This is an optimization exercise on Yosys and OpenROAD, whose aim is a short achievable clock period and few clock cycles, not a production implementation.
RTL that was checked went through simulation tests only; none was proved equivalent to the original.
Some runs may be left out. An edit can pass the tests and still lose a function that they never use.
Only the layout flow was run in runs 5 to 12; the RTL was not checked for function there.
Power and IR drop assume default switching activity.

## design/flow/run.sh

```bash
#!/bin/bash
# synth_recipe.tcl (not shown) runs the flow's synth.tcl, then flattens the netlist and writes it again
# the make line also repeats each setting of config.mk as NAME=value (left out here)
make -C /OpenROAD-flow-scripts/flow DESIGN_CONFIG=/design/flow/config.mk WORK_HOME=/design/flow/orfs CLKGATE_MAP_FILE= SYNTH_SCRIPT=/design/flow/synth_recipe.tcl finish
```

## design/flow/config.mk

```make
export PLATFORM = sky130hd
export DESIGN_NAME = MIPS_DLX
export DESIGN_NICKNAME = MIPS_DLX
export VERILOG_FILES = /design/flow/design.v
export SDC_FILE = /design/flow/constraint.sdc
export NUM_CORES = 8
export LEC_CHECK = 0
export CAP_MARGIN = 20
export CORE_MARGIN = 2
export CORE_UTILIZATION = 40
export SLEW_MARGIN = 20
```

## design/flow/constraint.sdc

```tcl
create_clock -name core_clock -period 10.0 [get_ports {clock}]
set_input_delay 2.0000 -clock core_clock [delete_from_list [all_inputs] [get_ports {clock}]]
set_output_delay 2.0000 -clock core_clock [all_outputs]
set_load 0.01 [all_outputs]
```

## design/flow/design.v

```verilog
`timescale 1ps / 1ps
module adder(
							in_a,
							in_b,
							sum
							);
parameter width = 10;
input  [width-1:0]in_a;
input  [width-1:0]in_b;
output [width-1:0]sum;
assign sum = in_a + in_b;
endmodule
`timescale 1ps / 1ps
module mux_2to1(in_a,in_b,sel,out);
parameter bus_size = 10;
input [bus_size-1:0]in_a;
input [bus_size-1:0]in_b;
input sel;
output reg [bus_size-1:0]out;
always@(sel,in_a,in_b)
begin
	case (sel)
	2'b0: out = in_a;	
	2'b1: out = in_b;
	endcase
end
endmodule
`timescale 1ns / 1ps
module mux_3to1(in_a,in_b,in_c,sel,out);
parameter bus_size = 10;
input [bus_size-1:0]in_a;
input [bus_size-1:0]in_b;
input [bus_size-1:0]in_c;
input [1:0]sel;
output reg [bus_size-1:0]out;
always@(sel,in_a,in_b, in_c)
begin
	case (sel)
	2'b00: out = in_a;	
	2'b10: out = in_b;
	2'b01: out = in_c;
	default: out = in_a;
	endcase
end
endmodule
`timescale 1ps / 1ps
module PC(
					input clock,
					input reset,
					input enable,
					input PC_write,
					input [9:0] PC_new,			 
					output reg [9:0]PC_current		 
					);
always@ (posedge clock)
begin
	if(reset)
		PC_current<=0;
	else if(enable)
		begin
			if(PC_write)
				PC_current<=PC_new;
			else
				PC_current<=PC_current;
		end
	else
		begin
			PC_current<=PC_current;
		end
end
endmodule
`timescale 1ns / 1ps
module instruction_fetch(
												input clock,
												input reset,
												input enable,
												input PC_sel,
												input jump_sel,
												input PC_write,
												input [9:0] branch_address,
												input [9:0] jump_address,
												input [31:0]imem_data,	 
												output [31:0]instruc,
												output [9:0]PC_current
												);
wire [9:0] PC;
wire [9:0] PC_plus_1;
wire PC_enable;
assign instruc = imem_data;
mux_3to1 #(9+1) mux_PC (
    .in_a(PC_plus_1), 
    .in_b(branch_address), 
    .in_c(jump_address), 
    .sel({PC_sel,jump_sel}), 
    .out(PC)
    );
PC pc_reg(
					.clock(clock),
					.reset(reset),
					.enable(enable),
					.PC_write(PC_write),
					.PC_new(PC),			 
					.PC_current(PC_current)		 
					 );
adder #(9+1) add_1(
									.in_a(PC_current),
									.in_b({{9{1'b0}},1'b1}),
									.sum(PC_plus_1)
									 );
endmodule
`timescale 1ns / 1ps
module IF_ID(
							input clock,
							input reset,
							input enable,
							input [31:0]instruc_in,
							input [9:0]PC_plus_1_in,
							input IF_ID_write,
							input branch_taken,
							input jump_sel,
							output reg[31:0]instruc_out,
							output reg[9:0]PC_plus_1_out
							);
always@(posedge clock)
begin
	if(reset)
		begin
			instruc_out <= 0;
			PC_plus_1_out <= 0;
		end
	else if(enable)
		begin
			if(branch_taken || jump_sel)  
				begin
					instruc_out <= 0;
					PC_plus_1_out <= 0;
				end
			else if(!IF_ID_write)
				begin
					instruc_out <= instruc_out;
					PC_plus_1_out <= PC_plus_1_out;
				end
			else
				begin
					instruc_out <= instruc_in;
					PC_plus_1_out <= PC_plus_1_in;  
				end
		end
end
endmodule
`timescale 1ps / 1ps
module register_bank(input reg_write,
							input clock,
							input [4:0] ra,
							input [4:0] rb,
							input [4:0] rw,  
							input [31:0] busw,
							output [31:0] bus_a,
							output [31:0] bus_b
    );
reg [31:0] registro[0:31];
assign bus_a = (ra == 0) ? 32'd0 : registro[ra];
assign bus_b = (rb == 0) ? 32'd0 : registro[rb];
always @(negedge clock) 
	begin
		if(reg_write == 1 && rw != 0)
			registro[rw] <= busw;
	end
endmodule
`timescale 1ns / 1ps
module comparer(a,b,cmp_out);
parameter BUS_SIZE = 10;
input [BUS_SIZE-1:0] a,b;
output cmp_out;
assign cmp_out = (a == b);
endmodule
`timescale 1ns / 1ps
module branch_logic(
							input [1:0] DE_control,
							input cmp,
							output reg PC_sel
							);
always @(*)
PC_sel = ((DE_control[0] ~^ cmp) & DE_control[1]);
endmodule
`timescale 1ps / 1ps
module control_unit(input [5:0] opcode,
							output reg [1:0] DE_control,
							output reg [3:0] EX_control,
							output reg [1:0] M_control,  
							output reg [1:0] WB_control
    );
always@(opcode)
begin
	case (opcode)
	6'b100011:  
		begin
			EX_control = 4'b0100;
			M_control = 2'b10;
			WB_control = 2'b10;
			DE_control = 2'b00;
		end
	6'b101011:   
		begin
			EX_control = 4'b0100;
			M_control = 2'b01;
			WB_control = 2'b00;
			DE_control = 2'b00;
		end
	6'b000100:  
		begin
			EX_control = 4'b0001;
			M_control = 2'b00;
			WB_control = 2'b00;
			DE_control = 2'b11;
		end
	6'b000101:  
		begin
			EX_control = 4'b0001;
			M_control = 2'b00;
			WB_control = 2'b00;
			DE_control = 2'b10;
		end
	6'b000000:  
		begin
			EX_control = 4'b1010;
			M_control = 2'b00;
			WB_control = 2'b11;
			DE_control = 2'b00;
		end
	6'b001000:  
		begin
			EX_control = 4'b0111;
			M_control = 2'b00;
			WB_control = 2'b11;
			DE_control = 2'b00;
		end	
	6'b001100:  
		begin
			EX_control = 4'b0111;
			M_control = 2'b00;
			WB_control = 2'b11;
			DE_control = 2'b00;
		end	
	6'b001010:  
		begin
			EX_control = 4'b0111;
			M_control = 2'b00;
			WB_control = 2'b11;
			DE_control = 2'b00;
		end	
	6'b001101:  
		begin
			EX_control = 4'b0111;
			M_control = 2'b00;
			WB_control = 2'b11;
			DE_control = 2'b00;
		end	
	6'b001110:  
		begin
			EX_control = 4'b0111;
			M_control = 2'b00;
			WB_control = 2'b11;
			DE_control = 2'b00;
		end	
	default: 
		begin
			EX_control = 4'b0000;
			M_control = 2'b00;
			WB_control = 2'b00;
			DE_control = 2'b00;
		end
	endcase
end
endmodule
`timescale 1ns / 1ps
module jump_decode(
											input [5:0] opcode,
											output reg jump_sel
										);
always@(opcode)
begin
	case (opcode)
	6'b000010:  
		begin
			jump_sel = 1;
		end
	default: 
		begin
			jump_sel = 0;
		end
	endcase
end
endmodule
`timescale 1ps / 1ps
module instruction_decode(
									input [31:0] instruc,
									input clock,
									input [9:0] current_PC,
									input [4:0] rw,
									input reg_write,
									input [31:0] busw,
									input mux_ctrl_signal_sel,
									output [3:0] EX_control,
									output [1:0] M_control,
									output [1:0] WB_control,
									output [31:0] bus_a,
									output [31:0] bus_b,
									output [31:0] immed_ext,
									output [9:0] branch_address,
									output [9:0] jump_address,
									output branch_sel, 
									output jump_sel
									);
assign immed_ext = {{16{instruc[15]}},{instruc[15:0]}};
wire cmp_out;
wire [1:0] DE_control;
comparer #(32) branch_cmp(
														.a(bus_a),
														.b(bus_b),
														.cmp_out(cmp_out)
														);
branch_logic branch_log(
							.DE_control(DE_control),
							.cmp(cmp_out),
							.PC_sel(branch_sel)
							);
adder #(9+1) add(
								.in_a(current_PC),
								.in_b(immed_ext[9:0]),
								.sum(branch_address)
								 );
register_bank registers(
							.reg_write(reg_write),
							.clock(clock),
							.ra(instruc[25:21]),
							.rb(instruc[20:16]),
							.rw(rw),  
							.busw(busw),
							.bus_a(bus_a),
							.bus_b(bus_b)
    );
wire [3:0] EX_control_out;
wire [1:0] M_control_out;
wire [1:0] WB_control_out;
control_unit ctrl_unit( .opcode(instruc[31:26]),
							.DE_control(DE_control),
							.EX_control(EX_control_out),
							.M_control(M_control_out),
							.WB_control(WB_control_out)
    );
wire [7:0] control;
mux_2to1 #(8) mux_ctrl_signal (
    .in_a(8'b0), 
    .in_b({EX_control_out,M_control_out,WB_control_out}), 
    .sel(mux_ctrl_signal_sel), 
    .out(control)
    );
assign EX_control = control[7:4];
assign M_control = control[3:2];
assign WB_control = control[1:0];
jump_decode jump_decode (
													 .opcode(instruc[31:26]), 
													 .jump_sel(jump_sel)
													 );
assign jump_address = instruc[9:0];
endmodule
`timescale 1ns / 1ps
module ID_EX(  
							input clock,
								input reset,
							input enable,
							input [3:0] EX_control_in,
							input [1:0] M_control_in,
							input [1:0] WB_control_in,
							input [31:0] bus_a_in,
							input [31:0] bus_b_in,
							input [31:0] immed_ext_in,
							input [31:0] instruc_in,
							output reg [3:0] EX_control_out,
							output reg [1:0] M_control_out,
							output reg [1:0] WB_control_out,
							output reg [31:0] bus_a_out,
							output reg [31:0] bus_b_out,
							output reg [31:0] immed_ext_out,
							output reg [31:0] instruc_out
							);
always@(posedge clock)
	begin
		if(reset)
			begin
				EX_control_out <= 0;
				M_control_out <= 0;
				WB_control_out <= 0;
				bus_a_out <= 0;
				bus_b_out <= 0;
				immed_ext_out <= 0;
				instruc_out <= 0;
			end
		else if(enable)
			begin
				EX_control_out <= EX_control_in;
				M_control_out <= M_control_in;
				WB_control_out <= WB_control_in;
				bus_a_out <= bus_a_in;
				bus_b_out <= bus_b_in;
				immed_ext_out <= immed_ext_in;
				instruc_out <= instruc_in;
			end
		else
			begin
				EX_control_out <= EX_control_out;
				M_control_out <= M_control_out;
				WB_control_out <= WB_control_out;
				bus_a_out <= bus_a_out;
				bus_b_out <= bus_b_out;
				immed_ext_out <= immed_ext_out;
				instruc_out <= instruc_out;
			end
	end
endmodule
`timescale 1ps / 1ps
module alu(a,b,op,rdo,zero);
	parameter b_dat = 32;
	parameter b_op = 4;
	input [b_dat-1:0] a,b;
	output [b_dat-1:0] rdo; 
	output zero ; 
	input [b_op-1:0] op ; 
	wire [b_dat:0] resultado;
	assign resultado = funcion_alu(a,b,op);
	assign rdo = resultado[b_dat-1:0]; 
	assign zero = bandera_Z(rdo) ; 
function [b_dat:0] funcion_alu; 
	input [b_dat-1:0] a,b ;
	input [b_op-1:0] op ; 
	case ( op ) 
		4'b0010: funcion_alu = a + b;
		4'b0110: funcion_alu = a - b;
		4'b0000: funcion_alu = a & b;
		4'b0001: funcion_alu = a | b;
		4'b0011: funcion_alu = {1'b0,~(a | b)}; 
		4'b0100: funcion_alu = a ^ b;
		4'b1100: funcion_alu = $signed(a) >>> b;
		4'b1010: funcion_alu = a >> b;
		4'b0101: funcion_alu = a << b;
		4'b1001: funcion_alu = $signed(a) << b[4:0];
		4'b1011: funcion_alu = a >> b[4:0];
		4'b1101: funcion_alu = $signed(a) >>> b[4:0];
		4'b1110: funcion_alu = $unsigned(a) + $unsigned(b);
		4'b1111: funcion_alu = $unsigned(a) - $unsigned(b);
		4'b0111: funcion_alu = $signed(a) < $signed(b);
		4'b1000: funcion_alu = $unsigned(a) < $unsigned(b);
		default : begin
			funcion_alu = {b_dat+1{1'b0}};
			$display("Operacion Ilegal Detectada!!"); 
		end
	endcase
endfunction
function bandera_Z ; 
	input [b_dat-1:0] res ;
	begin
		bandera_Z = (res == {b_dat+1{1'b0}});
	end 
endfunction 
endmodule
`timescale 1ps / 1ps
module ALU_ctrl(input [5:0] op,
					input [5:0] funct,
					input [1:0] ALU_op,
					output reg [3:0] ALU_ctrl
    );
always@(funct, ALU_op, op)
begin
	if(ALU_op == 2'b11)  
		begin
			case(op)
			6'b001000: ALU_ctrl = 4'b0010;	 
			6'b001100: ALU_ctrl = 4'b0000;	 
			6'b001101: ALU_ctrl = 4'b0001;	 
			6'b001110: ALU_ctrl = 4'b0100;	 
			6'b001010: ALU_ctrl = 4'b0111;	 
			default: ALU_ctrl = 4'b0010;
			endcase
		end
	else
	casex({funct,ALU_op})
	8'bXXXXXX00:  
		begin
			ALU_ctrl = 4'b0010;
		end
	8'bXXXXXX01:  
		begin
			ALU_ctrl = 4'b0110;
		end
	8'b10000010:  
		begin
			ALU_ctrl = 4'b0010;
		end
	8'b10001010:  
		begin
			ALU_ctrl = 4'b0110;
		end
	8'b10010010:  
		begin
			ALU_ctrl = 4'b0000;
		end
	8'b10010110:  
		begin
			ALU_ctrl = 4'b0001;
		end
	8'b10101010:  
		begin
			ALU_ctrl = 4'b0111;
		end
	8'b00010010:  
		begin
			ALU_ctrl = 4'b1001;
		end
	8'b10011110:  
		begin
			ALU_ctrl = 4'b0011;
		end
	8'b10011010:  
		begin
			ALU_ctrl = 4'b0100;
		end
	8'b00011010:  
		begin
			ALU_ctrl = 4'b1011;
		end
	8'b00011110:  
		begin
			ALU_ctrl = 4'b1101;
		end
	8'b00000010:  
		begin
			ALU_ctrl = 4'b0101;
		end
	8'b00001010:  
		begin
			ALU_ctrl = 4'b1010;
		end
	8'b00001110:  
		begin
			ALU_ctrl = 4'b1100;
		end
	8'b10000110:  
		begin
			ALU_ctrl = 4'b1110;
		end
	8'b10001110:  
		begin
			ALU_ctrl = 4'b1111;
		end
	8'b10101110:  
		begin
			ALU_ctrl = 4'b1000;
		end
	default: 
		begin
			ALU_ctrl = 4'b0000; 
		end
	endcase
end
endmodule
`timescale 1ps / 1ps
module execution( 
									input  [3:0] EX_control,
									input  [1:0] sel_a_forwarding,
									input  [1:0] sel_b_forwarding,
									input [31:0] bus_a,
									input [31:0] bus_b,
									input	[31:0] alu_out_forwarded,
									input	[31:0] bus_w_forwarded,
									input [31:0] immed_ext,
									input [31:0] instruc,
									output zero,
									output [31:0] ALU_out,
									output [31:0] data_write,  
									output [4:0] WB_register  
									);
wire [3:0] ALU_ctrl;
wire [31:0] ALU_a;
wire [31:0] ALU_b;
wire [31:0] mux_b_mux;
assign data_write=mux_b_mux;
alu ALU(
				.a(ALU_a),
				.b(ALU_b),
				.op(ALU_ctrl),
				.rdo(ALU_out),
				.zero(zero)
				);
mux_3to1 #(32) mux_op_a (
													 .in_a(bus_a), 
													 .in_b(alu_out_forwarded), 
													 .in_c(bus_w_forwarded), 
													 .sel(sel_a_forwarding), 
													 .out(ALU_a)
													 );
mux_3to1 #(32) mux_op_b (
													 .in_a(bus_b), 
													 .in_b(alu_out_forwarded), 
													 .in_c(bus_w_forwarded), 
													 .sel(sel_b_forwarding), 
													 .out(mux_b_mux)
													 );
mux_2to1 #(32) mux_alu_src (
														.in_a(mux_b_mux),
														.in_b(immed_ext),
														.sel(EX_control[2]), 
														.out(ALU_b)
														 );
mux_2to1 #(5) mux_reg_dst (
														.in_a(instruc[20:16]),
														.in_b(instruc[15:11]),
														.sel(EX_control[3]),
														.out(WB_register)
														 );
ALU_ctrl alu_ctrl(
								.op(instruc[31:26]),
								.funct(instruc[5:0]),
								.ALU_op(EX_control[1:0]),
								.ALU_ctrl(ALU_ctrl)
								);
endmodule
`timescale 1ns / 1ps
module EX_MEM(
								input clock,
								input reset,
								input enable,
								input [1:0] M_control_in,
								input [1:0] WB_control_in,
								input [31:0] ALU_out_in,
								input [31:0] data_write_in,
								input [4:0] rw_in,
								output reg [1:0] M_control_out,
								output reg [1:0] WB_control_out,
								output reg [31:0] ALU_out_out,
								output reg [31:0] data_write_out,
								output reg [4:0] rw_out
								);
always@(posedge clock)
	begin
		if(reset)
			begin
				M_control_out <= 0;
				WB_control_out <= 0;
				ALU_out_out <= 0;
				data_write_out <= 0;
				rw_out <= 0;
			end
		else if(enable)
			begin
				M_control_out <= M_control_in;
				WB_control_out <= WB_control_in;
				ALU_out_out <= ALU_out_in;
				data_write_out <= data_write_in;
				rw_out <= rw_in;
			end
		else
			begin
				M_control_out <= M_control_out;
				WB_control_out <= WB_control_out;
				ALU_out_out <= ALU_out_out;
				data_write_out <= data_write_out;
				rw_out <= rw_out;
			end
	end
endmodule
`timescale 1ns / 1ps
module MEM_WB( 
									input clock,
								input reset,
									input enable,
									input [1:0] WB_control_in,
									input [31:0] data_from_mem_in,
									input [31:0] data_from_ALU_in,
									input [4:0] rw_in,
									output reg[1:0] WB_control_out,
									output reg[31:0] data_from_mem_out,
									output reg[31:0] data_from_ALU_out,
									output reg [4:0] rw_out
									);
always@(posedge clock)
	begin
		if(reset)
			begin
				WB_control_out <= 0;
				data_from_mem_out <= 0;
				data_from_ALU_out <= 0;
				rw_out <= 0;
			end
		else if(enable)
			begin
				WB_control_out <= WB_control_in;
				data_from_mem_out <= data_from_mem_in;
				data_from_ALU_out <= data_from_ALU_in;
				rw_out <= rw_in;
			end
		else
			begin
				WB_control_out <= WB_control_out;
				data_from_mem_out <= data_from_mem_out;
				data_from_ALU_out <= data_from_ALU_out;
				rw_out <= rw_out;
			end
	end
endmodule
`timescale 1ns / 1ps
module write_back(
						input WB_control,
						input [31:0]data_from_mem,
						input [31:0]data_from_ALU,
						output [31:0]bus_w
    );
mux_2to1 #(32) mux (
	.in_a(data_from_mem),
	.in_b(data_from_ALU),
	.sel(WB_control),
	.out(bus_w)
    );
endmodule
`timescale 1ns / 1ps
module forwarding_unit(input [4:0] rt,
							  input [4:0] rs,
							  input [4:0] rw_EX_MEM,
							  input [4:0] rw_MEM_WB,
							  input write_reg_MEM_ctrl,	 
							  input write_reg_WB_ctrl,	 
							  output reg [1:0] mux_ALU_a,
							  output reg [1:0] mux_ALU_b);
	always @ (*)
	begin
		if(write_reg_MEM_ctrl
		&& (rw_EX_MEM !=0) 
		&& (rw_EX_MEM == rs))
			mux_ALU_a = 2'b10;
		else if(write_reg_WB_ctrl
				&& (rw_MEM_WB !=0) 
				&& (rw_MEM_WB == rs))
					mux_ALU_a = 2'b01;
		else 
			mux_ALU_a = 2'b00;
		if(write_reg_MEM_ctrl 
			&& (rw_EX_MEM !=0) 
			&& (rw_EX_MEM == rt))
			mux_ALU_b = 2'b10;
		else if(write_reg_WB_ctrl 
			&& (rw_MEM_WB !=0)
			&& (rw_MEM_WB == rt))
			mux_ALU_b = 2'b01;
		else
			mux_ALU_b = 2'b00;	
	end
endmodule
`timescale 1ns / 1ps
module hazard_detection_unit(input mem_read_MEM_ctrl,	 
										input [5:0] opcode_IF_ID,
										input [4:0] rs_IF_ID,
										input [4:0] rt_IF_ID,
										input [4:0] rt_ID_EX,
										input reg_write_ID_EX,		 
										input [4:0] rw_ID_EX,
										input reg_write_EX_MEM,		 
										input [4:0] rw_EX_MEM,
										output reg PC_write,
										output reg mux_ctrl_signal_sel,
										output reg IF_ID_write
										);
wire is_branch = (opcode_IF_ID == 6'b000100) || (opcode_IF_ID == 6'b000101);
wire branch_hazard = is_branch
	&& ((reg_write_ID_EX && (rw_ID_EX != 0) && ((rw_ID_EX == rs_IF_ID) || (rw_ID_EX == rt_IF_ID)))
	||  (reg_write_EX_MEM && (rw_EX_MEM != 0) && ((rw_EX_MEM == rs_IF_ID) || (rw_EX_MEM == rt_IF_ID))));
always @ *
begin
	if( (mem_read_MEM_ctrl
	&& ((rt_ID_EX == rs_IF_ID)
	||(rt_ID_EX == rt_IF_ID)))
	|| branch_hazard)
		begin
			PC_write = 0;
			mux_ctrl_signal_sel = 0;
			IF_ID_write = 0;
		end
	else
		begin
			PC_write = 1;
			mux_ctrl_signal_sel = 1;
			IF_ID_write = 1;
		end
end
endmodule
`timescale 1ps / 1ps
module MIPS_DLX(
									input clock,
									input reset,						 
									input enable,
									output [9:0] imem_addr,		 
									input [31:0] imem_data,			 
									output [9:0] dmem_addr,			 
									output [31:0] dmem_wdata,
									output dmem_we,					 
									input [31:0] dmem_rdata			 
									);
wire [31:0] instruc;
wire [9:0] PC_plus_1;
wire [9:0] branch_address;
wire [9:0] jump_address;
wire PC_sel;
wire jump_sel;
wire PC_write;
wire branch_sel_ID;
wire jump_sel_ID;
assign PC_sel = branch_sel_ID & PC_write;
assign jump_sel = jump_sel_ID & PC_write;
instruction_fetch IF_instance (
														.clock(clock),
														.reset(reset),
														.enable(enable),
														.PC_sel(PC_sel), 
														.jump_sel(jump_sel), 
														.PC_write(PC_write), 
														.branch_address(branch_address), 
														.jump_address(jump_address), 
														.imem_data(imem_data),
														.instruc(instruc), 
														.PC_current(PC_plus_1)
														);
assign imem_addr = PC_plus_1;	 
wire [31:0] instruc_latch_IF_ID;
wire [9:0] PC_plus_1_latch;
wire IF_ID_write;
IF_ID IF_ID_latch(
								.clock(clock),
								.reset(reset),
								.enable(enable),
								.instruc_in(instruc),
								.IF_ID_write(IF_ID_write),
								.branch_taken(PC_sel),
								.jump_sel(jump_sel),
								.PC_plus_1_in(PC_plus_1),
								.instruc_out(instruc_latch_IF_ID),
								.PC_plus_1_out(PC_plus_1_latch)
								);
wire [31:0] bus_a, bus_b, immed_ext;
wire [3:0]EX_control;
wire [1:0]M_control;
wire [1:0]WB_control;
wire [31:0] busw;
wire [4:0] rw_latch_MEM_WB;
wire [1:0] WB_control_latch_MEM_WB; 
wire mux_ctrl_signal_sel;
instruction_decode ID_instance(
									.instruc(instruc_latch_IF_ID),
									.clock(clock),
									.rw(rw_latch_MEM_WB),
									.current_PC(PC_plus_1_latch),
									.busw(busw),
									.mux_ctrl_signal_sel(mux_ctrl_signal_sel),
									.reg_write(WB_control_latch_MEM_WB[1]),
									.EX_control(EX_control),
									.M_control(M_control),  
									.WB_control(WB_control),
									.bus_a(bus_a),
									.bus_b(bus_b),
									.immed_ext(immed_ext),
									.branch_address(branch_address), 
									.jump_address(jump_address),
									.branch_sel(branch_sel_ID),
									.jump_sel(jump_sel_ID)
    );
wire [31:0] instruc_latch_ID_EX;
wire [31:0] bus_a_latch, bus_b_latch, immed_ext_latch;
wire [3:0]EX_control_latch;
wire [31:0] busw_latch;
wire [1:0]M_control_latch_ID_EX;
wire [1:0]WB_control_latch_ID_EX; 
ID_EX ID_EX_latch (
									.clock(clock),
									.reset(reset),
									.enable(enable), 
									.EX_control_in(EX_control), 
									.M_control_in(M_control), 
									.WB_control_in(WB_control), 
									.bus_a_in(bus_a), 
									.bus_b_in(bus_b), 
									.immed_ext_in(immed_ext), 
									.instruc_in(instruc_latch_IF_ID), 
									.EX_control_out(EX_control_latch), 
									.M_control_out(M_control_latch_ID_EX), 
									.WB_control_out(WB_control_latch_ID_EX), 
									.bus_a_out(bus_a_latch), 
									.bus_b_out(bus_b_latch), 
									.immed_ext_out(immed_ext_latch), 
									.instruc_out(instruc_latch_ID_EX)
									);
wire [31:0] data_write;
wire [31:0]ALU_out;
wire [31:0] ALU_out_latch;		
wire [4:0] rw;
wire [1:0] forward_sel_a;
wire [1:0] forward_sel_b;
execution EX_instance (
							 .EX_control(EX_control_latch), 
							 .sel_a_forwarding(forward_sel_a), 
							 .sel_b_forwarding(forward_sel_b), 
							 .bus_a(bus_a_latch), 
							 .bus_b(bus_b_latch), 
							 .alu_out_forwarded(ALU_out_latch), 
							 .bus_w_forwarded(busw), 
							 .immed_ext(immed_ext_latch), 
							 .instruc(instruc_latch_ID_EX), 
							 .zero(), 
							 .ALU_out(ALU_out), 
							 .data_write(data_write), 
							 .WB_register(rw)
							 );
wire [31:0] data_write_latch;
wire [1:0] M_control_latch_EX_MEM;
wire [1:0] WB_control_latch_EX_MEM; 
wire [4:0] rw_latch_EX_MEM;
EX_MEM EX_MEM_latch (
												.clock(clock),
									.reset(reset),
												.enable(enable), 
												.M_control_in(M_control_latch_ID_EX), 
												.WB_control_in(WB_control_latch_ID_EX), 
												.ALU_out_in(ALU_out), 
												.data_write_in(data_write), 
												.rw_in(rw), 
												.M_control_out(M_control_latch_EX_MEM), 
												.WB_control_out(WB_control_latch_EX_MEM), 
												.ALU_out_out(ALU_out_latch), 
												.data_write_out(data_write_latch), 
												.rw_out(rw_latch_EX_MEM)
												);
wire[31:0]data_from_mem;
wire[31:0]data_from_ALU;
assign dmem_addr = ALU_out_latch[9:0];
assign dmem_wdata = data_write_latch;
assign dmem_we = M_control_latch_EX_MEM[0] & enable;
assign data_from_mem = dmem_rdata;
assign data_from_ALU = ALU_out_latch;
wire[31:0] data_from_mem_latch;
wire[31:0] data_from_ALU_latch;
MEM_WB MEM_WB_latch  (
													.clock(clock),
									.reset(reset),
													.enable(enable), 
													.WB_control_in(WB_control_latch_EX_MEM), 
													.data_from_mem_in(data_from_mem), 
													.data_from_ALU_in(data_from_ALU), 
													.rw_in(rw_latch_EX_MEM), 
													.WB_control_out(WB_control_latch_MEM_WB), 
													.data_from_mem_out(data_from_mem_latch), 
													.data_from_ALU_out(data_from_ALU_latch), 
													.rw_out(rw_latch_MEM_WB)
													);
write_back WB_instance(
												.WB_control(WB_control_latch_MEM_WB[0]),
												.data_from_mem(data_from_mem_latch),
												.data_from_ALU(data_from_ALU_latch),
												.bus_w(busw)
												);
forwarding_unit forward_unit (
														 .rt(instruc_latch_ID_EX[20:16]), 
														 .rs(instruc_latch_ID_EX[25:21]), 
														 .rw_EX_MEM(rw_latch_EX_MEM), 
														 .rw_MEM_WB(rw_latch_MEM_WB), 
														 .write_reg_MEM_ctrl(WB_control_latch_EX_MEM[1]), 
														 .write_reg_WB_ctrl(WB_control_latch_MEM_WB[1]), 
														 .mux_ALU_a(forward_sel_a), 
														 .mux_ALU_b(forward_sel_b)
														 );
hazard_detection_unit hazard_detection_unit (
																					 .mem_read_MEM_ctrl(M_control_latch_ID_EX[1]),
																					 .rs_IF_ID(instruc_latch_IF_ID[25:21]),
																					 .rt_IF_ID(instruc_latch_IF_ID[20:16]),
																					 .rt_ID_EX(instruc_latch_ID_EX[20:16]),
																					 .opcode_IF_ID(instruc_latch_IF_ID[31:26]),
																					 .reg_write_ID_EX(WB_control_latch_ID_EX[1]),
																					 .rw_ID_EX(rw),
																					 .reg_write_EX_MEM(WB_control_latch_EX_MEM[1]),
																					 .rw_EX_MEM(rw_latch_EX_MEM),
																					 .PC_write(PC_write),
																					 .mux_ctrl_signal_sel(mux_ctrl_signal_sel),
																					 .IF_ID_write(IF_ID_write)
																					 );
endmodule
```

**Run 1: I/O nets highlighted**

Scale: 1.5 px per um.
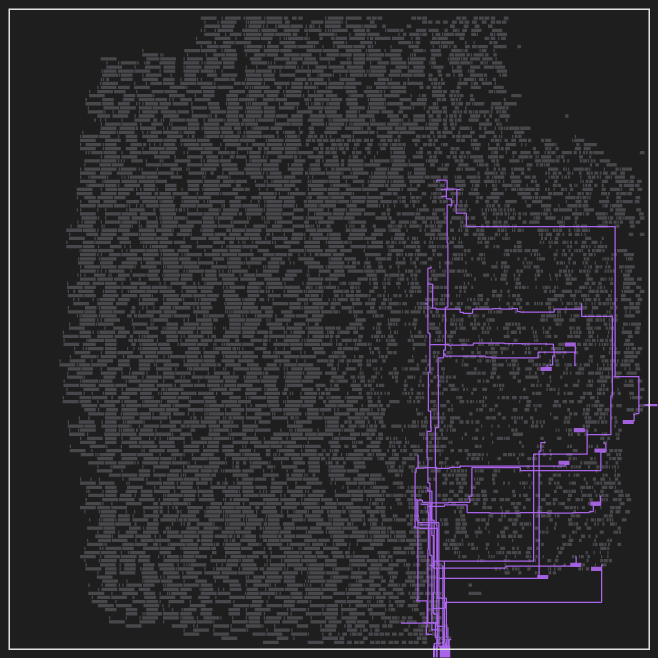
Key: purple = `dmem_addr` [bits 10, direction output, end cells 10, buffers 14, wire 3210 um]

**Run 1: the metal 2 layer**

Scale: 1 px per um.
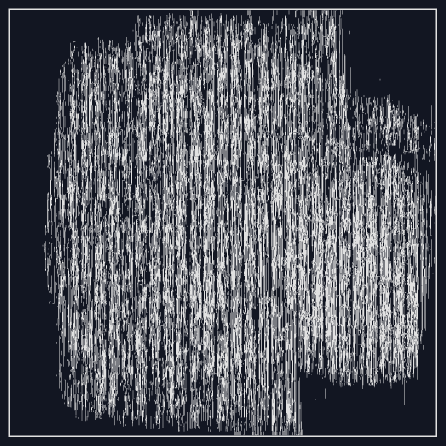
The layer holds 47% of the routed length. The longest straight run is 145 um. The layer carries 125 mm of wire. The wires run mostly vertical. 5545 nets have wire on it.

**Run 1: wire density map**

Scale: 1 px per um. 21 x 21 tiles, from dark purple (low) to yellow (high), scaled to the fullest tile. Values are wire area over tile area, all layers added.
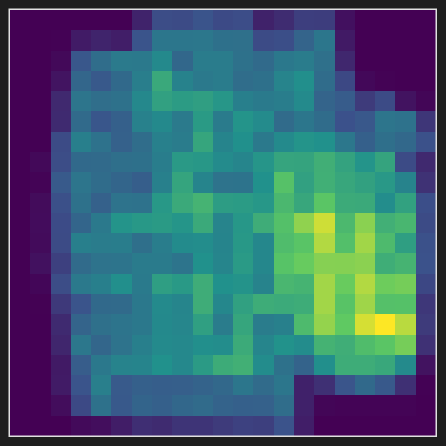
The densest ninth of the die: middle right. 16% of the tiles are nearly empty. The mean over all tiles is 0.25. 26% of the tiles are over half the peak. The fullest tile reaches 0.72.

==> out/results.ini, run 1 <==
[status]
outcome=finished clean

[clocking]
cts_resized=10
clkTransAtPathRegs_ns=0.06
worstSkewPairLatency_ns=0.82
htreeDepth=4
clock_sinks=1323
cts_tree=yes
ctsLongestPathBuffers=3
hold_buffers=0
post-cts-setup-buffers=0

[synth]
synth-seq-area-share_pct=51.7
synth_top_area_share_pct=43.2
netlist_instances=5141
synth_mux_area_share_pct=27.0
yosys.area.top_type=edfxtp_1
synth_top_family_by_area=multiplexers
ys_warn_count=18
async_reset_ff_share_pct=0
netlist-cell-type-count=89
synth_compound_area_share_pct=8.26
ys_ff_latch=1323
synth_edf_count=1024
syn_avg_cell_area_um2=13.8
syn_area_um2=71100
synthSimpleGateAreaFrac_pct=6.67
ys.flop_type=edfxtp_1
yosys-top-cells-area=edfxtp_1 (43%), mux4_2 (20%), dfxtp_1 (8.4%)
yosys.area_share.xor_xnor_pct=1.24
synth-adder-area-share_pct=2.02

[drt]
wl_met2_um=125000
wl_met1_um=99300
routed.top_layer=met5
dr_wl_met3_um=22900
remaining_drc_errors=0
detail-route-antenna-nets=0
vias=53621
drt-initial-drc-count=6501
drt-vias-per-instance=6.15
drtPass1Iterations=6
wl_per_cell_um=30.5

[power]
pg_seq_mw=6.20
p_sw_share_pct=32.4
pwr-share-seq_pct=38.3
cellLeakagePower_nw=33.0
p_comb_share_pct=16.5
top_power_group=clock
total_power_mw=16.2
ir_drop_uv=183
cellPowerDensity_nw_per_um2=191
power_clock_mw=7.33
p_sw_mw=5.25
powerComb_mw=2.68
intPower_mw=11.0
clockPowerShare_pct=45.2

[grt]
grt_max_degree=99
use_met2_pct=45.6
use_met3_pct=6.79
grt_first_pass_wirelength_um=379000
grt_pass1_vias=54413
overflow=0
grt.busiest_layer=met2
met1_usage_pct=35.8
grt.total_usage_pct=29.2
antenna_found_initial=6

[setup_path]
startpoint_type=flip-flop
r2r_slack_ns=0.16
reg2regPathDepth=17
critPathArrivalTime_ns=10.59
path_class=flip-flop to flip-flop
crit_buf_inv=3
worstPathMaxFanout=16
startpoint=ID_instance.registers.registro[31][14]$_DFFE_NP_
worst-path-stages=17
worstSetupEndpoint=IF_instance.pc_reg.PC_current[3]$_SDFFE_PP0P_
worstPathRequired_ns=10.74
r2r-end=IF_instance.pc_reg.PC_current[3]$_SDFFE_PP0P_
cp_top_family=simple AND/OR/NAND/NOR gates
critPathMaxStageDelay_ns=0.75
rr_startpoint=ID_instance.registers.registro[31][14]$_DFFE_NP_

[final_layout]
largest_reg_flops=1024
multi_input_area_um2=32800
buf_share_pct=3.60
seq_area_share_pct=43.2
instances_no_fill=8720
clock_area_share_pct=10.5
dominant-cell-class=flip-flops and latches
final-seq-area_um2=36800
fin_area_um2=85000
post-route-util_pct=48.2
n_all_inverters=134
syn2layout_area_growth_pct=19.6
clock_buffers=170
multi_input_cells=3293
fillers=15446
flops_and_latches=1323
num_antenna_cells=5
top_register=ID_instance.registers.registro
multi_input_area_share_pct=38.6
final_common_cell=inv_1
final_nets=6437
final_cell_mix=inv_1 (1173), edfxtp_1 (1024), mux4_2 (644)
buffers_excl_clock=333
drive_above_1_share_pct=19.8

[placed_design]
dp.cells=7424
hpwl_um=172000
finalWeightedCongestion=1.02
place_ws_ns=-0.362
port_buffers=119

[sta]
finalSetupViolations=0
drv_slew=0
holdWs_ns=0.477
timing.final.ws_setup_ns=0.156
relSlewSlack_pct=7.95
tightest_slew_ns=1.37

[min_path]
hold_depth=2
hold_path_end=ID_EX_latch.WB_control_out[0]$_SDFFE_PP0P_
hold_path_startpoint=ID_EX_latch.WB_control_out[0]$_SDFFE_PP0P_
hold_class=flip-flop to flip-flop

[floorplan]
coreArea_um2=176000
ios=120
die_w_um=426
rows=154
die-area_um2=181000
tap_cells=2340

[job]
maxCapViolations=0

Testbench counts for the RTL of run 1, summed over its fixed seeds: cycles 44,514.
**Run 1: the routed nets**

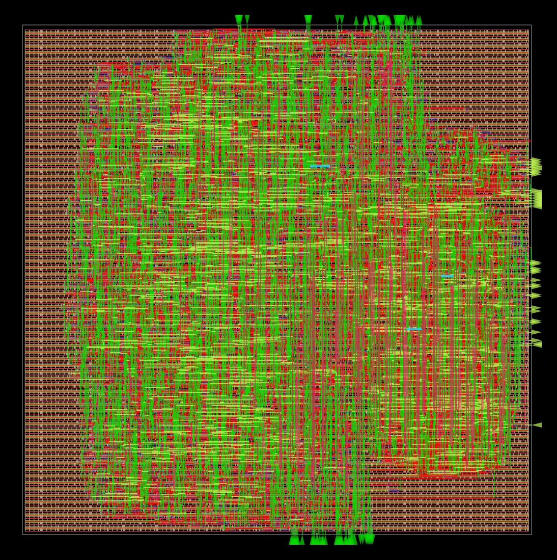

==> run 2: a larger rewrite; changed files in full <==
==> design/flow/design.v <==
`timescale 1ns / 1ps
module MIPS_DLX(
	input         clock,
	input         reset,
	input         enable,
	output [9:0]  imem_addr,
	input  [31:0] imem_data,
	output [9:0]  dmem_addr,
	output [31:0] dmem_wdata,
	output        dmem_we,
	input  [31:0] dmem_rdata
);
reg [9:0]  pc;
reg        e_we, e_load, e_store, e_br, e_bne, e_pred;
reg [4:0]  e_dst;
reg [9:0]  e_alt;
reg        e_fa_ld, e_fa_res, e_fb_ld, e_fb_res, e_fc_ld, e_fc_res;
reg [31:0] e_a, e_b, e_c;         
reg [9:0]  e_imm;
reg        e_sub, e_arith, e_and, e_or, e_xor, e_nor, e_slt, e_sltu;
reg        e_sll, e_sr, e_sra, e_big;
reg        m_we, m_load, m_store;
reg [4:0]  m_dst;
reg [31:0] m_res;
reg [9:0]  m_addr;
reg [31:0] m_wdata;
reg [31:0] rf [1:31];
wire [31:0] m_data = m_load ? dmem_rdata : m_res;
assign dmem_addr  = m_addr;
assign dmem_wdata = m_wdata;
assign dmem_we    = m_store & enable;
wire [31:0] a = ({32{e_fa_ld}} & dmem_rdata) | ({32{e_fa_res}} & m_res) | ({32{~(e_fa_ld | e_fa_res)}} & e_a);
wire [31:0] b = ({32{e_fb_ld}} & dmem_rdata) | ({32{e_fb_res}} & m_res) | ({32{~(e_fb_ld | e_fb_res)}} & e_b);
wire [31:0] c = ({32{e_fc_ld}} & dmem_rdata) | ({32{e_fc_res}} & m_res) | ({32{~(e_fc_ld | e_fc_res)}} & e_c);
wire [32:0] sum  = {1'b0, a} + {1'b0, c ^ {32{e_sub}}} + {32'd0, e_sub};
wire        lt   = (a[31] ^ c[31]) ? a[31] : sum[31];
wire        ltu  = ~sum[32];
wire [4:0]  sh   = c[4:0];
wire        big  = e_big & (|c[31:5]);
wire [31:0] shl  = a << sh;
wire [32:0] shr  = $signed({e_sra & a[31], a}) >>> sh;
wire [31:0] res_shl = big ? 32'd0 : shl;
wire [31:0] res_shr = big ? {32{e_sra & a[31]}} : shr[31:0];
wire [31:0] res = ({32{e_arith}} & sum[31:0])
                | ({32{e_and}}   & (a & c))
                | ({32{e_or}}    & (a | c))
                | ({32{e_xor}}   & (a ^ c))
                | ({32{e_nor}}   & ~(a | c))
                | {31'd0, (e_slt & lt) | (e_sltu & ltu)}
                | ({32{e_sll}}   & res_shl)
                | ({32{e_sr}}    & res_shr);
wire        taken      = (a == b) ^ e_bne;
wire        mispredict = e_br & (taken ^ e_pred);
wire [9:0]  addr       = a[9:0] + e_imm;
wire [31:0] ins   = imem_data;
wire [5:0]  op    = ins[31:26];
wire [4:0]  rs    = ins[25:21];
wire [4:0]  rt    = ins[20:16];
wire [4:0]  rd    = ins[15:11];
wire [5:0]  funct = ins[5:0];
wire is_r    = op == 6'b000000;
wire is_j    = op == 6'b000010;
wire is_beq  = op == 6'b000100;
wire is_bne  = op == 6'b000101;
wire is_addi = op == 6'b001000;
wire is_slti = op == 6'b001010;
wire is_andi = op == 6'b001100;
wire is_ori  = op == 6'b001101;
wire is_xori = op == 6'b001110;
wire is_lw   = op == 6'b100011;
wire is_sw   = op == 6'b101011;
wire is_imm  = is_addi | is_slti | is_andi | is_ori | is_xori;
wire is_br   = is_beq | is_bne;
wire [4:0] dst = is_r ? rd : rt;
wire       we  = (is_r | is_imm | is_lw) & (dst != 5'd0);
wire f_add  = is_r & (funct == 6'h20 || funct == 6'h21);
wire f_sub  = is_r & (funct == 6'h22 || funct == 6'h23);
wire f_or   = is_r & (funct == 6'h25);
wire f_xor  = is_r & (funct == 6'h26);
wire f_nor  = is_r & (funct == 6'h27);
wire f_slt  = is_r & (funct == 6'h2a);
wire f_sltu = is_r & (funct == 6'h2b);
wire f_sll  = is_r & (funct == 6'h00);
wire f_srl  = is_r & (funct == 6'h02);
wire f_sra  = is_r & (funct == 6'h03);
wire f_sllv = is_r & (funct == 6'h04);
wire f_srlv = is_r & (funct == 6'h06);
wire f_srav = is_r & (funct == 6'h07);
wire f_and  = is_r & ~(f_add | f_sub | f_or | f_xor | f_nor | f_slt | f_sltu |
                       f_sll | f_srl | f_sra | f_sllv | f_srlv | f_srav);
wire [31:0] imm = {{16{ins[15]}}, ins[15:0]};
wire [31:0] rf_a = (rs == 5'd0) ? 32'd0 : rf[rs];
wire [31:0] rf_b = (rt == 5'd0) ? 32'd0 : rf[rt];
wire        byp_a = m_we & (m_dst == rs);
wire        byp_b = m_we & (m_dst == rt);
wire [31:0] val_a = byp_a ? m_data : rf_a;
wire [31:0] val_b = byp_b ? m_data : rf_b;
wire fwd_a = e_we & (e_dst == rs);
wire fwd_b = e_we & (e_dst == rt);
wire same = rs == rt;
wire pred = is_beq ? (same | ins[15]) : ~same;
wire [9:0] pc1 = pc + 10'd1;
wire [9:0] tgt = pc + ins[9:0];
wire [9:0] f_next = is_j ? ins[9:0] : (is_br & pred) ? tgt : pc1;
assign imem_addr = pc;
always @(posedge clock) begin
	if (reset)
		pc <= 10'd0;
	else if (enable)
		pc <= mispredict ? e_alt : f_next;
end
wire kill = mispredict;
always @(posedge clock) begin
	if (reset) begin
		e_we <= 1'b0; e_load <= 1'b0; e_store <= 1'b0; e_br <= 1'b0;
	end else if (enable) begin
		e_we    <= we & ~kill;
		e_load  <= is_lw & ~kill;
		e_store <= is_sw & ~kill;
		e_br    <= is_br & ~kill;
	end
end
always @(posedge clock) begin
	if (enable) begin
		e_dst    <= dst;
		e_bne    <= is_bne;
		e_pred   <= pred;
		e_alt    <= pred ? pc1 : tgt;
		e_fa_ld  <= fwd_a & e_load;
		e_fa_res <= fwd_a & ~e_load;
		e_fb_ld  <= fwd_b & e_load;
		e_fb_res <= fwd_b & ~e_load;
		e_fc_ld  <= fwd_b & e_load & ~is_imm;
		e_fc_res <= fwd_b & ~e_load & ~is_imm;
		e_a      <= val_a;
		e_b      <= val_b;
		e_c      <= is_imm ? imm : val_b;
		e_imm    <= ins[9:0];
		e_sub    <= f_sub | f_slt | f_sltu | is_slti;
		e_arith  <= f_add | f_sub | is_addi;
		e_and    <= f_and | is_andi;
		e_or     <= f_or | is_ori;
		e_xor    <= f_xor | is_xori;
		e_nor    <= f_nor;
		e_slt    <= f_slt | is_slti;
		e_sltu   <= f_sltu;
		e_sll    <= f_sll | f_sllv;
		e_sr     <= f_srl | f_sra | f_srlv | f_srav;
		e_sra    <= f_sra | f_srav;
		e_big    <= f_sll | f_srl | f_sra;
	end
end
always @(posedge clock) begin
	if (reset) begin
		m_we <= 1'b0; m_load <= 1'b0; m_store <= 1'b0;
	end else if (enable) begin
		m_we    <= e_we;
		m_load  <= e_load;
		m_store <= e_store;
	end
end
always @(posedge clock) begin
	if (enable) begin
		m_dst   <= e_dst;
		m_res   <= res;
		m_addr  <= addr;
		m_wdata <= b;
	end
end
always @(posedge clock) begin
	if (enable && m_we)
		rf[m_dst] <= m_data;
end
endmodule
==> design/flow/config.mk <==
export PLATFORM = sky130hd
export DESIGN_NAME = MIPS_DLX
export DESIGN_NICKNAME = MIPS_DLX
export VERILOG_FILES = /design/flow/design.v
export SDC_FILE = /design/flow/constraint.sdc
export NUM_CORES = 8
export LEC_CHECK = 0
export ABC_CLOCK_PERIOD_IN_PS = 4000
export CAP_MARGIN = 20
export CORE_MARGIN = 2
export CORE_UTILIZATION = 40
export SETUP_SLACK_MARGIN = 5
export SLEW_MARGIN = 20
**Run 2: the routed nets**

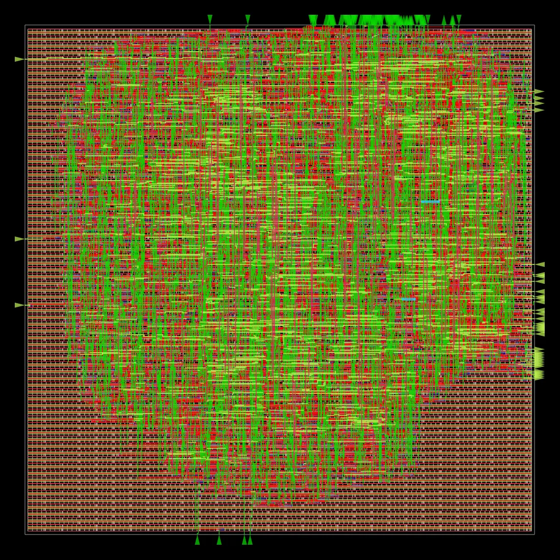
Highest Signal Layer: met5
met1 wire length: 91100 um
WL per Instance: 33.1 um

**Run 2: wire density map**

Scale: 1 px per um. 20 x 20 tiles, from dark purple (low) to yellow (high), scaled to the fullest tile. Values are wire area over tile area, all layers added.
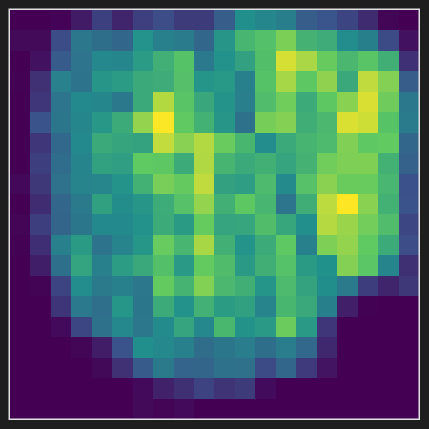
19% of the tiles are nearly empty. The fullest tile reaches 0.55. 44% of the tiles are over half the peak. The mean over all tiles is 0.23.

==> run 2 against run 1 <==
Clock-buffer cell count increased by 1; hold slack lost 0.0077 ns; clock skew is 0.026 ns lower; sequential share of layout area is 5.6 points higher; combinational power is 15% lower; highest routed layer unchanged.
==> out/results.ini, run 2 <==
[final_layout]
drive_above_1_share_pct=23.3  ; +3.5 points
dominant-cell-class=flip-flops and latches
num_antenna_cells=7  ; +2
multi_input_area_share_pct=36.7  ; -1.9 points
multi_input_cells=2757  ; -16%
fin_area_um2=75200  ; -12%
seq_area_share_pct=48.9  ; +5.6 points
final_nets=4780  ; -26%
fillers=14208  ; -8.0%
multi_input_area_um2=27600  ; -16%
post-route-util_pct=46.2  ; -2.0 points
buffers_excl_clock=310  ; -6.9%
top_register=rf
clock_area_share_pct=5.73  ; -4.8 points
final_common_cell=edfxtp_1
clock_buffers=171  ; +0.59%
syn2layout_area_growth_pct=14.8

[drt]
vias=44578  ; -17%
remaining_drc_errors=0  ; unchanged
drt-initial-drc-count=5843  ; -10%
drt-vias-per-instance=6.48  ; +5.3%
drtPass1Iterations=6  ; unchanged

[synth]
synth-seq-area-share_pct=56.1  ; +4.4 points
yosys-top-cells-area=edfxtp_1 (56%), mux4_2 (15%), mux2i_1 (5.4%)
synth_top_area_share_pct=55.6  ; +12 points
ys_warn_count=1  ; -17
ys.flop_type=edfxtp_1
async_reset_ff_share_pct=0  ; unchanged
netlist-cell-type-count=79  ; -11%
synth_edf_count=1212  ; +18%
syn_avg_cell_area_um2=14.6  ; +5.5%
synthSimpleGateAreaFrac_pct=4.16  ; -2.5 points
ys_ff_latch=1229  ; -7.1%
synth-adder-area-share_pct=2.29  ; +0.27 points
yosys.area_share.xor_xnor_pct=1.87  ; +0.63 points
netlist_instances=4487  ; -13%
yosys.area.top_type=edfxtp_1
synth_mux_area_share_pct=22.6  ; -4.4 points

[sta]
finalSetupViolations=0  ; unchanged
holdWs_ns=0.469  ; -0.00766 ns
drv_slew=0  ; unchanged
timing.final.ws_setup_ns=4.88  ; +4.72 ns

[power]
p_comb_share_pct=17.4  ; +0.9 points
power_clock_mw=4.91  ; -33%
intPower_mw=9.49  ; -13%
clockPowerShare_pct=37.4  ; -7.8 points
total_power_mw=13.1  ; -19%
p_sw_mw=3.63  ; -31%
top_power_group=registers
cellLeakagePower_nw=25.4  ; -23%
cellPowerDensity_nw_per_um2=175  ; -8.5%
p_sw_share_pct=27.6  ; -4.7 points
ir_drop_uv=152  ; -17%

[clocking]
post-cts-setup-buffers=15  ; +15
clock_sinks=1229  ; -7.1%
clkTransAtPathRegs_ns=0.06  ; about the same
worstSkewPairLatency_ns=0.80  ; -0.02 ns
cts_resized=88  ; +78
ctsLongestPathBuffers=3  ; unchanged
htreeDepth=4  ; unchanged

[setup_path]
path_class=primary input to flip-flop
worstSetupEndpoint=e_b[3]$_DFFE_PP_
cp_top_family=compound AO/OA/AOI/OAI gates
worst-path-stages=7  ; -10
rr_startpoint=e_fc_ld$_DFFE_PP_
startpoint=imem_data[17]
reg2regPathDepth=17  ; unchanged
critPathArrivalTime_ns=5.53  ; -5.06 ns
crit_buf_inv=2  ; -1
worstPathMaxFanout=63  ; +47

[min_path]
hold_class=flip-flop to flip-flop
hold_path_startpoint=e_store$_SDFFE_PP0P_

[placed_design]
finalWeightedCongestion=0.943  ; -8.0%
port_buffers=119  ; unchanged
hpwl_um=143000  ; -17%

[floorplan]
die-area_um2=167000  ; -7.8%
coreArea_um2=163000  ; -7.8%
rows=148  ; -3.9%
die_w_um=409  ; -4.0%
tap_cells=2175  ; -7.1%

[grt]
grt.busiest_layer=met2
overflow=0  ; unchanged
use_met3_pct=4.80  ; -2.0 points
use_met2_pct=42.4  ; -3.2 points
antenna_found_initial=11  ; +5
grt_pass1_vias=43725  ; -20%

[status]
outcome=finished clean

[job]
maxCapViolations=0  ; unchanged

Testbench counts for the RTL of run 2, summed over its fixed seeds: cycles 31,486.
==> run 3: changes to the inputs <==
--- a/design/flow/config.mk
+++ b/design/flow/config.mk
@@ -7,3 +7,2 @@
 export LEC_CHECK = 0
-export ABC_CLOCK_PERIOD_IN_PS = 4000
 export CAP_MARGIN = 20
**Run 3: the metal 2 layer**

Scale: 1 px per um.
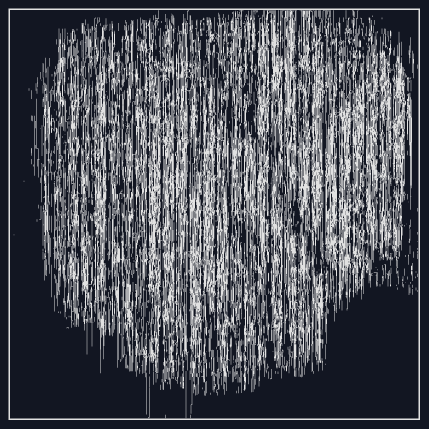
The layer holds 47% of the routed length. The wires run mostly vertical. The layer carries 106 mm of wire. 4102 nets have wire on it.

==> run 3 against run 2 <==
Combinational power barely moved; via count did not move; total power did not move.
==> out/results.ini, run 3 <==
[grt]
grt_max_degree=108
antenna_found_initial=11  ; unchanged
grt.total_usage_pct=26.7
use_met2_pct=42.4  ; unchanged
grt_first_pass_wirelength_um=322000
grt.busiest_layer=met2
overflow=0  ; unchanged
use_met3_pct=4.80  ; unchanged
grt_pass1_vias=43725  ; unchanged
met1_usage_pct=36.4

[synth]
synth-seq-area-share_pct=56.1  ; unchanged
synth-adder-area-share_pct=2.29  ; unchanged
yosysMostFrequentCell=edfxtp_1
synth.top_cells.by_count=edfxtp_1 (1212), mux4_2 (445), mux2i_1 (351)
ys.flop_type=edfxtp_1
yosys-top-cells-area=edfxtp_1 (56%), mux4_2 (15%), mux2i_1 (5.4%)
syn_avg_cell_area_um2=14.6  ; unchanged
synth_compound_area_share_pct=9.98
ys_warn_count=1  ; unchanged
synth_top_family_by_area=multiplexers
yosys.area.top_type=edfxtp_1
synth_edf_count=1212  ; unchanged
async_reset_ff_share_pct=0  ; unchanged
yosys.area_share.xor_xnor_pct=1.87  ; unchanged
syn_area_um2=65500
synthSimpleGateAreaFrac_pct=4.16  ; unchanged
netlist_instances=4487  ; unchanged
netlist-cell-type-count=79  ; unchanged
synth_top_area_share_pct=55.6  ; unchanged
synth_mux_area_share_pct=22.6  ; unchanged
ys_ff_latch=1229  ; unchanged

[job]
maxCapViolations=0  ; unchanged

[floorplan]
die_w_um=409  ; unchanged
die-area_um2=167000  ; unchanged
rows=148  ; unchanged
start_util_pct=40.3
die_h_um=409
coreArea_um2=163000  ; unchanged
ios=120
tap_cells=2175  ; unchanged

[power]
p_comb_share_pct=17.4  ; about the same
top_power_group=registers
pg_seq_mw=5.93
powerComb_mw=2.28
intPower_mw=9.49  ; unchanged
cellLeakagePower_nw=25.4  ; unchanged
cellPowerDensity_nw_per_um2=175  ; unchanged
pwr-share-seq_pct=45.2
clockPowerShare_pct=37.4  ; about the same
p_sw_mw=3.63  ; unchanged
p_sw_share_pct=27.6  ; unchanged
power_clock_mw=4.91  ; about the same
total_power_mw=13.1  ; unchanged
ir_drop_uv=152  ; unchanged

[final_layout]
multi_input_cells=2757  ; unchanged
final_cell_mix=edfxtp_1 (1212), mux4_2 (445), mux2i_1 (351)
buf_share_pct=4.20
top_register=rf
fillers=14208  ; unchanged
multi_input_area_share_pct=36.7  ; unchanged
clock_buffers=171  ; unchanged
final-seq-area_um2=36700
buffers_excl_clock=310  ; unchanged
num_antenna_cells=7  ; unchanged
instances_no_fill=6884
clock_area_share_pct=5.73  ; unchanged
seq_area_share_pct=48.9  ; unchanged
final_common_cell=edfxtp_1
final_nets=4780  ; unchanged
dominant-cell-class=flip-flops and latches
multi_input_area_um2=27600  ; unchanged
flops_and_latches=1229
n_all_inverters=160
largest_reg_flops=992
post-route-util_pct=46.2  ; unchanged
syn2layout_area_growth_pct=14.8  ; unchanged
drive_above_1_share_pct=23.3  ; unchanged
fin_area_um2=75200  ; unchanged

[min_path]
hold_path_startpoint=e_store$_SDFFE_PP0P_
hold_class=flip-flop to flip-flop
hold_path_end=e_store$_SDFFE_PP0P_
hold_depth=2

[sta]
setup_tns_ns=0
finalSetupViolations=0  ; unchanged
timing.final.ws_setup_ns=4.88  ; unchanged
rsz0062_at_grt=true
relSlewSlack_pct=11.5
final_hold_viol_count=0
drv_slew=0  ; unchanged
fmax_ghz=0.195
fin_crit_sh_pct=51.2
tightest_slew_ns=1.32
fin_skew_ns=0.0391
holdWs_ns=0.469  ; unchanged
fin_crit_ns=5.12

[clocking]
cts_tree=yes
cts_resized=88  ; unchanged
post-cts-setup-buffers=15  ; unchanged
htreeDepth=4  ; unchanged
clkTransAtPathRegs_ns=0.06  ; about the same
worstSkewPairLatency_ns=0.80  ; about the same
clock_sinks=1229  ; unchanged
ctsLongestPathBuffers=3  ; unchanged
hold_buffers=0
numCtsBuffers=137
root_buffer=clkbuf_16

[drt]
routed.top_layer=met5
dr_wl_met3_um=20200
wl_per_cell_um=33.1  ; unchanged
remaining_drc_errors=0  ; unchanged
drt_wl_total_um=228000
drt-initial-drc-count=5843  ; unchanged
drt-vias-per-instance=6.48  ; unchanged
wl_met1_um=91100  ; unchanged
drtPass1Iterations=6  ; unchanged
wl_met2_um=106000
vias=44578  ; unchanged
detail-route-antenna-nets=0

[setup_path]
crit_chain=buf_8 > buf_4 > mux4_2 > mux2i_1 > a21oi_1 > nor3_1 > o32ai_1
r2r-end=m_res[29]$_DFFE_PP_
worstPathRequired_ns=10.41
worst-path-stages=7  ; unchanged
path_class=primary input to flip-flop
cp_top_family=compound AO/OA/AOI/OAI gates
end_kind=flip-flop
r2r_slack_ns=5.26
rr_startpoint=e_fc_ld$_DFFE_PP_
startpoint_type=primary input
critPathArrivalTime_ns=5.53  ; about the same
worstSetupEndpoint=e_b[3]$_DFFE_PP_
cp_slowest_cell=o32ai_1
reg2regPathDepth=17  ; unchanged
critPathMaxStageDelay_ns=1.11
startpoint=imem_data[17]
worstPathMaxFanout=63  ; unchanged
crit_buf_inv=2  ; unchanged

[placed_design]
place_ws_ns=3.34
finalWeightedCongestion=0.943  ; unchanged
hpwl_um=143000  ; unchanged
dp.cells=6574
post_dp_cell_area_um2=69500
port_buffers=119  ; unchanged

[status]
outcome=finished clean

**Run 3: sequential cells grouped by signal name**

Scale: 1 px per um.
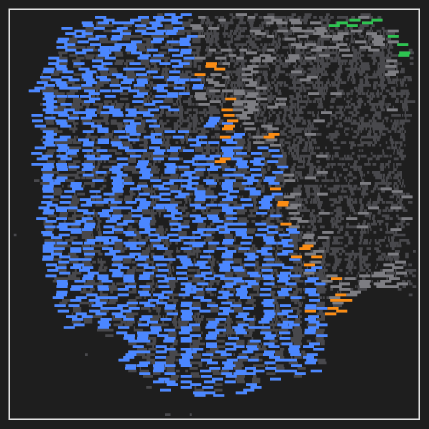
Key: orange = `e_a` [placed flops 32]; green = `m_addr` [placed flops 10, where upper right]; blue = `rf` [placed flops 992]
Another 195 sequential cells are not coloured.

**Run 3: I/O nets highlighted**

Scale: 1.5 px per um.
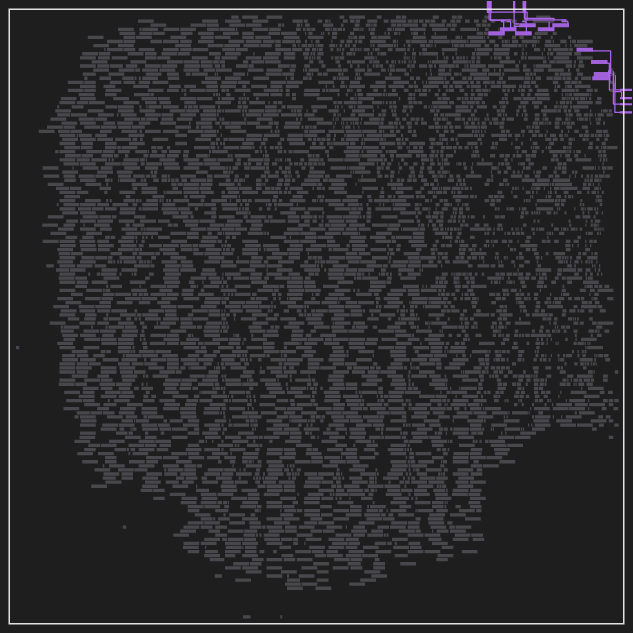

==> run 4: changes to the inputs <==
--- a/design/flow/config.mk
+++ b/design/flow/config.mk
@@ -10,3 +10,2 @@
 export CORE_UTILIZATION = 40
-export SETUP_SLACK_MARGIN = 5
 export SLEW_MARGIN = 20
**Run 4: I/O nets highlighted**

Scale: 1.5 px per um.
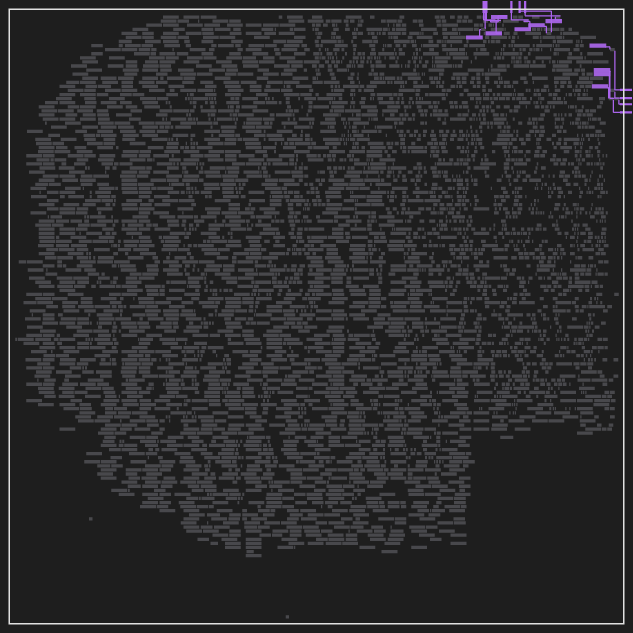
Key: purple = `dmem_addr` [bits 10, direction output, end cells 10, buffers 10, wire 281 um]

**Run 4: wire density map**

Scale: 1 px per um. 20 x 20 tiles, from dark purple (low) to yellow (high), scaled to the fullest tile. Values are wire area over tile area, all layers added.
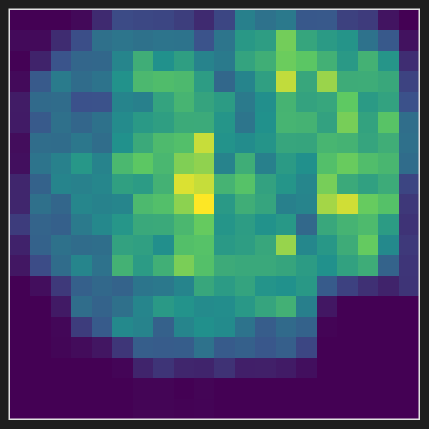
20% of the tiles are nearly empty. The mean over all tiles is 0.22. 37% of the tiles are over half the peak. The emptiest ninth of the die: lower right. The densest ninth of the die: centre.

==> run 4 against run 3 <==
Fmax shrank 18%; non-clock buffer count shrank 60; still clean; routed wire length fell by 3.9%; critical endpoint is now m_res[0]$_DFFE_PP_; critical path type unchanged; area after synthesis stayed put.
==> out/results.ini, run 4 <==
[sta]
setup_tns_ns=0  ; unchanged
fin_crit_sh_pct=62.4  ; +11 points
tightest_slew_ns=1.38  ; +0.0553 ns
fmax_ghz=0.160  ; -18%
relSlewSlack_pct=7.77  ; -3.7 points
fin_skew_ns=0.0333  ; -0.00588 ns

[final_layout]
drive_above_1_share_pct=20.5  ; -2.8 points
fin_area_um2=73800  ; -1.8%
final_cell_mix=edfxtp_1 (1212), mux4_2 (445), mux2i_1 (351)
post-route-util_pct=45.4  ; -0.82 points
n_all_inverters=159  ; -0.63%
largest_reg_flops=992  ; unchanged
buf_share_pct=3.04  ; -1.2 points
top_register=rf
clock_area_share_pct=5.89  ; +0.17 points
dominant-cell-class=flip-flops and latches
multi_input_cells=2757  ; unchanged
instances_no_fill=6829  ; -0.80%
buffers_excl_clock=250  ; -19%
multi_input_area_um2=27100  ; -1.6%
multi_input_area_share_pct=36.8  ; +0.078 points

[power]
intPower_mw=9.47  ; -0.29%
p_comb_share_pct=16.3  ; -1.1 points
clockPowerShare_pct=38.1  ; +0.7 points
cellLeakagePower_nw=24.8  ; -2.4%
cellPowerDensity_nw_per_um2=176  ; +1.0%
p_sw_share_pct=27.3  ; -0.36 points
power_clock_mw=4.96  ; +1%
pg_seq_mw=5.93  ; about the same

[setup_path]
startpoint=dmem_rdata[2]
critPathArrivalTime_ns=6.74  ; +1.21 ns
worstPathRequired_ns=10.50  ; +0.09 ns
cp_slowest_cell=inv_2
worst-path-stages=16  ; +9
crit_buf_inv=3  ; +1
reg2regPathDepth=17  ; unchanged
r2r-end=m_res[0]$_DFFE_PP_
r2r_slack_ns=4.15  ; -1.11 ns
worstSetupEndpoint=m_res[0]$_DFFE_PP_

[grt]
grt_pass1_vias=43367  ; -0.82%
grt_first_pass_wirelength_um=312000  ; -3.1%
grt_max_degree=85  ; -21%
use_met3_pct=5.46  ; +0.67 points

[drt]
dr_wl_met3_um=20700  ; +2.3%
remaining_drc_errors=0  ; unchanged
wl_met1_um=88400  ; -3.0%
routed.top_layer=met5
wl_met2_um=102000  ; -4.5%
drt_wl_total_um=219000  ; -3.9%
vias=43831  ; -1.7%
drt-vias-per-instance=6.42  ; -0.88%
drtPass1Iterations=8  ; +2
wl_per_cell_um=32.1  ; -3.1%

[synth]
yosys.area.top_type=edfxtp_1
synth.top_cells.by_count=edfxtp_1 (1212), mux4_2 (445), mux2i_1 (351)
synthSimpleGateAreaFrac_pct=4.16  ; unchanged
synth_edf_count=1212  ; unchanged
syn_area_um2=65500  ; unchanged
synth_mux_area_share_pct=22.6  ; unchanged
ys_warn_count=1  ; unchanged
syn_avg_cell_area_um2=14.6  ; unchanged
yosys-top-cells-area=edfxtp_1 (56%), mux4_2 (15%), mux2i_1 (5.4%)
synth-adder-area-share_pct=2.29  ; unchanged
synth-seq-area-share_pct=56.1  ; unchanged

[placed_design]
dp.cells=6570  ; -0.061%
hpwl_um=140000  ; -2.0%
finalWeightedCongestion=0.950  ; +0.75%

[min_path]
hold_path_end=e_br$_SDFFE_PP0P_
hold_class=flip-flop to flip-flop
hold_path_startpoint=e_br$_SDFFE_PP0P_

[clocking]
hold_buffers=0  ; unchanged
cts_resized=0  ; -100%
ctsLongestPathBuffers=3  ; unchanged
post-cts-setup-buffers=0  ; -15
worstSkewPairLatency_ns=0.78  ; -0.02 ns
clock_sinks=1229  ; unchanged
numCtsBuffers=137  ; unchanged
htreeDepth=4  ; unchanged
root_buffer=clkbuf_16

[floorplan]
rows=148  ; unchanged
coreArea_um2=163000  ; unchanged
die_w_um=409  ; unchanged
die-area_um2=167000  ; unchanged
ios=120  ; unchanged

[status]
outcome=finished clean

[job]
maxCapViolations=0  ; unchanged

**Run 4: the metal 2 layer**

Scale: 1 px per um.
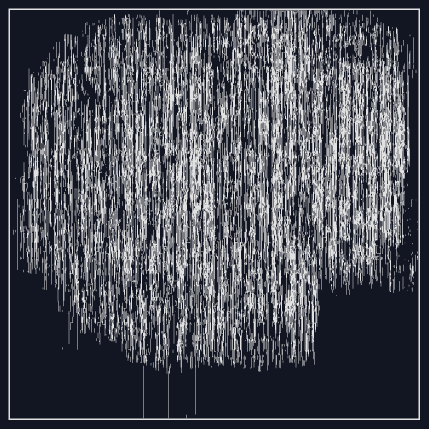

==> run 5: changes to the inputs <==
--- a/design/flow/design.v
+++ b/design/flow/design.v
@@ -16,2 +16,5 @@
 reg [9:0]  e_alt;
+reg [9:0]  e_pc;
+reg        e_hit, e_spred;
+reg [1:0]  e_ctr;
 reg        e_fa_ld, e_fa_res, e_fb_ld, e_fb_res, e_fc_ld, e_fc_res;
@@ -21,2 +24,4 @@
 reg        e_sll, e_sr, e_sra, e_big;
+reg        e_ek_addi, e_ek_andi, e_ek_slt, e_ek_sltu, e_ezk;
+reg [31:0] e_negimm;
 reg        m_we, m_load, m_store;
@@ -54,2 +59,4 @@
 wire [9:0]  addr       = a[9:0] + e_imm;
+wire        ezero      = (e_ek_addi & (a == e_negimm)) | (e_ek_andi & ~|(a & c)) |
+                         (e_ek_slt & ~lt) | (e_ek_sltu & ~ltu);
 wire [31:0] ins   = imem_data;
@@ -100,3 +107,14 @@
 wire same = rs == rt;
-wire pred = is_beq ? (same | ins[15]) : ~same;
+wire spred = is_beq ? (same | ins[15]) : ~same;
+reg        bp_v   [0:31];
+reg [4:0]  bp_tag [0:31];
+reg [1:0]  bp_ctr [0:31];
+wire [4:0] bp_i   = pc[4:0];
+wire       bp_hit = bp_v[bp_i] & (bp_tag[bp_i] == pc[9:5]);
+wire [1:0] bp_c   = bp_ctr[bp_i];
+wire dpred = bp_hit ? bp_c[1] : spred;
+wire [4:0] zr       = (rt == 5'd0) ? rs : rt;
+wire       early_ok = is_br & ~same & ((rt == 5'd0) | (rs == 5'd0)) &
+                      e_we & e_ezk & (e_dst == zr);
+wire       pred     = early_ok ? (is_beq ? ezero : ~ezero) : dpred;
 wire [9:0] pc1 = pc + 10'd1;
@@ -127,2 +145,6 @@
 		e_pred   <= pred;
+		e_pc     <= pc;
+		e_hit    <= bp_hit;
+		e_spred  <= spred;
+		e_ctr    <= bp_c;
 		e_alt    <= pred ? pc1 : tgt;
@@ -150,2 +172,8 @@
 		e_big    <= f_sll | f_srl | f_sra;
+		e_ek_addi <= is_addi;
+		e_ek_andi <= is_andi;
+		e_ek_slt  <= f_slt | is_slti;
+		e_ek_sltu <= f_sltu;
+		e_ezk     <= is_addi | is_andi | f_slt | is_slti | f_sltu;
+		e_negimm  <= 32'd0 - imm;
 	end
@@ -169,2 +197,19 @@
 end
+wire [1:0] ctr0  = e_hit ? e_ctr : (e_spred ? 2'b10 : 2'b01);
+wire [1:0] ctr1  = taken ? ((ctr0 == 2'b11) ? 2'b11 : ctr0 + 2'b01)
+                         : ((ctr0 == 2'b00) ? 2'b00 : ctr0 - 2'b01);
+integer k;
+always @(posedge clock) begin
+	if (reset) begin
+		for (k = 0; k < 32; k = k + 1) bp_v[k] <= 1'b0;
+	end else if (enable && e_br) begin
+		bp_v[e_pc[4:0]] <= 1'b1;
+	end
+end
+always @(posedge clock) begin
+	if (enable && e_br) begin
+		bp_tag[e_pc[4:0]] <= e_pc[9:5];
+		bp_ctr[e_pc[4:0]] <= ctr1;
+	end
+end
 always @(posedge clock) begin
==> design/flow/flow/run.sh (new file) <==
#!/bin/bash
# Standard ORFS layout, with repair_timing asked for more setup slack than the default.
set -euo pipefail
bash standard.sh SETUP_SLACK_MARGIN=6 finish > standard.log 2>&1
==> design/flow/standard.sh (new file) <==
#!/bin/bash
# synth_recipe.tcl (not shown) runs the flow's synth.tcl, then flattens the netlist and writes it again
# the make line also repeats each setting of config.mk as NAME=value (left out here)
make -C /OpenROAD-flow-scripts/flow DESIGN_CONFIG=/design/flow/config.mk WORK_HOME=/design/flow/orfs CLKGATE_MAP_FILE= SYNTH_SCRIPT=/design/flow/synth_recipe.tcl "${@:-finish}"
--- a/design/flow/config.mk
+++ b/design/flow/config.mk
@@ -10,2 +10,3 @@
 export CORE_UTILIZATION = 40
+export SETUP_SLACK_MARGIN = 5
 export SLEW_MARGIN = 20
removed: design/flow/run.sh
**Run 5: the metal 2 layer**

Scale: 1 px per um.
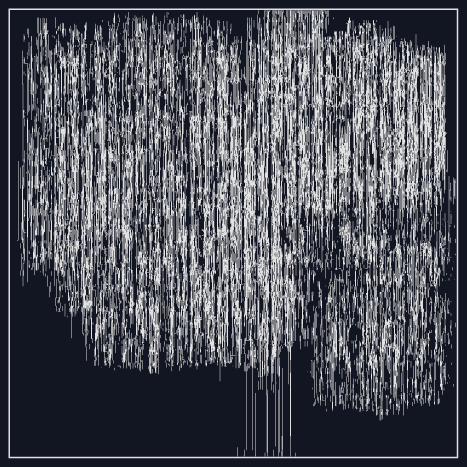
The layer holds 46% of the routed length. 5111 nets have wire on it. The wires run mostly vertical.

**Run 5: sequential cells grouped by signal name**

Scale: 1 px per um.
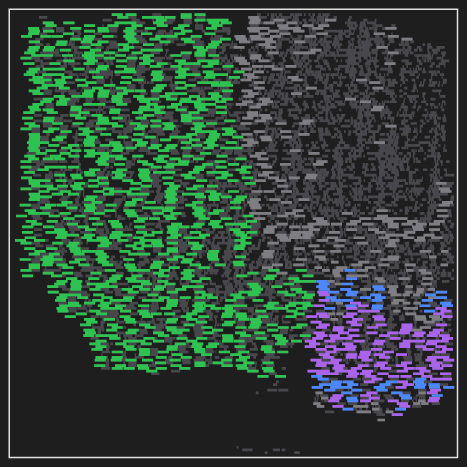
Key: purple = `bp_tag` [placed flops 160, where lower right]; blue = `bp_ctr` [placed flops 64, where lower right]; green = `rf` [placed flops 992]
Another 307 sequential cells are not coloured.

==> run 5 against run 4 <==
Combinational power rose by 42%; clock skew increased by 0.050 ns; total power rose by 24%; largest power group unchanged; area after synthesis grew 20%; non-clock buffer count up 249; highest routed layer unchanged; sequential share of layout area is 1.4 points lower; first-iteration DRC count increased by 18%; hold slack worse by 0.017 ns; largest cell class unchanged.
==> out/results.ini, run 5 <==
[clocking]
post-cts-setup-buffers=191  ; +191
numCtsBuffers=164  ; +20%
worstSkewPairLatency_ns=0.84  ; +0.06 ns
hold_buffers=0  ; unchanged
clock_sinks=1523  ; +24%
htreeDepth=4  ; unchanged
root_buffer=clkbuf_16
cts_resized=674  ; +674
ctsLongestPathBuffers=3  ; unchanged

[drt]
drt-vias-per-instance=6.41  ; about the same
remaining_drc_errors=0  ; unchanged
dr_wl_met3_um=27100  ; +31%
drtPass1Iterations=7  ; -1
wl_met1_um=108000  ; +23%
wl_per_cell_um=33.4  ; +4.0%
vias=53605  ; +22%
drt_wl_total_um=279000  ; +27%
wl_met2_um=129000  ; +27%

[grt]
use_met3_pct=5.91  ; +0.44 points
grt_max_degree=143  ; +68%
grt_pass1_vias=52310  ; +21%

[final_layout]
fin_area_um2=93500  ; +27%
multi_input_cells=3276  ; +19%
post-route-util_pct=48.0  ; +2.6 points
n_all_inverters=142  ; -11%
final_cell_mix=edfxtp_1 (1469), mux4_2 (535), nor2_1 (358)
buf_share_pct=5.70  ; +2.7 points
clock_area_share_pct=5.36  ; -0.53 points
multi_input_area_share_pct=36.4  ; -0.37 points
buffers_excl_clock=499  ; +100%
drive_above_1_share_pct=30.6  ; +10 points
dominant-cell-class=flip-flops and latches
instances_no_fill=8360  ; +22%

[synth]
syn_area_um2=78400  ; +20%
yosys.area.top_type=edfxtp_1
yosys-top-cells-area=edfxtp_1 (56%), mux4_2 (15%), mux2i_1 (4.6%)
synth-adder-area-share_pct=1.98  ; -0.31 points
ys_warn_count=1  ; unchanged
synth_edf_count=1469  ; +21%
synth_mux_area_share_pct=20.9  ; -1.7 points
synth-seq-area-share_pct=57.6  ; +1.5 points
synth.top_cells.by_count=edfxtp_1 (1469), mux4_2 (535), nor2_1 (403)

[floorplan]
rows=162  ; +9.5%
coreArea_um2=195000  ; +20%
die_w_um=447  ; +9.3%
die-area_um2=200000  ; +20%
ios=120  ; unchanged

[sta]
relSlewSlack_pct=24.3  ; +17 points
tightest_slew_ns=1.14  ; -0.244 ns
fin_skew_ns=0.0832  ; +0.0499 ns
setup_tns_ns=0  ; unchanged
fmax_ghz=0.199  ; +24%

[setup_path]
crit_buf_inv=2  ; -1
critPathArrivalTime_ns=5.77  ; -0.97 ns
reg2regPathDepth=17  ; unchanged
cp_slowest_cell=or4_4
worstPathRequired_ns=10.75  ; +0.25 ns
worstSetupEndpoint=pc[6]$_SDFFE_PP0P_
startpoint=dmem_rdata[23]
r2r-end=pc[6]$_SDFFE_PP0P_
r2r_slack_ns=5.06  ; +0.91 ns

[power]
cellLeakagePower_nw=31.3  ; +26%
clockPowerShare_pct=35.9  ; -2.2 points
cellPowerDensity_nw_per_um2=172  ; -2.2%
intPower_mw=11.6  ; +23%
pg_seq_mw=7.32  ; +23%

[min_path]
hold_path_end=e_store$_SDFFE_PP0P_
hold_class=flip-flop to flip-flop
hold_path_startpoint=e_store$_SDFFE_PP0P_

[placed_design]
hpwl_um=169000  ; +21%

[job]
maxCapViolations=0  ; unchanged

[status]
outcome=finished clean

**Run 5: I/O nets highlighted**

Scale: 1 px per um.
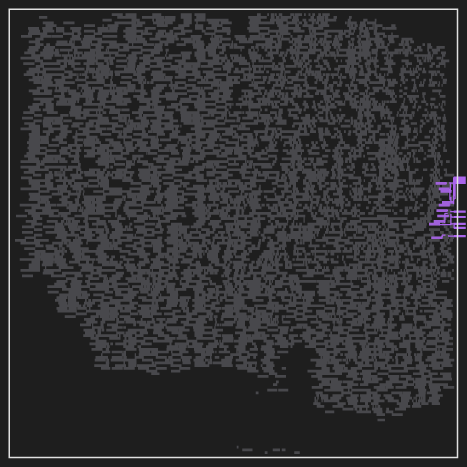

==> run 6: changes to the inputs <==
==> design/flow/run.sh (new file) <==
#!/bin/bash
# synth_recipe.tcl (not shown) runs the flow's synth.tcl, then flattens the netlist and writes it again
# the make line also repeats each setting of config.mk as NAME=value (left out here)
make -C /OpenROAD-flow-scripts/flow DESIGN_CONFIG=/design/flow/config.mk WORK_HOME=/design/flow/orfs CLKGATE_MAP_FILE= SYNTH_SCRIPT=/design/flow/synth_recipe.tcl finish
removed: design/flow/flow/run.sh
removed: design/flow/standard.sh
**Run 6: I/O nets highlighted**

Scale: 1 px per um.
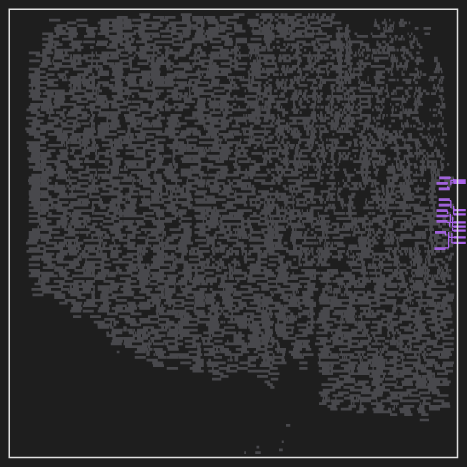
Key: purple = `dmem_addr` [bits 10, direction output, end cells 10, buffers 10, wire 142 um]

==> run 6 against run 5 <==
Sequential cell count stayed put; area after synthesis did not move; routed wire length decreased by 3.0%; fmax down 1.5%; synthesized cell count is the same; critical path type unchanged.
==> out/results.ini, run 6 <==
[status]
outcome=finished clean

[power]
clockPowerShare_pct=37.2  ; +1.3 points
ir_drop_uv=182
pg_seq_mw=7.32  ; about the same
cellLeakagePower_nw=30.0  ; -4.2%
cellPowerDensity_nw_per_um2=177  ; +2.5%
pwr-share-seq_pct=45.9
intPower_mw=11.6  ; -0.18%

[placed_design]
port_buffers=119
post_dp_cell_area_um2=82600
hpwl_um=168000  ; -0.97%

[clocking]
hold_buffers=0  ; unchanged
post-cts-setup-buffers=88  ; -54%
worstSkewPairLatency_ns=0.82  ; -0.02 ns
root_buffer=clkbuf_16
numCtsBuffers=161  ; -1.8%
ctsLongestPathBuffers=3  ; unchanged
cts_resized=279  ; -59%
clkTransAtPathRegs_ns=0.06
htreeDepth=4  ; unchanged
clock_sinks=1523  ; unchanged

[floorplan]
die_h_um=447
rows=162  ; unchanged
tap_cells=2624
ios=120  ; unchanged
die-area_um2=200000  ; unchanged
coreArea_um2=195000  ; unchanged
die_w_um=447  ; unchanged

[grt]
grt_max_degree=114  ; -20%
use_met3_pct=4.95  ; -0.96 points
met1_usage_pct=36.2
grt.total_usage_pct=26.6
grt_pass1_vias=50874  ; -2.7%

[final_layout]
instances_no_fill=8226  ; -1.6%
num_antenna_cells=10
final-seq-area_um2=45200
drive_above_1_share_pct=25.3  ; -5.3 points
final_cell_mix=edfxtp_1 (1469), mux4_2 (535), nor2_1 (365)
n_all_inverters=144  ; +1.4%
dominant-cell-class=flip-flops and latches
clock_area_share_pct=5.74  ; +0.38 points
buffers_excl_clock=359  ; -28%
buf_share_pct=3.63  ; -2.1 points
multi_input_area_share_pct=36.2  ; -0.20 points
post-route-util_pct=46.3  ; -1.7 points
final_nets=5649
fin_area_um2=90200  ; -3.5%
seq_area_share_pct=50.1
multi_input_cells=3271  ; -0.15%

[synth]
synth.top_cells.by_count=edfxtp_1 (1469), mux4_2 (535), nor2_1 (403)
synth_mux_area_share_pct=20.9  ; unchanged
yosys-top-cells-area=edfxtp_1 (56%), mux4_2 (15%), mux2i_1 (4.6%)
syn_area_um2=78400  ; unchanged
yosys.area.top_type=edfxtp_1
synth_edf_count=1469  ; unchanged
ys_warn_count=1  ; unchanged
synth-adder-area-share_pct=1.98  ; unchanged
synth-seq-area-share_pct=57.6  ; unchanged

[drt]
remaining_drc_errors=0  ; unchanged
drtPass1Iterations=6  ; -1
dr_wl_met3_um=24700  ; -8.7%
wl_per_cell_um=32.9  ; -1.5%
drt-vias-per-instance=6.39  ; -0.28%

[sta]
relSlewSlack_pct=21.9  ; -2.4 points
fin_skew_ns=0.0374  ; -0.0458 ns
setup_tns_ns=0  ; unchanged
final_hold_viol_count=0
fmax_ghz=0.196  ; -1.5%
tightest_slew_ns=1.14  ; +0.00353 ns

[setup_path]
worstPathRequired_ns=10.67  ; -0.08 ns
crit_buf_inv=4  ; +2
cp_slowest_cell=clkdlybuf4s50_1
startpoint=dmem_rdata[31]
critPathArrivalTime_ns=5.77  ; about the same
r2r_slack_ns=5.08  ; +0.02 ns
reg2regPathDepth=19  ; +2

[min_path]
hold_path_end=bp_v[8]$_DFF_P_
hold_depth=2
hold_path_startpoint=bp_v[8]$_DFF_P_
hold_class=flip-flop to flip-flop

[job]
maxCapViolations=0  ; unchanged

**Run 6: the routed nets**

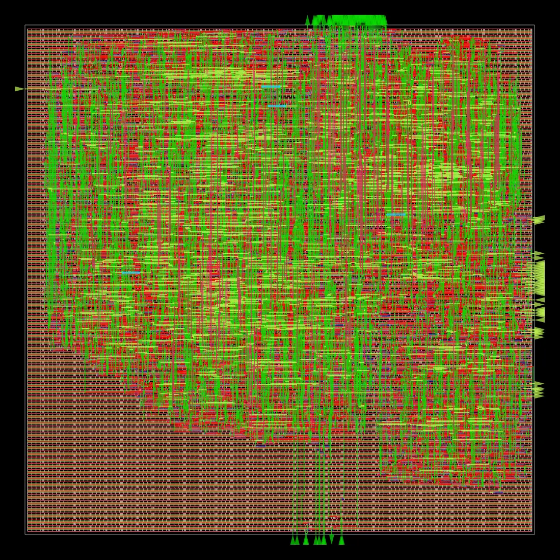
met1 wire length: 107000 um
DR WL met2: 125000 um
WL final: 270000 um
routed via count: 52596

**Run 6: sequential cells grouped by signal name**

Scale: 1 px per um.
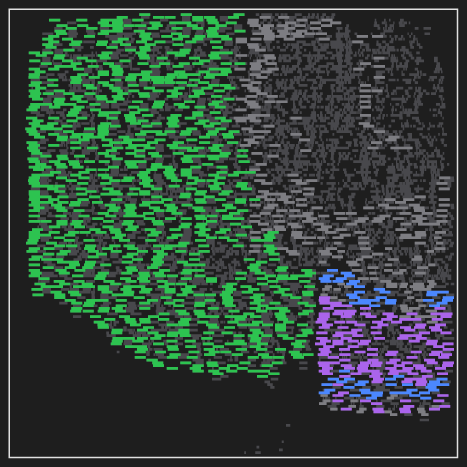

==> run 7: changes to the inputs <==
--- a/design/flow/design.v
+++ b/design/flow/design.v
@@ -15,3 +15,3 @@
 reg [4:0]  e_dst;
-reg [9:0]  e_alt;
+reg [9:0]  e_pc1, e_tgt;
 reg [9:0]  e_pc;
@@ -36,6 +36,30 @@
 assign dmem_we    = m_store & enable;
-wire [31:0] a = ({32{e_fa_ld}} & dmem_rdata) | ({32{e_fa_res}} & m_res) | ({32{~(e_fa_ld | e_fa_res)}} & e_a);
-wire [31:0] b = ({32{e_fb_ld}} & dmem_rdata) | ({32{e_fb_res}} & m_res) | ({32{~(e_fb_ld | e_fb_res)}} & e_b);
-wire [31:0] c = ({32{e_fc_ld}} & dmem_rdata) | ({32{e_fc_res}} & m_res) | ({32{~(e_fc_ld | e_fc_res)}} & e_c);
-wire [32:0] sum  = {1'b0, a} + {1'b0, c ^ {32{e_sub}}} + {32'd0, e_sub};
+wire [31:0] a_r = e_fa_res ? m_res : e_a;
+wire [31:0] b_r = e_fb_res ? m_res : e_b;
+wire [31:0] c_r = e_fc_res ? m_res : e_c;
+wire [31:0] a = e_fa_ld ? dmem_rdata : a_r;
+wire [31:0] b = e_fb_ld ? dmem_rdata : b_r;
+wire [31:0] c = e_fc_ld ? dmem_rdata : c_r;
+function [32:0] ks_add;
+	input [31:0] x, y;
+	input        cin;
+	reg [31:0] p, g, gg, pp, gn, pn;
+	integer i, d;
+	begin
+		p = x ^ y;
+		g = x & y;
+		gg = g; gg[0] = g[0] | (p[0] & cin);
+		pp = p;
+		for (d = 1; d < 32; d = d * 2) begin
+			gn = gg; pn = pp;
+			for (i = d; i < 32; i = i + 1) begin
+				gn[i] = gg[i] | (pp[i] & gg[i-d]);
+				pn[i] = pp[i] & pp[i-d];
+			end
+			gg = gn; pp = pn;
+		end
+		ks_add = {gg[31], p ^ {gg[30:0], cin}};
+	end
+endfunction
+wire [32:0] sum  = ks_add(a, c ^ {32{e_sub}}, e_sub);
 wire        lt   = (a[31] ^ c[31]) ? a[31] : sum[31];
@@ -121,3 +145,3 @@
 wire [9:0] tgt = pc + ins[9:0];
-wire [9:0] f_next = is_j ? ins[9:0] : (is_br & pred) ? tgt : pc1;
+wire [9:0] f_next = (is_br & pred) ? tgt : (is_j ? ins[9:0] : pc1);
 assign imem_addr = pc;
@@ -127,3 +151,3 @@
 	else if (enable)
-		pc <= mispredict ? e_alt : f_next;
+		pc <= mispredict ? (e_pred ? e_pc1 : e_tgt) : f_next;
 end
@@ -149,3 +173,4 @@
 		e_ctr    <= bp_c;
-		e_alt    <= pred ? pc1 : tgt;
+		e_pc1    <= pc1;
+		e_tgt    <= tgt;
 		e_fa_ld  <= fwd_a & e_load;
==> design/flow/flow/run.sh (new file) <==
#!/bin/bash
# Standard ORFS layout, with repair_timing asked for more setup slack than the default.
set -euo pipefail
bash standard.sh SETUP_SLACK_MARGIN=6 finish > standard.log 2>&1
==> design/flow/standard.sh (new file) <==
#!/bin/bash
# synth_recipe.tcl (not shown) runs the flow's synth.tcl, then flattens the netlist and writes it again
# the make line also repeats each setting of config.mk as NAME=value (left out here)
make -C /OpenROAD-flow-scripts/flow DESIGN_CONFIG=/design/flow/config.mk WORK_HOME=/design/flow/orfs CLKGATE_MAP_FILE= SYNTH_SCRIPT=/design/flow/synth_recipe.tcl "${@:-finish}"
--- a/design/flow/config.mk
+++ b/design/flow/config.mk
@@ -10,3 +10,2 @@
 export CORE_UTILIZATION = 40
-export SETUP_SLACK_MARGIN = 5
 export SLEW_MARGIN = 20
removed: design/flow/run.sh
**Run 7: sequential cells grouped by signal name**

Scale: 1 px per um.
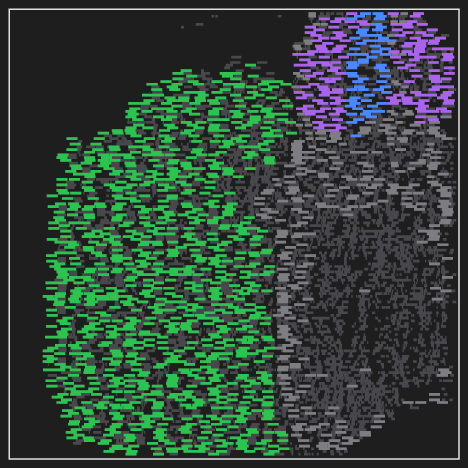
Key: blue = `bp_ctr` [placed flops 64, where upper right]; purple = `bp_tag` [placed flops 160, where upper right]; green = `rf` [placed flops 992]
Another 317 sequential cells are not coloured.

**Run 7: the metal 2 layer**

Scale: 1 px per um.
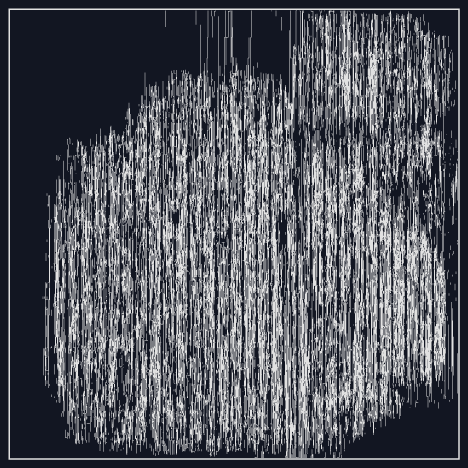
The layer carries 135 mm of wire. 5014 nets have wire on it.

==> run 7 against run 6 <==
Die area rose by 0.70%; critical path depth fell by 3; final cell count rose by 1.7%; still clean on timing, DRC and antenna.
==> out/results.ini, run 7 <==
[floorplan]
ios=120  ; unchanged
coreArea_um2=197000  ; +1.0%
die_h_um=448  ; +0.35%
die-area_um2=201000  ; +0.70%
rows=163  ; +0.62%
tap_cells=2640  ; +0.61%
start_util_pct=40.1
die_w_um=448  ; +0.35%

[drt]
routed.top_layer=met4
drt-vias-per-instance=6.33  ; -1.0%
drt_wl_total_um=281000  ; +3.8%
dr_wl_met3_um=23500  ; -5.2%
detail-route-antenna-nets=0
wl_per_cell_um=33.5  ; +2.0%
drtPass1Iterations=5  ; -1
drt-initial-drc-count=6776
remaining_drc_errors=0  ; unchanged
vias=52966  ; +0.70%
wl_met2_um=135000  ; +7.9%
wl_met1_um=110000  ; +2.4%

[min_path]
hold_path_end=bp_v[31]$_DFF_P_
hold_class=flip-flop to flip-flop
hold_depth=2  ; unchanged
hold_path_startpoint=bp_v[31]$_DFF_P_

[clocking]
clock_sinks=1533  ; +0.66%
cts_resized=624  ; +120%
post-cts-setup-buffers=138  ; +57%
numCtsBuffers=165  ; +2.5%
hold_buffers=0  ; unchanged
clkTransAtPathRegs_ns=0.06  ; about the same
cts_tree=yes
ctsLongestPathBuffers=3  ; unchanged
htreeDepth=4  ; unchanged
root_buffer=clkbuf_16
worstSkewPairLatency_ns=0.87  ; +0.05 ns

[status]
outcome=finished clean

[sta]
relSlewSlack_pct=21.2  ; -0.74 points
fmax_ghz=0.218  ; +11%
tightest_slew_ns=1.15  ; +0.0107 ns
fin_crit_sh_pct=45.9
rsz0062_at_grt=true
finalSetupViolations=0
timing.final.ws_setup_ns=5.41
setup_tns_ns=0  ; unchanged
holdWs_ns=0.463
final_hold_viol_count=0  ; unchanged
fin_skew_ns=0.0561  ; +0.0187 ns
drv_slew=0

[synth]
yosys.area_share.xor_xnor_pct=1.86
synth_edf_count=1479  ; +0.68%
netlist-cell-type-count=95
synth_mux_area_share_pct=22.7  ; +1.7 points
netlist_instances=5329
synth-adder-area-share_pct=1.99  ; +0.015 points
ys_ff_latch=1533
synthSimpleGateAreaFrac_pct=5.68
ys.flop_type=edfxtp_1
yosys-top-cells-area=edfxtp_1 (56%), mux4_2 (15%), mux2i_1 (5.2%)
yosys.area.top_type=edfxtp_1
ys_warn_count=1  ; unchanged
syn_avg_cell_area_um2=14.8
yosysMostFrequentCell=edfxtp_1
synth.top_cells.by_count=edfxtp_1 (1479), mux4_2 (527), mux2i_1 (410)
syn_area_um2=78900  ; +0.70%
synth_top_family_by_area=multiplexers
synth_top_area_share_pct=56.3
synth-seq-area-share_pct=57.6  ; about the same

[setup_path]
crit_buf_inv=2  ; -2
cp_slowest_cell=mux2_4
worstPathRequired_ns=10.74  ; +0.07 ns
startpoint_type=primary input
critPathArrivalTime_ns=5.33  ; -0.44 ns
path_class=primary input to flip-flop
reg2regPathDepth=16  ; -3
cp_top_family=compound AO/OA/AOI/OAI gates
critPathMaxStageDelay_ns=0.33
startpoint=dmem_rdata[6]
worstPathMaxFanout=5
worst-path-stages=14
r2r_slack_ns=5.49  ; +0.41 ns
end_kind=flip-flop

[final_layout]
flops_and_latches=1533
buf_share_pct=5.45  ; +1.8 points
fin_area_um2=94000  ; +4.2%
seq_area_share_pct=48.4  ; -1.7 points
drive_above_1_share_pct=30.1  ; +4.8 points
multi_input_area_share_pct=36.2  ; about the same
syn2layout_area_growth_pct=19.1
largest_reg_flops=992
multi_input_area_um2=34000
post-route-util_pct=47.8  ; +1.4 points
clock_area_share_pct=5.72  ; -0.021 points
final_nets=5775  ; +2.2%
final_common_cell=edfxtp_1
n_all_inverters=153  ; +6.3%
final-seq-area_um2=45500  ; +0.69%
buffers_excl_clock=462  ; +29%
num_antenna_cells=11  ; +1
dominant-cell-class=flip-flops and latches
top_register=rf
multi_input_cells=3270  ; -0.031%
clock_buffers=220
fillers=16811
final_cell_mix=edfxtp_1 (1479), mux4_2 (527), nand2_1 (372)
instances_no_fill=8368  ; +1.7%

[power]
pwr-share-seq_pct=44.6  ; -1.3 points
power_clock_mw=6.11
clockPowerShare_pct=37.2  ; about the same
intPower_mw=11.9  ; +2.4%
top_power_group=registers
total_power_mw=16.4
p_sw_share_pct=27.7
cellLeakagePower_nw=31.4  ; +4.7%
pg_seq_mw=7.34  ; about the same
powerComb_mw=2.99
p_sw_mw=4.55
ir_drop_uv=159  ; -13%
cellPowerDensity_nw_per_um2=175  ; -1.1%
p_comb_share_pct=18.2

[grt]
grt_max_degree=68  ; -40%
grt_first_pass_wirelength_um=391000
grt.busiest_layer=met2
use_met2_pct=44.8
antenna_found_initial=26
overflow=0
use_met3_pct=4.31  ; -0.64 points
grt.total_usage_pct=27.4  ; +0.75 points
grt_pass1_vias=51644  ; +1.5%
met1_usage_pct=36.6  ; +0.43 points

[placed_design]
place_ws_ns=2.54
post_dp_cell_area_um2=83400  ; +0.91%
dp.cells=7828
finalWeightedCongestion=0.940
hpwl_um=168000  ; about the same
port_buffers=119  ; unchanged

[job]
maxCapViolations=0  ; unchanged

==> run 8: changes to the inputs <==
--- a/design/flow/config.mk
+++ b/design/flow/config.mk
@@ -7,2 +7,3 @@
 export LEC_CHECK = 0
+export ABC_CLOCK_PERIOD_IN_PS = 3000
 export CAP_MARGIN = 20
**Run 8: the routed nets**

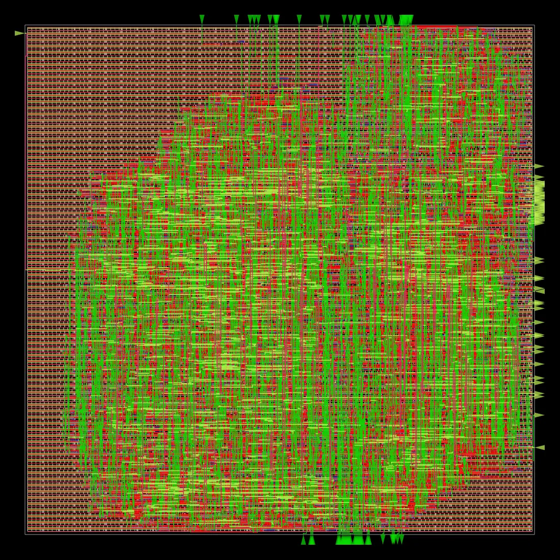
Highest Signal Layer: met4
DR WL met2: 135000 um
WL final: 281000 um

**Run 8: wire density map**

22 x 22 tiles, from dark purple (low) to yellow (high), scaled to the fullest tile. Values are wire area over tile area, all layers added.
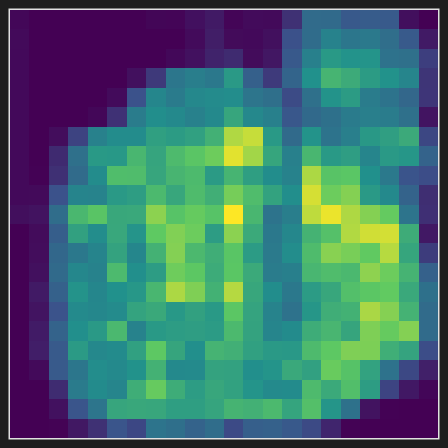
The fullest tile reaches 0.56. The emptiest ninth of the die: upper left. The mean over all tiles is 0.23. 14% of the tiles are nearly empty. 43% of the tiles are over half the peak.

==> run 8 against run 7 <==
Via count unchanged; highest routed layer unchanged; largest cell class unchanged; non-clock buffer count stayed put; largest power group unchanged; fmax unchanged; combinational power is essentially flat; die area unchanged; global-route usage is the same; final cell count unchanged; register-to-register slack barely moved.
==> out/results.ini, run 8 <==
[synth]
synth_mux_area_share_pct=22.7  ; unchanged
ys_warn_count=1  ; unchanged
synth-adder-area-share_pct=1.99  ; unchanged
synth_top_area_share_pct=56.3  ; unchanged
ys_ff_latch=1533  ; unchanged
synth_edf_count=1479  ; unchanged
syn_avg_cell_area_um2=14.8  ; unchanged
syn_area_um2=78900  ; unchanged
yosysMostFrequentCell=edfxtp_1
netlist-cell-type-count=95  ; unchanged
ys.flop_type=edfxtp_1

[sta]
setup_tns_ns=0  ; unchanged
relSlewSlack_pct=21.2  ; unchanged
finalSetupViolations=0  ; unchanged
rsz0062_at_grt=true
fmax_ghz=0.218  ; unchanged
fin_crit_sh_pct=45.9  ; unchanged
final_hold_viol_count=0  ; unchanged

[final_layout]
final_nets=5775  ; unchanged
fillers=16811  ; unchanged
multi_input_cells=3270  ; unchanged
fin_area_um2=94000  ; unchanged
largest_reg_flops=992  ; unchanged
flops_and_latches=1533  ; unchanged
clock_area_share_pct=5.72  ; unchanged
multi_input_area_share_pct=36.2  ; unchanged
post-route-util_pct=47.8  ; unchanged
multi_input_area_um2=34000  ; unchanged
n_all_inverters=153  ; unchanged
final_cell_mix=edfxtp_1 (1479), mux4_2 (527), nand2_1 (372)
final-seq-area_um2=45500  ; unchanged
top_register=rf
syn2layout_area_growth_pct=19.1  ; unchanged

[power]
p_sw_share_pct=27.7  ; unchanged
ir_drop_uv=159  ; unchanged
top_power_group=registers
p_sw_mw=4.55  ; unchanged
power_clock_mw=6.11  ; about the same
pwr-share-seq_pct=44.6  ; about the same
pg_seq_mw=7.34  ; about the same
cellLeakagePower_nw=31.4  ; unchanged

[setup_path]
worst-path-stages=14  ; unchanged
cp_slowest_cell=mux2_4
startpoint=dmem_rdata[6]
crit_buf_inv=2  ; unchanged
r2r_slack_ns=5.49  ; about the same
worstPathRequired_ns=10.74  ; about the same
reg2regPathDepth=16  ; unchanged
critPathArrivalTime_ns=5.33  ; about the same

[floorplan]
tap_cells=2640  ; unchanged
coreArea_um2=197000  ; unchanged
ios=120  ; unchanged
die_w_um=448  ; unchanged
die-area_um2=201000  ; unchanged
rows=163  ; unchanged

[grt]
antenna_found_initial=26  ; unchanged
use_met2_pct=44.8  ; unchanged
overflow=0  ; unchanged
grt_max_degree=68  ; unchanged
grt_first_pass_wirelength_um=391000  ; unchanged
grt.total_usage_pct=27.4  ; unchanged
grt_pass1_vias=51644  ; unchanged
met1_usage_pct=36.6  ; unchanged

[drt]
detail-route-antenna-nets=0  ; unchanged
remaining_drc_errors=0  ; unchanged
vias=52966  ; unchanged
drt-initial-drc-count=6776  ; unchanged
dr_wl_met3_um=23500  ; unchanged

[placed_design]
finalWeightedCongestion=0.940  ; unchanged
hpwl_um=168000  ; unchanged
dp.cells=7828  ; unchanged

[clocking]
post-cts-setup-buffers=138  ; unchanged
clock_sinks=1533  ; unchanged
hold_buffers=0  ; unchanged
cts_tree=yes

[min_path]
hold_depth=2  ; unchanged

[status]
outcome=finished clean

[job]
maxCapViolations=0  ; unchanged

**Run 8: I/O nets highlighted**

Scale: 1 px per um.
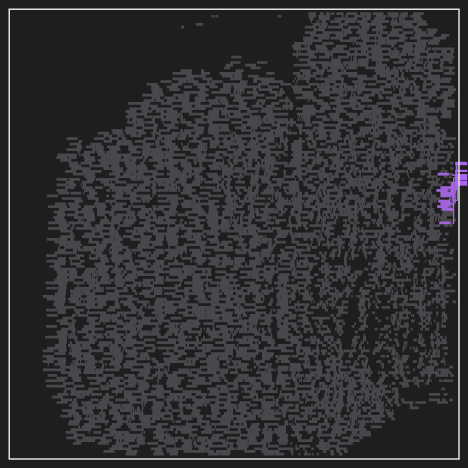

==> run 9: changes to the inputs <==
--- a/design/flow/design.v
+++ b/design/flow/design.v
@@ -132,8 +132,8 @@
 wire spred = is_beq ? (same | ins[15]) : ~same;
-reg        bp_v   [0:31];
-reg [4:0]  bp_tag [0:31];
-reg [1:0]  bp_ctr [0:31];
+reg [31:0]  bp_v;
+reg [159:0] bp_tag;
+reg [63:0]  bp_ctr;
 wire [4:0] bp_i   = pc[4:0];
-wire       bp_hit = bp_v[bp_i] & (bp_tag[bp_i] == pc[9:5]);
-wire [1:0] bp_c   = bp_ctr[bp_i];
+wire       bp_hit = bp_v[bp_i] & (bp_tag[bp_i*5 +: 5] == pc[9:5]);
+wire [1:0] bp_c   = bp_ctr[bp_i*2 +: 2];
 wire dpred = bp_hit ? bp_c[1] : spred;
@@ -225,6 +225,5 @@
                          : ((ctr0 == 2'b00) ? 2'b00 : ctr0 - 2'b01);
-integer k;
 always @(posedge clock) begin
 	if (reset) begin
-		for (k = 0; k < 32; k = k + 1) bp_v[k] <= 1'b0;
+		bp_v <= 32'd0;
 	end else if (enable && e_br) begin
@@ -235,4 +234,4 @@
 	if (enable && e_br) begin
-		bp_tag[e_pc[4:0]] <= e_pc[9:5];
-		bp_ctr[e_pc[4:0]] <= ctr1;
+		bp_tag[e_pc[4:0]*5 +: 5] <= e_pc[9:5];
+		bp_ctr[e_pc[4:0]*2 +: 2] <= ctr1;
 	end
==> design/flow/flow/run.sh (replaced) <==
#!/bin/bash
# Standard ORFS layout with two changes: Yosys maps adders as plain logic
# (no full/half-adder cells), and repair_timing aims for more setup slack.
set -euo pipefail
bash standard.sh ADDER_MAP_FILE= SETUP_SLACK_MARGIN=6 finish > standard.log 2>&1
--- a/design/flow/config.mk
+++ b/design/flow/config.mk
@@ -7,3 +7,2 @@
 export LEC_CHECK = 0
-export ABC_CLOCK_PERIOD_IN_PS = 3000
 export CAP_MARGIN = 20
**Run 9: I/O nets highlighted**

Scale: 1 px per um.
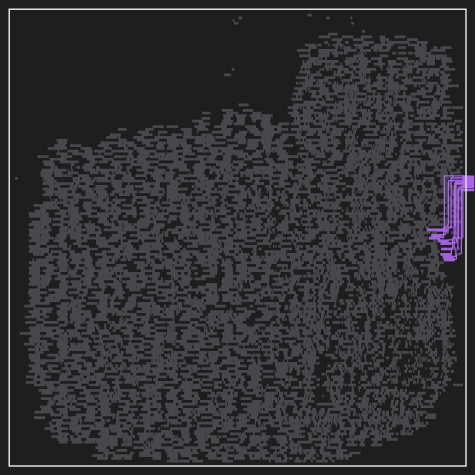
Key: purple = `dmem_addr` [bits 10, direction output, end cells 10, buffers 10, wire 753 um]

**Run 9: sequential cells grouped by signal name**

Scale: 1 px per um.
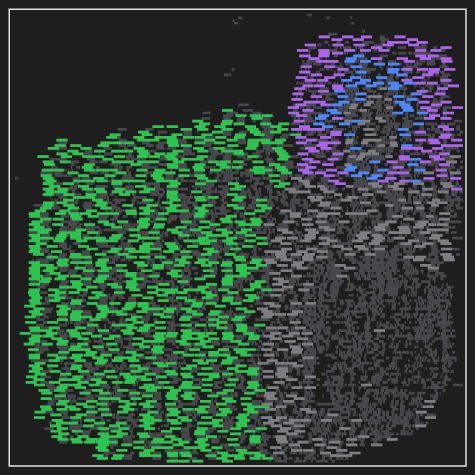
Key: blue = `bp_ctr` [placed flops 64, where upper right]; green = `rf` [placed flops 992]; purple = `bp_tag` [placed flops 160, where upper right]
Another 312 sequential cells are not coloured.

==> run 9 against run 8 <==
Fmax shrank 3.9%; critical path depth rose by 4; non-clock buffer count rose by 132; critical path type unchanged; largest cell class unchanged; die area grew 3.1%; clock power decreased by 2%; core utilization is 0.49 points higher; total power decreased by 0.63%.
==> out/results.ini, run 9 <==
[final_layout]
instances_no_fill=9210
num_antenna_cells=9
fillers=17376  ; +3.4%
final_cell_mix=edfxtp_1 (1479), nand2_1 (594), mux4_2 (490)
multi_input_area_um2=36800  ; +8.2%
final_common_cell=edfxtp_1
multi_input_area_share_pct=37.7  ; +1.5 points
dominant-cell-class=flip-flops and latches
post-route-util_pct=48.3  ; +0.49 points
fin_area_um2=97600  ; +3.8%
multi_input_cells=4034  ; +23%
n_all_inverters=74  ; -52%
clock_area_share_pct=5.37  ; -0.34 points
largest_reg_flops=992  ; unchanged
final-seq-area_um2=45400  ; -0.22%
drive_above_1_share_pct=29.5
clock_buffers=220
buf_share_pct=6.63
top_register=rf
final_nets=6464  ; +12%
syn2layout_area_growth_pct=19.9
buffers_excl_clock=594
seq_area_share_pct=46.5
flops_and_latches=1528  ; -0.33%

[setup_path]
worstPathMaxFanout=16
rr_startpoint=e_sub$_DFFE_PP_
path_class=primary input to flip-flop
critPathMaxStageDelay_ns=0.41
crit_buf_inv=3  ; +1
end_kind=flip-flop
worst-path-stages=18  ; +4
critPathArrivalTime_ns=5.47  ; +0.14 ns
crit_chain=buf_12 > nand2_2 > o21ai_4 > buf_12 > a211oi_1 > a211oi_2 > buf_4 > nand4_1 > o211ai_4 > a21oi_2 > and2_4 > a31o_4 > a31oi_4 > mux2i_4 > and4b_2 > a211o_4 > mux2i_1 > o311ai_1
startpoint_type=primary input
worstPathRequired_ns=10.69  ; -0.05 ns
cp_slowest_cell=mux2i_4
cp_common_cell=buf_12
cp_top_family=compound AO/OA/AOI/OAI gates
r2r_slack_ns=5.28  ; -0.21 ns
reg2regPathDepth=16  ; unchanged
r2r-end=pc[0]$_SDFFE_PP0P_
worstSetupEndpoint=pc[0]$_SDFFE_PP0P_
startpoint=dmem_rdata[3]

[sta]
fin_crit_sh_pct=47.8  ; +1.9 points
fin_crit_ns=4.78
final_hold_viol_count=0  ; unchanged
rsz0062_at_grt=true
setup_tns_ns=0  ; unchanged
holdWs_ns=0.466
tightest_slew_ns=1.08
drv_slew=0
finalSetupViolations=0  ; unchanged
fin_skew_ns=0.0688
fmax_ghz=0.209  ; -3.9%
timing.final.ws_setup_ns=5.22
relSlewSlack_pct=25.9  ; +4.8 points

[drt]
drt-vias-per-instance=6.47
wl_per_cell_um=32.4
wl_met1_um=116000
wl_met2_um=138000  ; +2.2%
drtPass1Iterations=6
vias=59584  ; +12%
drt-initial-drc-count=8388  ; +24%
remaining_drc_errors=0  ; unchanged
detail-route-antenna-nets=0  ; unchanged
drt_wl_total_um=298000  ; +6.4%
routed.top_layer=met5
dr_wl_met3_um=28200  ; +20%

[power]
top_power_group=registers
ir_drop_uv=189  ; +19%
intPower_mw=11.8
powerComb_mw=3.05
p_sw_share_pct=27.9  ; +0.25 points
cellLeakagePower_nw=32.5  ; +3.4%
p_comb_share_pct=18.7
pwr-share-seq_pct=44.5  ; about the same
pg_seq_mw=7.28  ; -0.8%
cellPowerDensity_nw_per_um2=167
clockPowerShare_pct=36.8
p_sw_mw=4.57  ; +0.27%
power_clock_mw=6.01  ; -2%
total_power_mw=16.3

[synth]
synth_edf_count=1479  ; unchanged
netlist-cell-type-count=97  ; +2.1%
synth_compound_area_share_pct=10.1
synth_top_family_by_area=multiplexers
synth-adder-area-share_pct=0.413  ; -1.6 points
ys_warn_count=1  ; unchanged
yosys.area.top_type=edfxtp_1
yosys-top-cells-area=edfxtp_1 (55%), mux4_2 (14%), mux2i_1 (4.6%)
syn_area_um2=81400  ; +3.2%
ys_ff_latch=1528  ; -0.33%
synth-seq-area-share_pct=55.7
async_reset_ff_share_pct=0
netlist_instances=6110
syn_avg_cell_area_um2=13.3  ; -10%
synth_top_area_share_pct=54.5  ; -1.7 points
yosys.area_share.xor_xnor_pct=2.55
yosysMostFrequentCell=edfxtp_1
synth.top_cells.by_count=edfxtp_1 (1479), nand2_1 (629), mux4_2 (490)
ys.flop_type=edfxtp_1
synthSimpleGateAreaFrac_pct=7.39
synth_mux_area_share_pct=21.1  ; -1.6 points

[min_path]
hold_depth=2  ; unchanged
hold_class=flip-flop to flip-flop
hold_path_startpoint=bp_v[31]$_SDFFE_PP0P_
hold_path_end=bp_v[31]$_SDFFE_PP0P_

[grt]
grt_pass1_vias=57003  ; +10%
grt_max_degree=161  ; +140%
grt_first_pass_wirelength_um=420000  ; +7.4%
grt.busiest_layer=met2
antenna_found_initial=34  ; +31%
grt.total_usage_pct=28.1  ; +0.70 points
use_met2_pct=44.0  ; -0.75 points
use_met3_pct=5.13
overflow=0  ; unchanged
met1_usage_pct=37.7  ; +1.0 points

[clocking]
numCtsBuffers=165
htreeDepth=4
worstSkewPairLatency_ns=0.85
post-cts-setup-buffers=219  ; +59%
root_buffer=clkbuf_16
hold_buffers=0  ; unchanged
clock_sinks=1528  ; -0.33%
cts_tree=yes
ctsLongestPathBuffers=3
clkTransAtPathRegs_ns=0.06
cts_resized=795

[floorplan]
die_h_um=455
ios=120  ; unchanged
rows=165  ; +1.2%
start_util_pct=40.3
coreArea_um2=202000  ; +2.8%
die_w_um=455  ; +1.6%
tap_cells=2672  ; +1.2%
die-area_um2=207000  ; +3.1%

[status]
outcome=finished clean

[placed_design]
place_ws_ns=2.86
dp.cells=8587  ; +9.7%
finalWeightedCongestion=0.959  ; +1.9%
hpwl_um=178000  ; +5.9%
port_buffers=119
post_dp_cell_area_um2=86000

[job]
maxCapViolations=0  ; unchanged

**Run 9: the metal 2 layer**

Scale: 1 px per um.
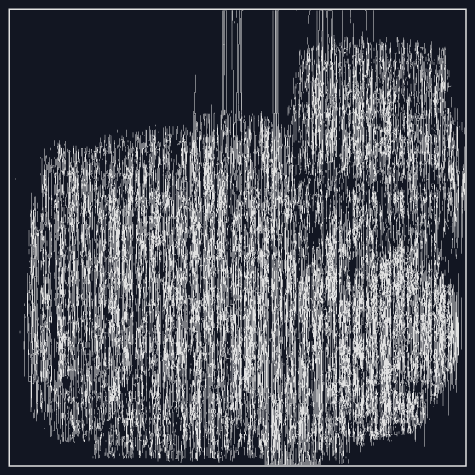

==> run 10: changes to the inputs <==
--- a/design/flow/design.v
+++ b/design/flow/design.v
@@ -24,3 +24,3 @@
 reg        e_sll, e_sr, e_sra, e_big;
-reg        e_ek_addi, e_ek_andi, e_ek_slt, e_ek_sltu, e_ezk;
+reg        e_ek_addi, e_ek_andi, e_ezk;
 reg [31:0] e_negimm;
@@ -83,4 +83,3 @@
 wire [9:0]  addr       = a[9:0] + e_imm;
-wire        ezero      = (e_ek_addi & (a == e_negimm)) | (e_ek_andi & ~|(a & c)) |
-                         (e_ek_slt & ~lt) | (e_ek_sltu & ~ltu);
+wire        ezero      = (e_ek_addi & (a == e_negimm)) | (e_ek_andi & ~|(a & c));
 wire [31:0] ins   = imem_data;
@@ -199,5 +198,3 @@
 		e_ek_andi <= is_andi;
-		e_ek_slt  <= f_slt | is_slti;
-		e_ek_sltu <= f_sltu;
-		e_ezk     <= is_addi | is_andi | f_slt | is_slti | f_sltu;
+		e_ezk     <= is_addi | is_andi;
 		e_negimm  <= 32'd0 - imm;
**Run 10: the metal 2 layer**

Scale: 1 px per um.
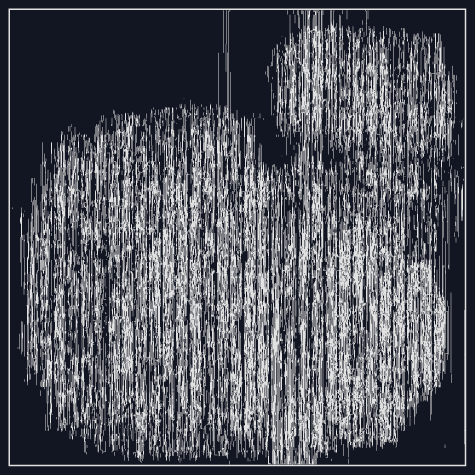
The layer carries 140 mm of wire. The wires run mostly vertical. The longest straight run is 159 um. The layer holds 46% of the routed length. 5668 nets have wire on it.

**Run 10: sequential cells grouped by signal name**

Scale: 1 px per um.
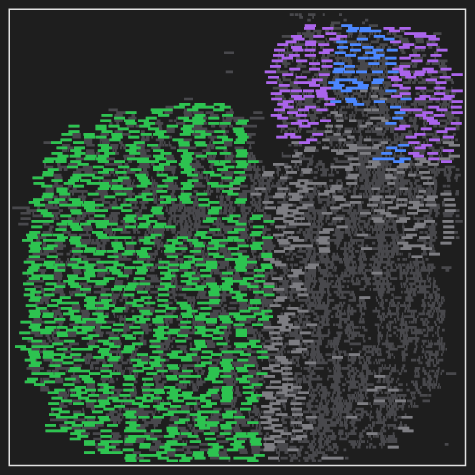
Key: green = `rf` [placed flops 992]; purple = `bp_tag` [placed flops 160, where upper right]; blue = `bp_ctr` [placed flops 64, where upper right]
Another 312 sequential cells are not coloured.

==> run 10 against run 9 <==
Still clean on timing, DRC and antenna; sequential share of layout area decreased by 0.41 points; critical path depth increased by 1; total power increased by 1.5%; register-to-register slack improved by 0.15 ns; area after synthesis decreased by 0.18%; non-clock buffer count decreased by 7; die area decreased by 0.18%; combinational power decreased by 2%; sequential power about the same; hold slack got worse by 0.00056 ns; final area increased by 0.88%; critical path type unchanged; highest routed layer unchanged.
==> out/results.ini, run 10 <==
[floorplan]
start_util_pct=40.2  ; about the same
coreArea_um2=202000  ; -0.10%
die-area_um2=207000  ; -0.18%

[final_layout]
fin_area_um2=98500  ; +0.88%
instances_no_fill=9220  ; +0.11%
final_common_cell=edfxtp_1
fillers=17201  ; -1.0%
clock_area_share_pct=5.60  ; +0.23 points
dominant-cell-class=flip-flops and latches
final_cell_mix=edfxtp_1 (1479), nand2_1 (529), mux4_2 (488)
buffers_excl_clock=587  ; -1.2%
num_antenna_cells=23  ; +14
n_all_inverters=77  ; +4.1%
multi_input_cells=4024  ; -0.25%
syn2layout_area_growth_pct=21.1
buf_share_pct=6.76  ; +0.13 points
multi_input_area_um2=37200  ; +0.98%
final_nets=6454  ; -0.15%
multi_input_area_share_pct=37.7  ; about the same

[setup_path]
startpoint=dmem_rdata[0]
worst-path-stages=19  ; +1
path_class=primary input to flip-flop
reg2regPathDepth=13  ; -3
rr_startpoint=e_fa_res$_DFFE_PP_
worstPathRequired_ns=10.55  ; -0.14 ns
crit_chain=buf_12 > buf_4 > buf_6 > buf_6 > nand2b_4 > buf_6 > buf_6 > o211ai_1 > o211ai_1 > o22ai_4 > o2111ai_2 > o211ai_1 > buf_4 > a2111oi_4 > or3_4 > or3_4 > nand3_4 > xnor2_2 > a221o_1
worstSetupEndpoint=m_res[31]$_DFFE_PP_
cp_slowest_cell=or3_4
crit_buf_inv=7  ; +4
startpoint_type=primary input
end_kind=flip-flop
cp_top_family=compound AO/OA/AOI/OAI gates

[grt]
grt.total_usage_pct=28.7  ; +0.56 points
use_met3_pct=6.07  ; +0.94 points
met1_usage_pct=38.4  ; +0.70 points
grt_max_degree=167  ; +3.7%
overflow=0  ; unchanged
antenna_found_initial=38  ; +12%
grt_pass1_vias=57384  ; +0.67%
grt_first_pass_wirelength_um=426000  ; +1.4%

[sta]
setup_tns_ns=0  ; unchanged
rsz0062_at_grt=true
final_hold_viol_count=0  ; unchanged
fmax_ghz=0.209  ; about the same
holdWs_ns=0.466  ; -0.000563 ns
tightest_slew_ns=1.26  ; +0.185 ns
drv_slew=0  ; unchanged
fin_crit_sh_pct=47.8  ; about the same

[synth]
synth.top_cells.by_count=edfxtp_1 (1479), nand2_1 (573), mux4_2 (488)
netlist-cell-type-count=84  ; -13%
synth_edf_count=1479  ; unchanged
syn_avg_cell_area_um2=13.3  ; -0.21%
synth_top_area_share_pct=54.6  ; +0.096 points
netlist_instances=6112  ; +0.033%
yosys-top-cells-area=edfxtp_1 (55%), mux4_2 (14%), mux2i_1 (5.2%)
synth-seq-area-share_pct=55.8  ; +0.099 points
synth_compound_area_share_pct=10.1  ; +0.052 points
async_reset_ff_share_pct=0  ; unchanged
ys_warn_count=1  ; unchanged
synth_mux_area_share_pct=21.4  ; +0.34 points
synth_top_family_by_area=multiplexers

[clocking]
worstSkewPairLatency_ns=0.85  ; about the same
clock_sinks=1528  ; unchanged
clkTransAtPathRegs_ns=0.06  ; about the same
cts_tree=yes
numCtsBuffers=169  ; +2.4%
cts_resized=771  ; -3.0%

[power]
ir_drop_uv=206  ; +9.3%
intPower_mw=12.0  ; +1.6%
cellLeakagePower_nw=32.9  ; +1.5%
total_power_mw=16.6  ; +1.5%
powerComb_mw=2.99  ; -2%
cellPowerDensity_nw_per_um2=168  ; +0.58%
p_sw_share_pct=27.8  ; -0.12 points
pg_seq_mw=7.28  ; about the same
top_power_group=registers
clockPowerShare_pct=38.0  ; +1.2 points
pwr-share-seq_pct=43.9  ; -0.6 points
p_comb_share_pct=18.0  ; -0.7 points
power_clock_mw=6.30  ; +4.8%

[drt]
wl_met2_um=140000  ; +1.9%
detail-route-antenna-nets=0  ; unchanged
wl_met1_um=116000  ; +0.38%
drt_wl_total_um=305000  ; +2.2%
drt-vias-per-instance=6.53  ; +0.88%
drtPass1Iterations=8  ; +2
remaining_drc_errors=0  ; unchanged
routed.top_layer=met5

[placed_design]
hpwl_um=181000  ; +1.8%
post_dp_cell_area_um2=86100  ; +0.15%
place_ws_ns=3.35  ; +0.489 ns

[min_path]
hold_depth=2  ; unchanged
hold_class=flip-flop to flip-flop

[job]
maxCapViolations=0  ; unchanged

[status]
outcome=finished clean

**Run 10: I/O nets highlighted**

Scale: 1 px per um.
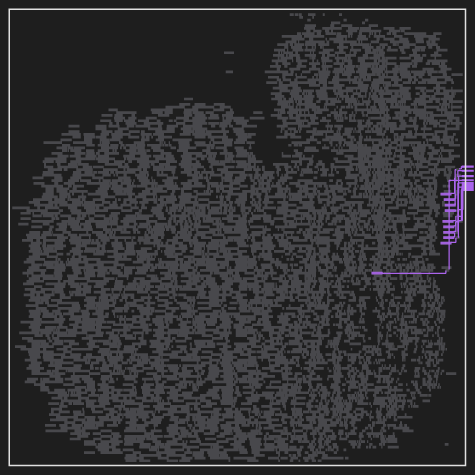

==> run 11: changes to the inputs <==
--- a/design/flow/design.v
+++ b/design/flow/design.v
@@ -28,3 +28,5 @@
 reg [4:0]  m_dst;
-reg [31:0] m_res;
+reg [31:0] m_sum, m_log, m_shl, m_shr;
+reg        m_lt, m_big, m_sgn;
+reg        m_s_arith, m_s_log, m_s_shl, m_s_shr;
 reg [9:0]  m_addr;
@@ -32,2 +34,7 @@
 reg [31:0] rf [1:31];
+wire [31:0] m_res = ({32{m_s_arith}} & m_sum)
+                  | ({32{m_s_log}}   & m_log)
+                  | ({32{m_s_shl}}   & m_shl)
+                  | ({32{m_s_shr}}   & (m_big ? {32{m_sgn}} : m_shr))
+                  | {31'd0, m_lt};
 wire [31:0] m_data = m_load ? dmem_rdata : m_res;
@@ -67,15 +74,9 @@
 wire [4:0]  sh   = c[4:0];
-wire        big  = e_big & (|c[31:5]);
+wire        big  = |c[31:5];
 wire [31:0] shl  = a << sh;
 wire [32:0] shr  = $signed({e_sra & a[31], a}) >>> sh;
-wire [31:0] res_shl = big ? 32'd0 : shl;
-wire [31:0] res_shr = big ? {32{e_sra & a[31]}} : shr[31:0];
-wire [31:0] res = ({32{e_arith}} & sum[31:0])
-                | ({32{e_and}}   & (a & c))
-                | ({32{e_or}}    & (a | c))
-                | ({32{e_xor}}   & (a ^ c))
-                | ({32{e_nor}}   & ~(a | c))
-                | {31'd0, (e_slt & lt) | (e_sltu & ltu)}
-                | ({32{e_sll}}   & res_shl)
-                | ({32{e_sr}}    & res_shr);
+wire [31:0] logic_res = ({32{e_and}} & (a & c))
+                      | ({32{e_or}}  & (a | c))
+                      | ({32{e_xor}} & (a ^ c))
+                      | ({32{e_nor}} & ~(a | c));
 wire        taken      = (a == b) ^ e_bne;
@@ -214,3 +215,13 @@
 		m_dst   <= e_dst;
-		m_res   <= res;
+		m_sum   <= sum[31:0];
+		m_log   <= logic_res;
+		m_shl   <= shl;
+		m_shr   <= shr[31:0];
+		m_lt    <= (e_slt & lt) | (e_sltu & ltu);
+		m_big   <= e_big & big;
+		m_sgn   <= e_sra & a[31];
+		m_s_arith <= e_arith;
+		m_s_log   <= e_and | e_or | e_xor | e_nor;
+		m_s_shl   <= e_sll & ~(e_big & big);
+		m_s_shr   <= e_sr;
 		m_addr  <= addr;
==> design/flow/flow/run.sh (replaced) <==
#!/bin/bash
# Standard ORFS layout, with repair_timing asked for more setup slack than the default.
set -euo pipefail
bash standard.sh SETUP_SLACK_MARGIN=5.6 finish > standard.log 2>&1
**Run 11: I/O nets highlighted**

Scale: 1 px per um.
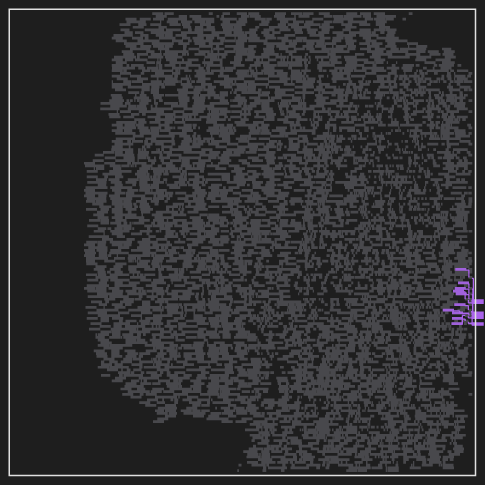
Key: purple = `dmem_addr` [bits 10, direction output, end cells 10, buffers 10, wire 206 um]

==> run 11 against run 10 <==
Still clean on timing, DRC and antenna; register-to-register slack got worse by 0.52 ns; core utilization fell by 2.6 points; fmax decreased by 6.7%; clock power grew 4.0%; worst setup slack worse by 0.34 ns; critical path depth shrank 6; area after synthesis up 4.4%; final area fell by 0.97%; clock-buffer cell count up 17; hold slack got worse by 0.037 ns; critical path type unchanged; critical endpoint is now pc[2]$_SDFFE_PP0P_; highest routed layer unchanged.
==> out/results.ini, run 11 <==
[setup_path]
critPathMaxStageDelay_ns=0.62
cp_slowest_cell=clkdlybuf4s50_1
rr_startpoint=m_s_arith$_DFFE_PP_
crit_chain=clkdlybuf4s50_1 > a22oi_1 > o21ai_2 > ha_1 > nor4_4 > nand4_1 > nor3_4 > nor3_1 > nor2b_1 > or4_4 > o21ai_4 > mux2i_1 > o21ai_1
worstPathMaxFanout=6
startpoint_type=primary input
crit_buf_inv=1  ; -6
worst-path-stages=13  ; -6
cp_top_family=simple AND/OR/NAND/NOR gates
end_kind=flip-flop
startpoint=dmem_rdata[17]
worstPathRequired_ns=10.71  ; +0.16 ns
path_class=primary input to flip-flop
critPathArrivalTime_ns=5.84
r2r-end=bp_ctr[56]$_DFFE_PP_
reg2regPathDepth=16  ; +3
worstSetupEndpoint=pc[2]$_SDFFE_PP0P_

[clocking]
post-cts-setup-buffers=68
ctsLongestPathBuffers=3
cts_tree=yes
numCtsBuffers=170  ; +0.59%
cts_resized=195  ; -75%
clock_sinks=1631  ; +6.7%
clkTransAtPathRegs_ns=0.07  ; about the same
worstSkewPairLatency_ns=0.87  ; +0.02 ns
htreeDepth=4

[final_layout]
fillers=18474  ; +7.4%
final_cell_mix=edfxtp_1 (1582), mux4_2 (545), nand2_1 (516)
flops_and_latches=1631
multi_input_area_um2=35200  ; -5.3%
n_all_inverters=166  ; +120%
dominant-cell-class=flip-flops and latches
clock_area_share_pct=5.81  ; +0.21 points
fin_area_um2=97500  ; -0.97%
drive_above_1_share_pct=22.5
multi_input_cells=3786  ; -5.9%
seq_area_share_pct=49.7
multi_input_area_share_pct=36.1  ; -1.7 points
final_nets=6337  ; -1.8%
largest_reg_flops=992
instances_no_fill=9108  ; -1.2%
final_common_cell=edfxtp_1
buffers_excl_clock=388  ; -34%
post-route-util_pct=46.1
num_antenna_cells=11  ; -52%
buf_share_pct=4.04  ; -2.7 points
clock_buffers=222
syn2layout_area_growth_pct=14.9

[sta]
tightest_slew_ns=1.17  ; -0.0953 ns
timing.final.ws_setup_ns=4.87
finalSetupViolations=0
final_hold_viol_count=0  ; unchanged
drv_slew=0  ; unchanged
holdWs_ns=0.429  ; -0.0370 ns
setup_tns_ns=0  ; unchanged
rsz0062_at_grt=true
fmax_ghz=0.195  ; -6.7%
fin_crit_sh_pct=51.3  ; +3.4 points

[power]
cellPowerDensity_nw_per_um2=180  ; +6.7%
clockPowerShare_pct=37.4  ; -0.6 points
p_comb_share_pct=16.9  ; -1.1 points
total_power_mw=17.5  ; +5.7%
p_sw_mw=4.87
pg_seq_mw=8.02  ; +10%
top_power_group=registers
intPower_mw=12.7  ; +5.8%
p_sw_share_pct=27.8  ; -0.049 points
pwr-share-seq_pct=45.8  ; +1.9 points
power_clock_mw=6.55  ; +4.0%
cellLeakagePower_nw=33.0  ; +0.22%
ir_drop_uv=171  ; -17%
powerComb_mw=2.96  ; about the same

[synth]
syn_avg_cell_area_um2=14.1  ; +6.1%
synth_edf_count=1582  ; +7.0%
synth_top_area_share_pct=56.0  ; +1.3 points
netlist_instances=6017  ; -1.6%
synth.top_cells.by_count=edfxtp_1 (1582), mux4_2 (545), nand2_1 (522)
syn_area_um2=84900
ys_ff_latch=1631
yosys-top-cells-area=edfxtp_1 (56%), mux4_2 (14%), mux2i_1 (4.1%)
synth_mux_area_share_pct=19.8  ; -1.6 points
synth_top_family_by_area=multiplexers
synth_compound_area_share_pct=10.1  ; -0.056 points
ys_warn_count=1  ; unchanged
ys.flop_type=edfxtp_1
async_reset_ff_share_pct=0  ; unchanged
yosys.area_share.xor_xnor_pct=1.79
synthSimpleGateAreaFrac_pct=6.39
synth-seq-area-share_pct=57.1  ; +1.3 points
netlist-cell-type-count=98  ; +17%

[floorplan]
die_w_um=465
ios=120
coreArea_um2=211000  ; +4.6%
die-area_um2=216000  ; +4.4%
start_util_pct=40.1  ; -0.081 points

[grt]
grt.busiest_layer=met2
grt_pass1_vias=56420  ; -1.7%
grt_max_degree=145  ; -13%
use_met3_pct=6.19  ; +0.12 points
grt.total_usage_pct=27.0  ; -1.6 points
antenna_found_initial=26  ; -32%
use_met2_pct=42.1
grt_first_pass_wirelength_um=423000  ; -0.75%
met1_usage_pct=37.5  ; -0.89 points
overflow=0  ; unchanged

[placed_design]
hpwl_um=189000  ; +4.7%
post_dp_cell_area_um2=89500  ; +4.0%
finalWeightedCongestion=0.980
place_ws_ns=2.96  ; -0.388 ns

[min_path]
hold_path_startpoint=e_sr$_DFFE_PP_
hold_class=flip-flop to flip-flop
hold_depth=0  ; -2
hold_path_end=m_s_shr$_DFFE_PP_

[drt]
detail-route-antenna-nets=0  ; unchanged
drtPass1Iterations=7  ; -1
remaining_drc_errors=0  ; unchanged
wl_met1_um=119000  ; +2.6%
drt-initial-drc-count=8312
drt-vias-per-instance=6.47  ; -0.85%

[job]
maxCapViolations=0  ; unchanged

[status]
outcome=finished clean

**Run 11: the routed nets**

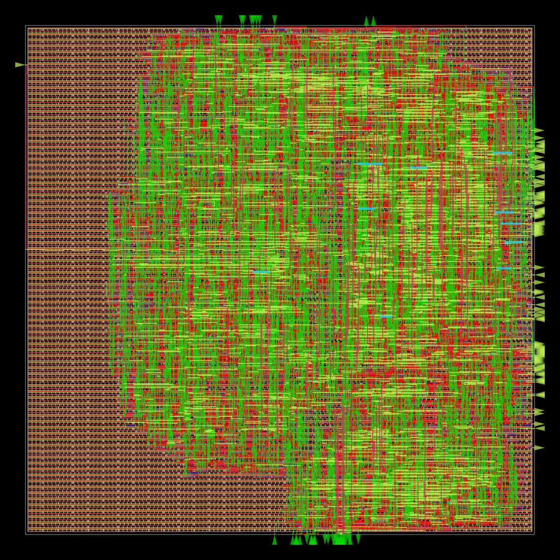
WL per Instance: 33.0 um
routed via count: 58936
DR WL met2: 138000 um
WL final: 300000 um
Highest Signal Layer: met5

**Run 11: sequential cells grouped by signal name**

Scale: 1 px per um.
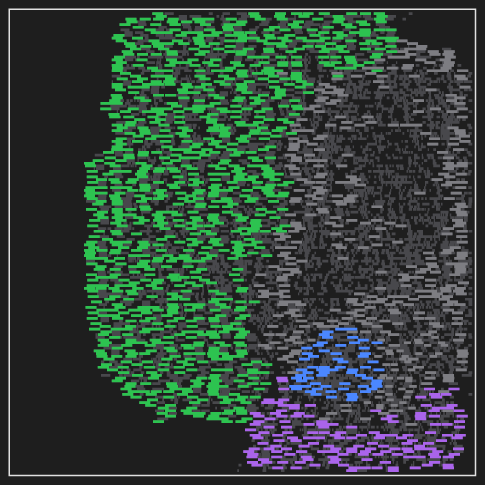

==> run 12: changes to the inputs <==
==> design/flow/run.sh (new file) <==
#!/bin/bash
# synth_recipe.tcl (not shown) runs the flow's synth.tcl, then flattens the netlist and writes it again
# the make line also repeats each setting of config.mk as NAME=value (left out here)
make -C /OpenROAD-flow-scripts/flow DESIGN_CONFIG=/design/flow/config.mk WORK_HOME=/design/flow/orfs CLKGATE_MAP_FILE= SYNTH_SCRIPT=/design/flow/synth_recipe.tcl finish
--- a/design/flow/config.mk
+++ b/design/flow/config.mk
@@ -10,2 +10,3 @@
 export CORE_UTILIZATION = 40
+export SETUP_SLACK_MARGIN = 5
 export SLEW_MARGIN = 20
removed: design/flow/flow/run.sh
removed: design/flow/standard.sh
**Run 12: sequential cells grouped by signal name**

Scale: 1 px per um.
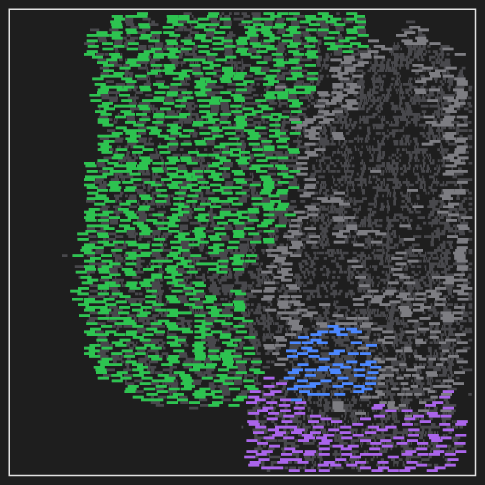
Key: blue = `bp_ctr` [placed flops 64]; purple = `bp_tag` [placed flops 160]; green = `rf` [placed flops 992]

**Run 12: I/O nets highlighted**

Scale: 1 px per um.
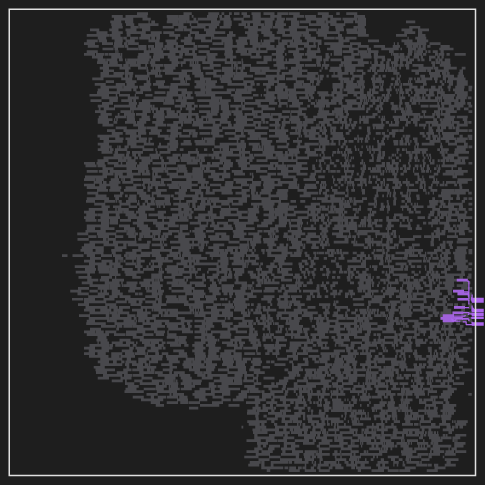
Key: purple = `dmem_addr` [bits 10, direction output, end cells 10, buffers 10, wire 150 um]

==> run 12 against run 11 <==
Still clean; critical path depth grew 6; hold slack lost 0.00056 ns; first-iteration DRC count grew 2.9%; clock skew shrank 0.037 ns; global-route usage shrank 0.17 points; synthesized cell count is the same; clock power shrank 3.2%; sequential power is essentially flat; clock-buffer cell count shrank 2; highest routed layer unchanged.
==> out/results.ini, run 12 <==
[setup_path]
rr_startpoint=m_s_arith$_DFFE_PP_
startpoint_type=flip-flop
r2r-end=m_lt$_DFFE_PP_
worstSetupEndpoint=m_lt$_DFFE_PP_
critPathArrivalTime_ns=5.97  ; +0.13 ns
crit_buf_inv=2  ; +1
cp_top_family=compound AO/OA/AOI/OAI gates
worstPathMaxFanout=9  ; +3
cp_slowest_cell=a222oi_1
worstPathRequired_ns=10.58  ; -0.13 ns
worst-path-stages=19  ; +6
reg2regPathDepth=19  ; +3

[floorplan]
ios=120  ; unchanged
coreArea_um2=211000  ; unchanged
die-area_um2=216000  ; unchanged
start_util_pct=40.1  ; unchanged
die_w_um=465  ; unchanged

[grt]
grt_pass1_vias=56099  ; -0.57%
grt.busiest_layer=met2
use_met3_pct=4.71  ; -1.5 points
antenna_found_initial=18  ; -31%
met1_usage_pct=37.9  ; +0.37 points
grt.total_usage_pct=26.9  ; -0.17 points
use_met2_pct=41.7  ; -0.43 points
overflow=0  ; unchanged

[drt]
wl_met1_um=120000  ; +1.0%
drt-vias-per-instance=6.43  ; -0.56%
drt-initial-drc-count=8551  ; +2.9%
wl_per_cell_um=32.7  ; -0.89%
routed.top_layer=met5
drt_wl_total_um=297000  ; -0.97%
wl_met2_um=137000  ; -0.37%
detail-route-antenna-nets=0  ; unchanged
drtPass1Iterations=9  ; +2

[synth]
netlist_instances=6017  ; unchanged
synth.top_cells.by_count=edfxtp_1 (1582), mux4_2 (545), nand2_1 (522)
syn_area_um2=84900  ; unchanged
synthSimpleGateAreaFrac_pct=6.39  ; unchanged
synth_top_area_share_pct=56.0  ; unchanged
ys_ff_latch=1631  ; unchanged
synth_top_family_by_area=multiplexers
ys_warn_count=1  ; unchanged
netlist-cell-type-count=98  ; unchanged
syn_avg_cell_area_um2=14.1  ; unchanged
yosys-top-cells-area=edfxtp_1 (56%), mux4_2 (14%), mux2i_1 (4.1%)
synth_edf_count=1582  ; unchanged
synth-seq-area-share_pct=57.1  ; unchanged
async_reset_ff_share_pct=0  ; unchanged

[sta]
drv_slew=0  ; unchanged
setup_tns_ns=0  ; unchanged
final_hold_viol_count=0  ; unchanged
rsz0062_at_grt=true
fin_crit_sh_pct=53.8  ; +2.6 points

[power]
clockPowerShare_pct=36.7  ; -0.7 points
pg_seq_mw=8.02  ; about the same
p_sw_share_pct=27.8  ; +0.071 points
intPower_mw=12.5  ; -1.7%
power_clock_mw=6.34  ; -3.2%
pwr-share-seq_pct=46.5  ; +0.7 points
powerComb_mw=2.89  ; -2%
p_sw_mw=4.80  ; -1.3%
cellLeakagePower_nw=32.8  ; -0.68%
total_power_mw=17.3  ; -1.6%

[final_layout]
clock_buffers=220  ; -0.90%
buffers_excl_clock=375  ; -3.4%
syn2layout_area_growth_pct=14.2
instances_no_fill=9101  ; -0.077%
flops_and_latches=1631  ; unchanged
multi_input_area_share_pct=36.2  ; +0.076 points
multi_input_cells=3782  ; -0.11%
final_nets=6324  ; -0.21%
clock_area_share_pct=5.68  ; -0.13 points
n_all_inverters=165  ; -0.60%
post-route-util_pct=45.8  ; -0.29 points
largest_reg_flops=992  ; unchanged
seq_area_share_pct=50.0  ; +0.32 points
fillers=18558  ; +0.45%
drive_above_1_share_pct=21.8  ; -0.75 points
multi_input_area_um2=35100  ; -0.43%
fin_area_um2=96900  ; -0.64%
num_antenna_cells=14  ; +3

[clocking]
cts_resized=129  ; -34%
worstSkewPairLatency_ns=0.84  ; -0.03 ns
numCtsBuffers=175  ; +2.9%
cts_tree=yes
clock_sinks=1631  ; unchanged
htreeDepth=4  ; unchanged
post-cts-setup-buffers=58  ; -15%
ctsLongestPathBuffers=3  ; unchanged
clkTransAtPathRegs_ns=0.06  ; about the same

[placed_design]
post_dp_cell_area_um2=89400  ; about the same

[job]
maxCapViolations=0  ; unchanged

[status]
outcome=finished clean

[min_path]
hold_class=flip-flop to flip-flop
hold_path_end=m_s_shr$_DFFE_PP_
hold_path_startpoint=e_sr$_DFFE_PP_

## separate check: timing with driven ports
In the flow no input, the clock included, has a driving cell. The finished layouts below were timed again as built, in two steps.
Step 1, drivers: a clkbuf_16 drives clock and a buf_2 each remaining input, both assumed.
Step 2 moves the port delays by t, midway between the first and last clock arrival at a register: inputs arrive t later, outputs are due t later. That takes back most of the time a late clock gives input paths.
Three values: no drivers, after step 1, after step 2; two values: the first two.
run	t (ns)	slack for setup (ns)	worst slew at a driven data input, ns
run 2	0.865	4.878 / 4.828 / 4.014	0.27
run 3	0.865	4.878 / 4.828 / 4.014	0.27
run 4	0.849	3.764 / 3.790 / 2.942	0.16
run 5	0.885	4.977 / 4.985 / 4.100	0.26
run 6	0.893	4.901 / 4.915 / 4.052	0.20
run 7	0.920	5.405 / 5.313 / 4.393	0.26
run 8	0.920	5.405 / 5.313 / 4.393	0.26
run 9	0.899	5.219 / 5.108 / 4.210	0.39
run 10	0.907	5.217 / 5.165 / 4.258	0.37
run 11	0.909	4.873 / 4.906 / 4.002	0.23
run 12	0.917	4.617 / 4.617 / 3.773	0.25
After both steps setup and hold are still met in every run listed.
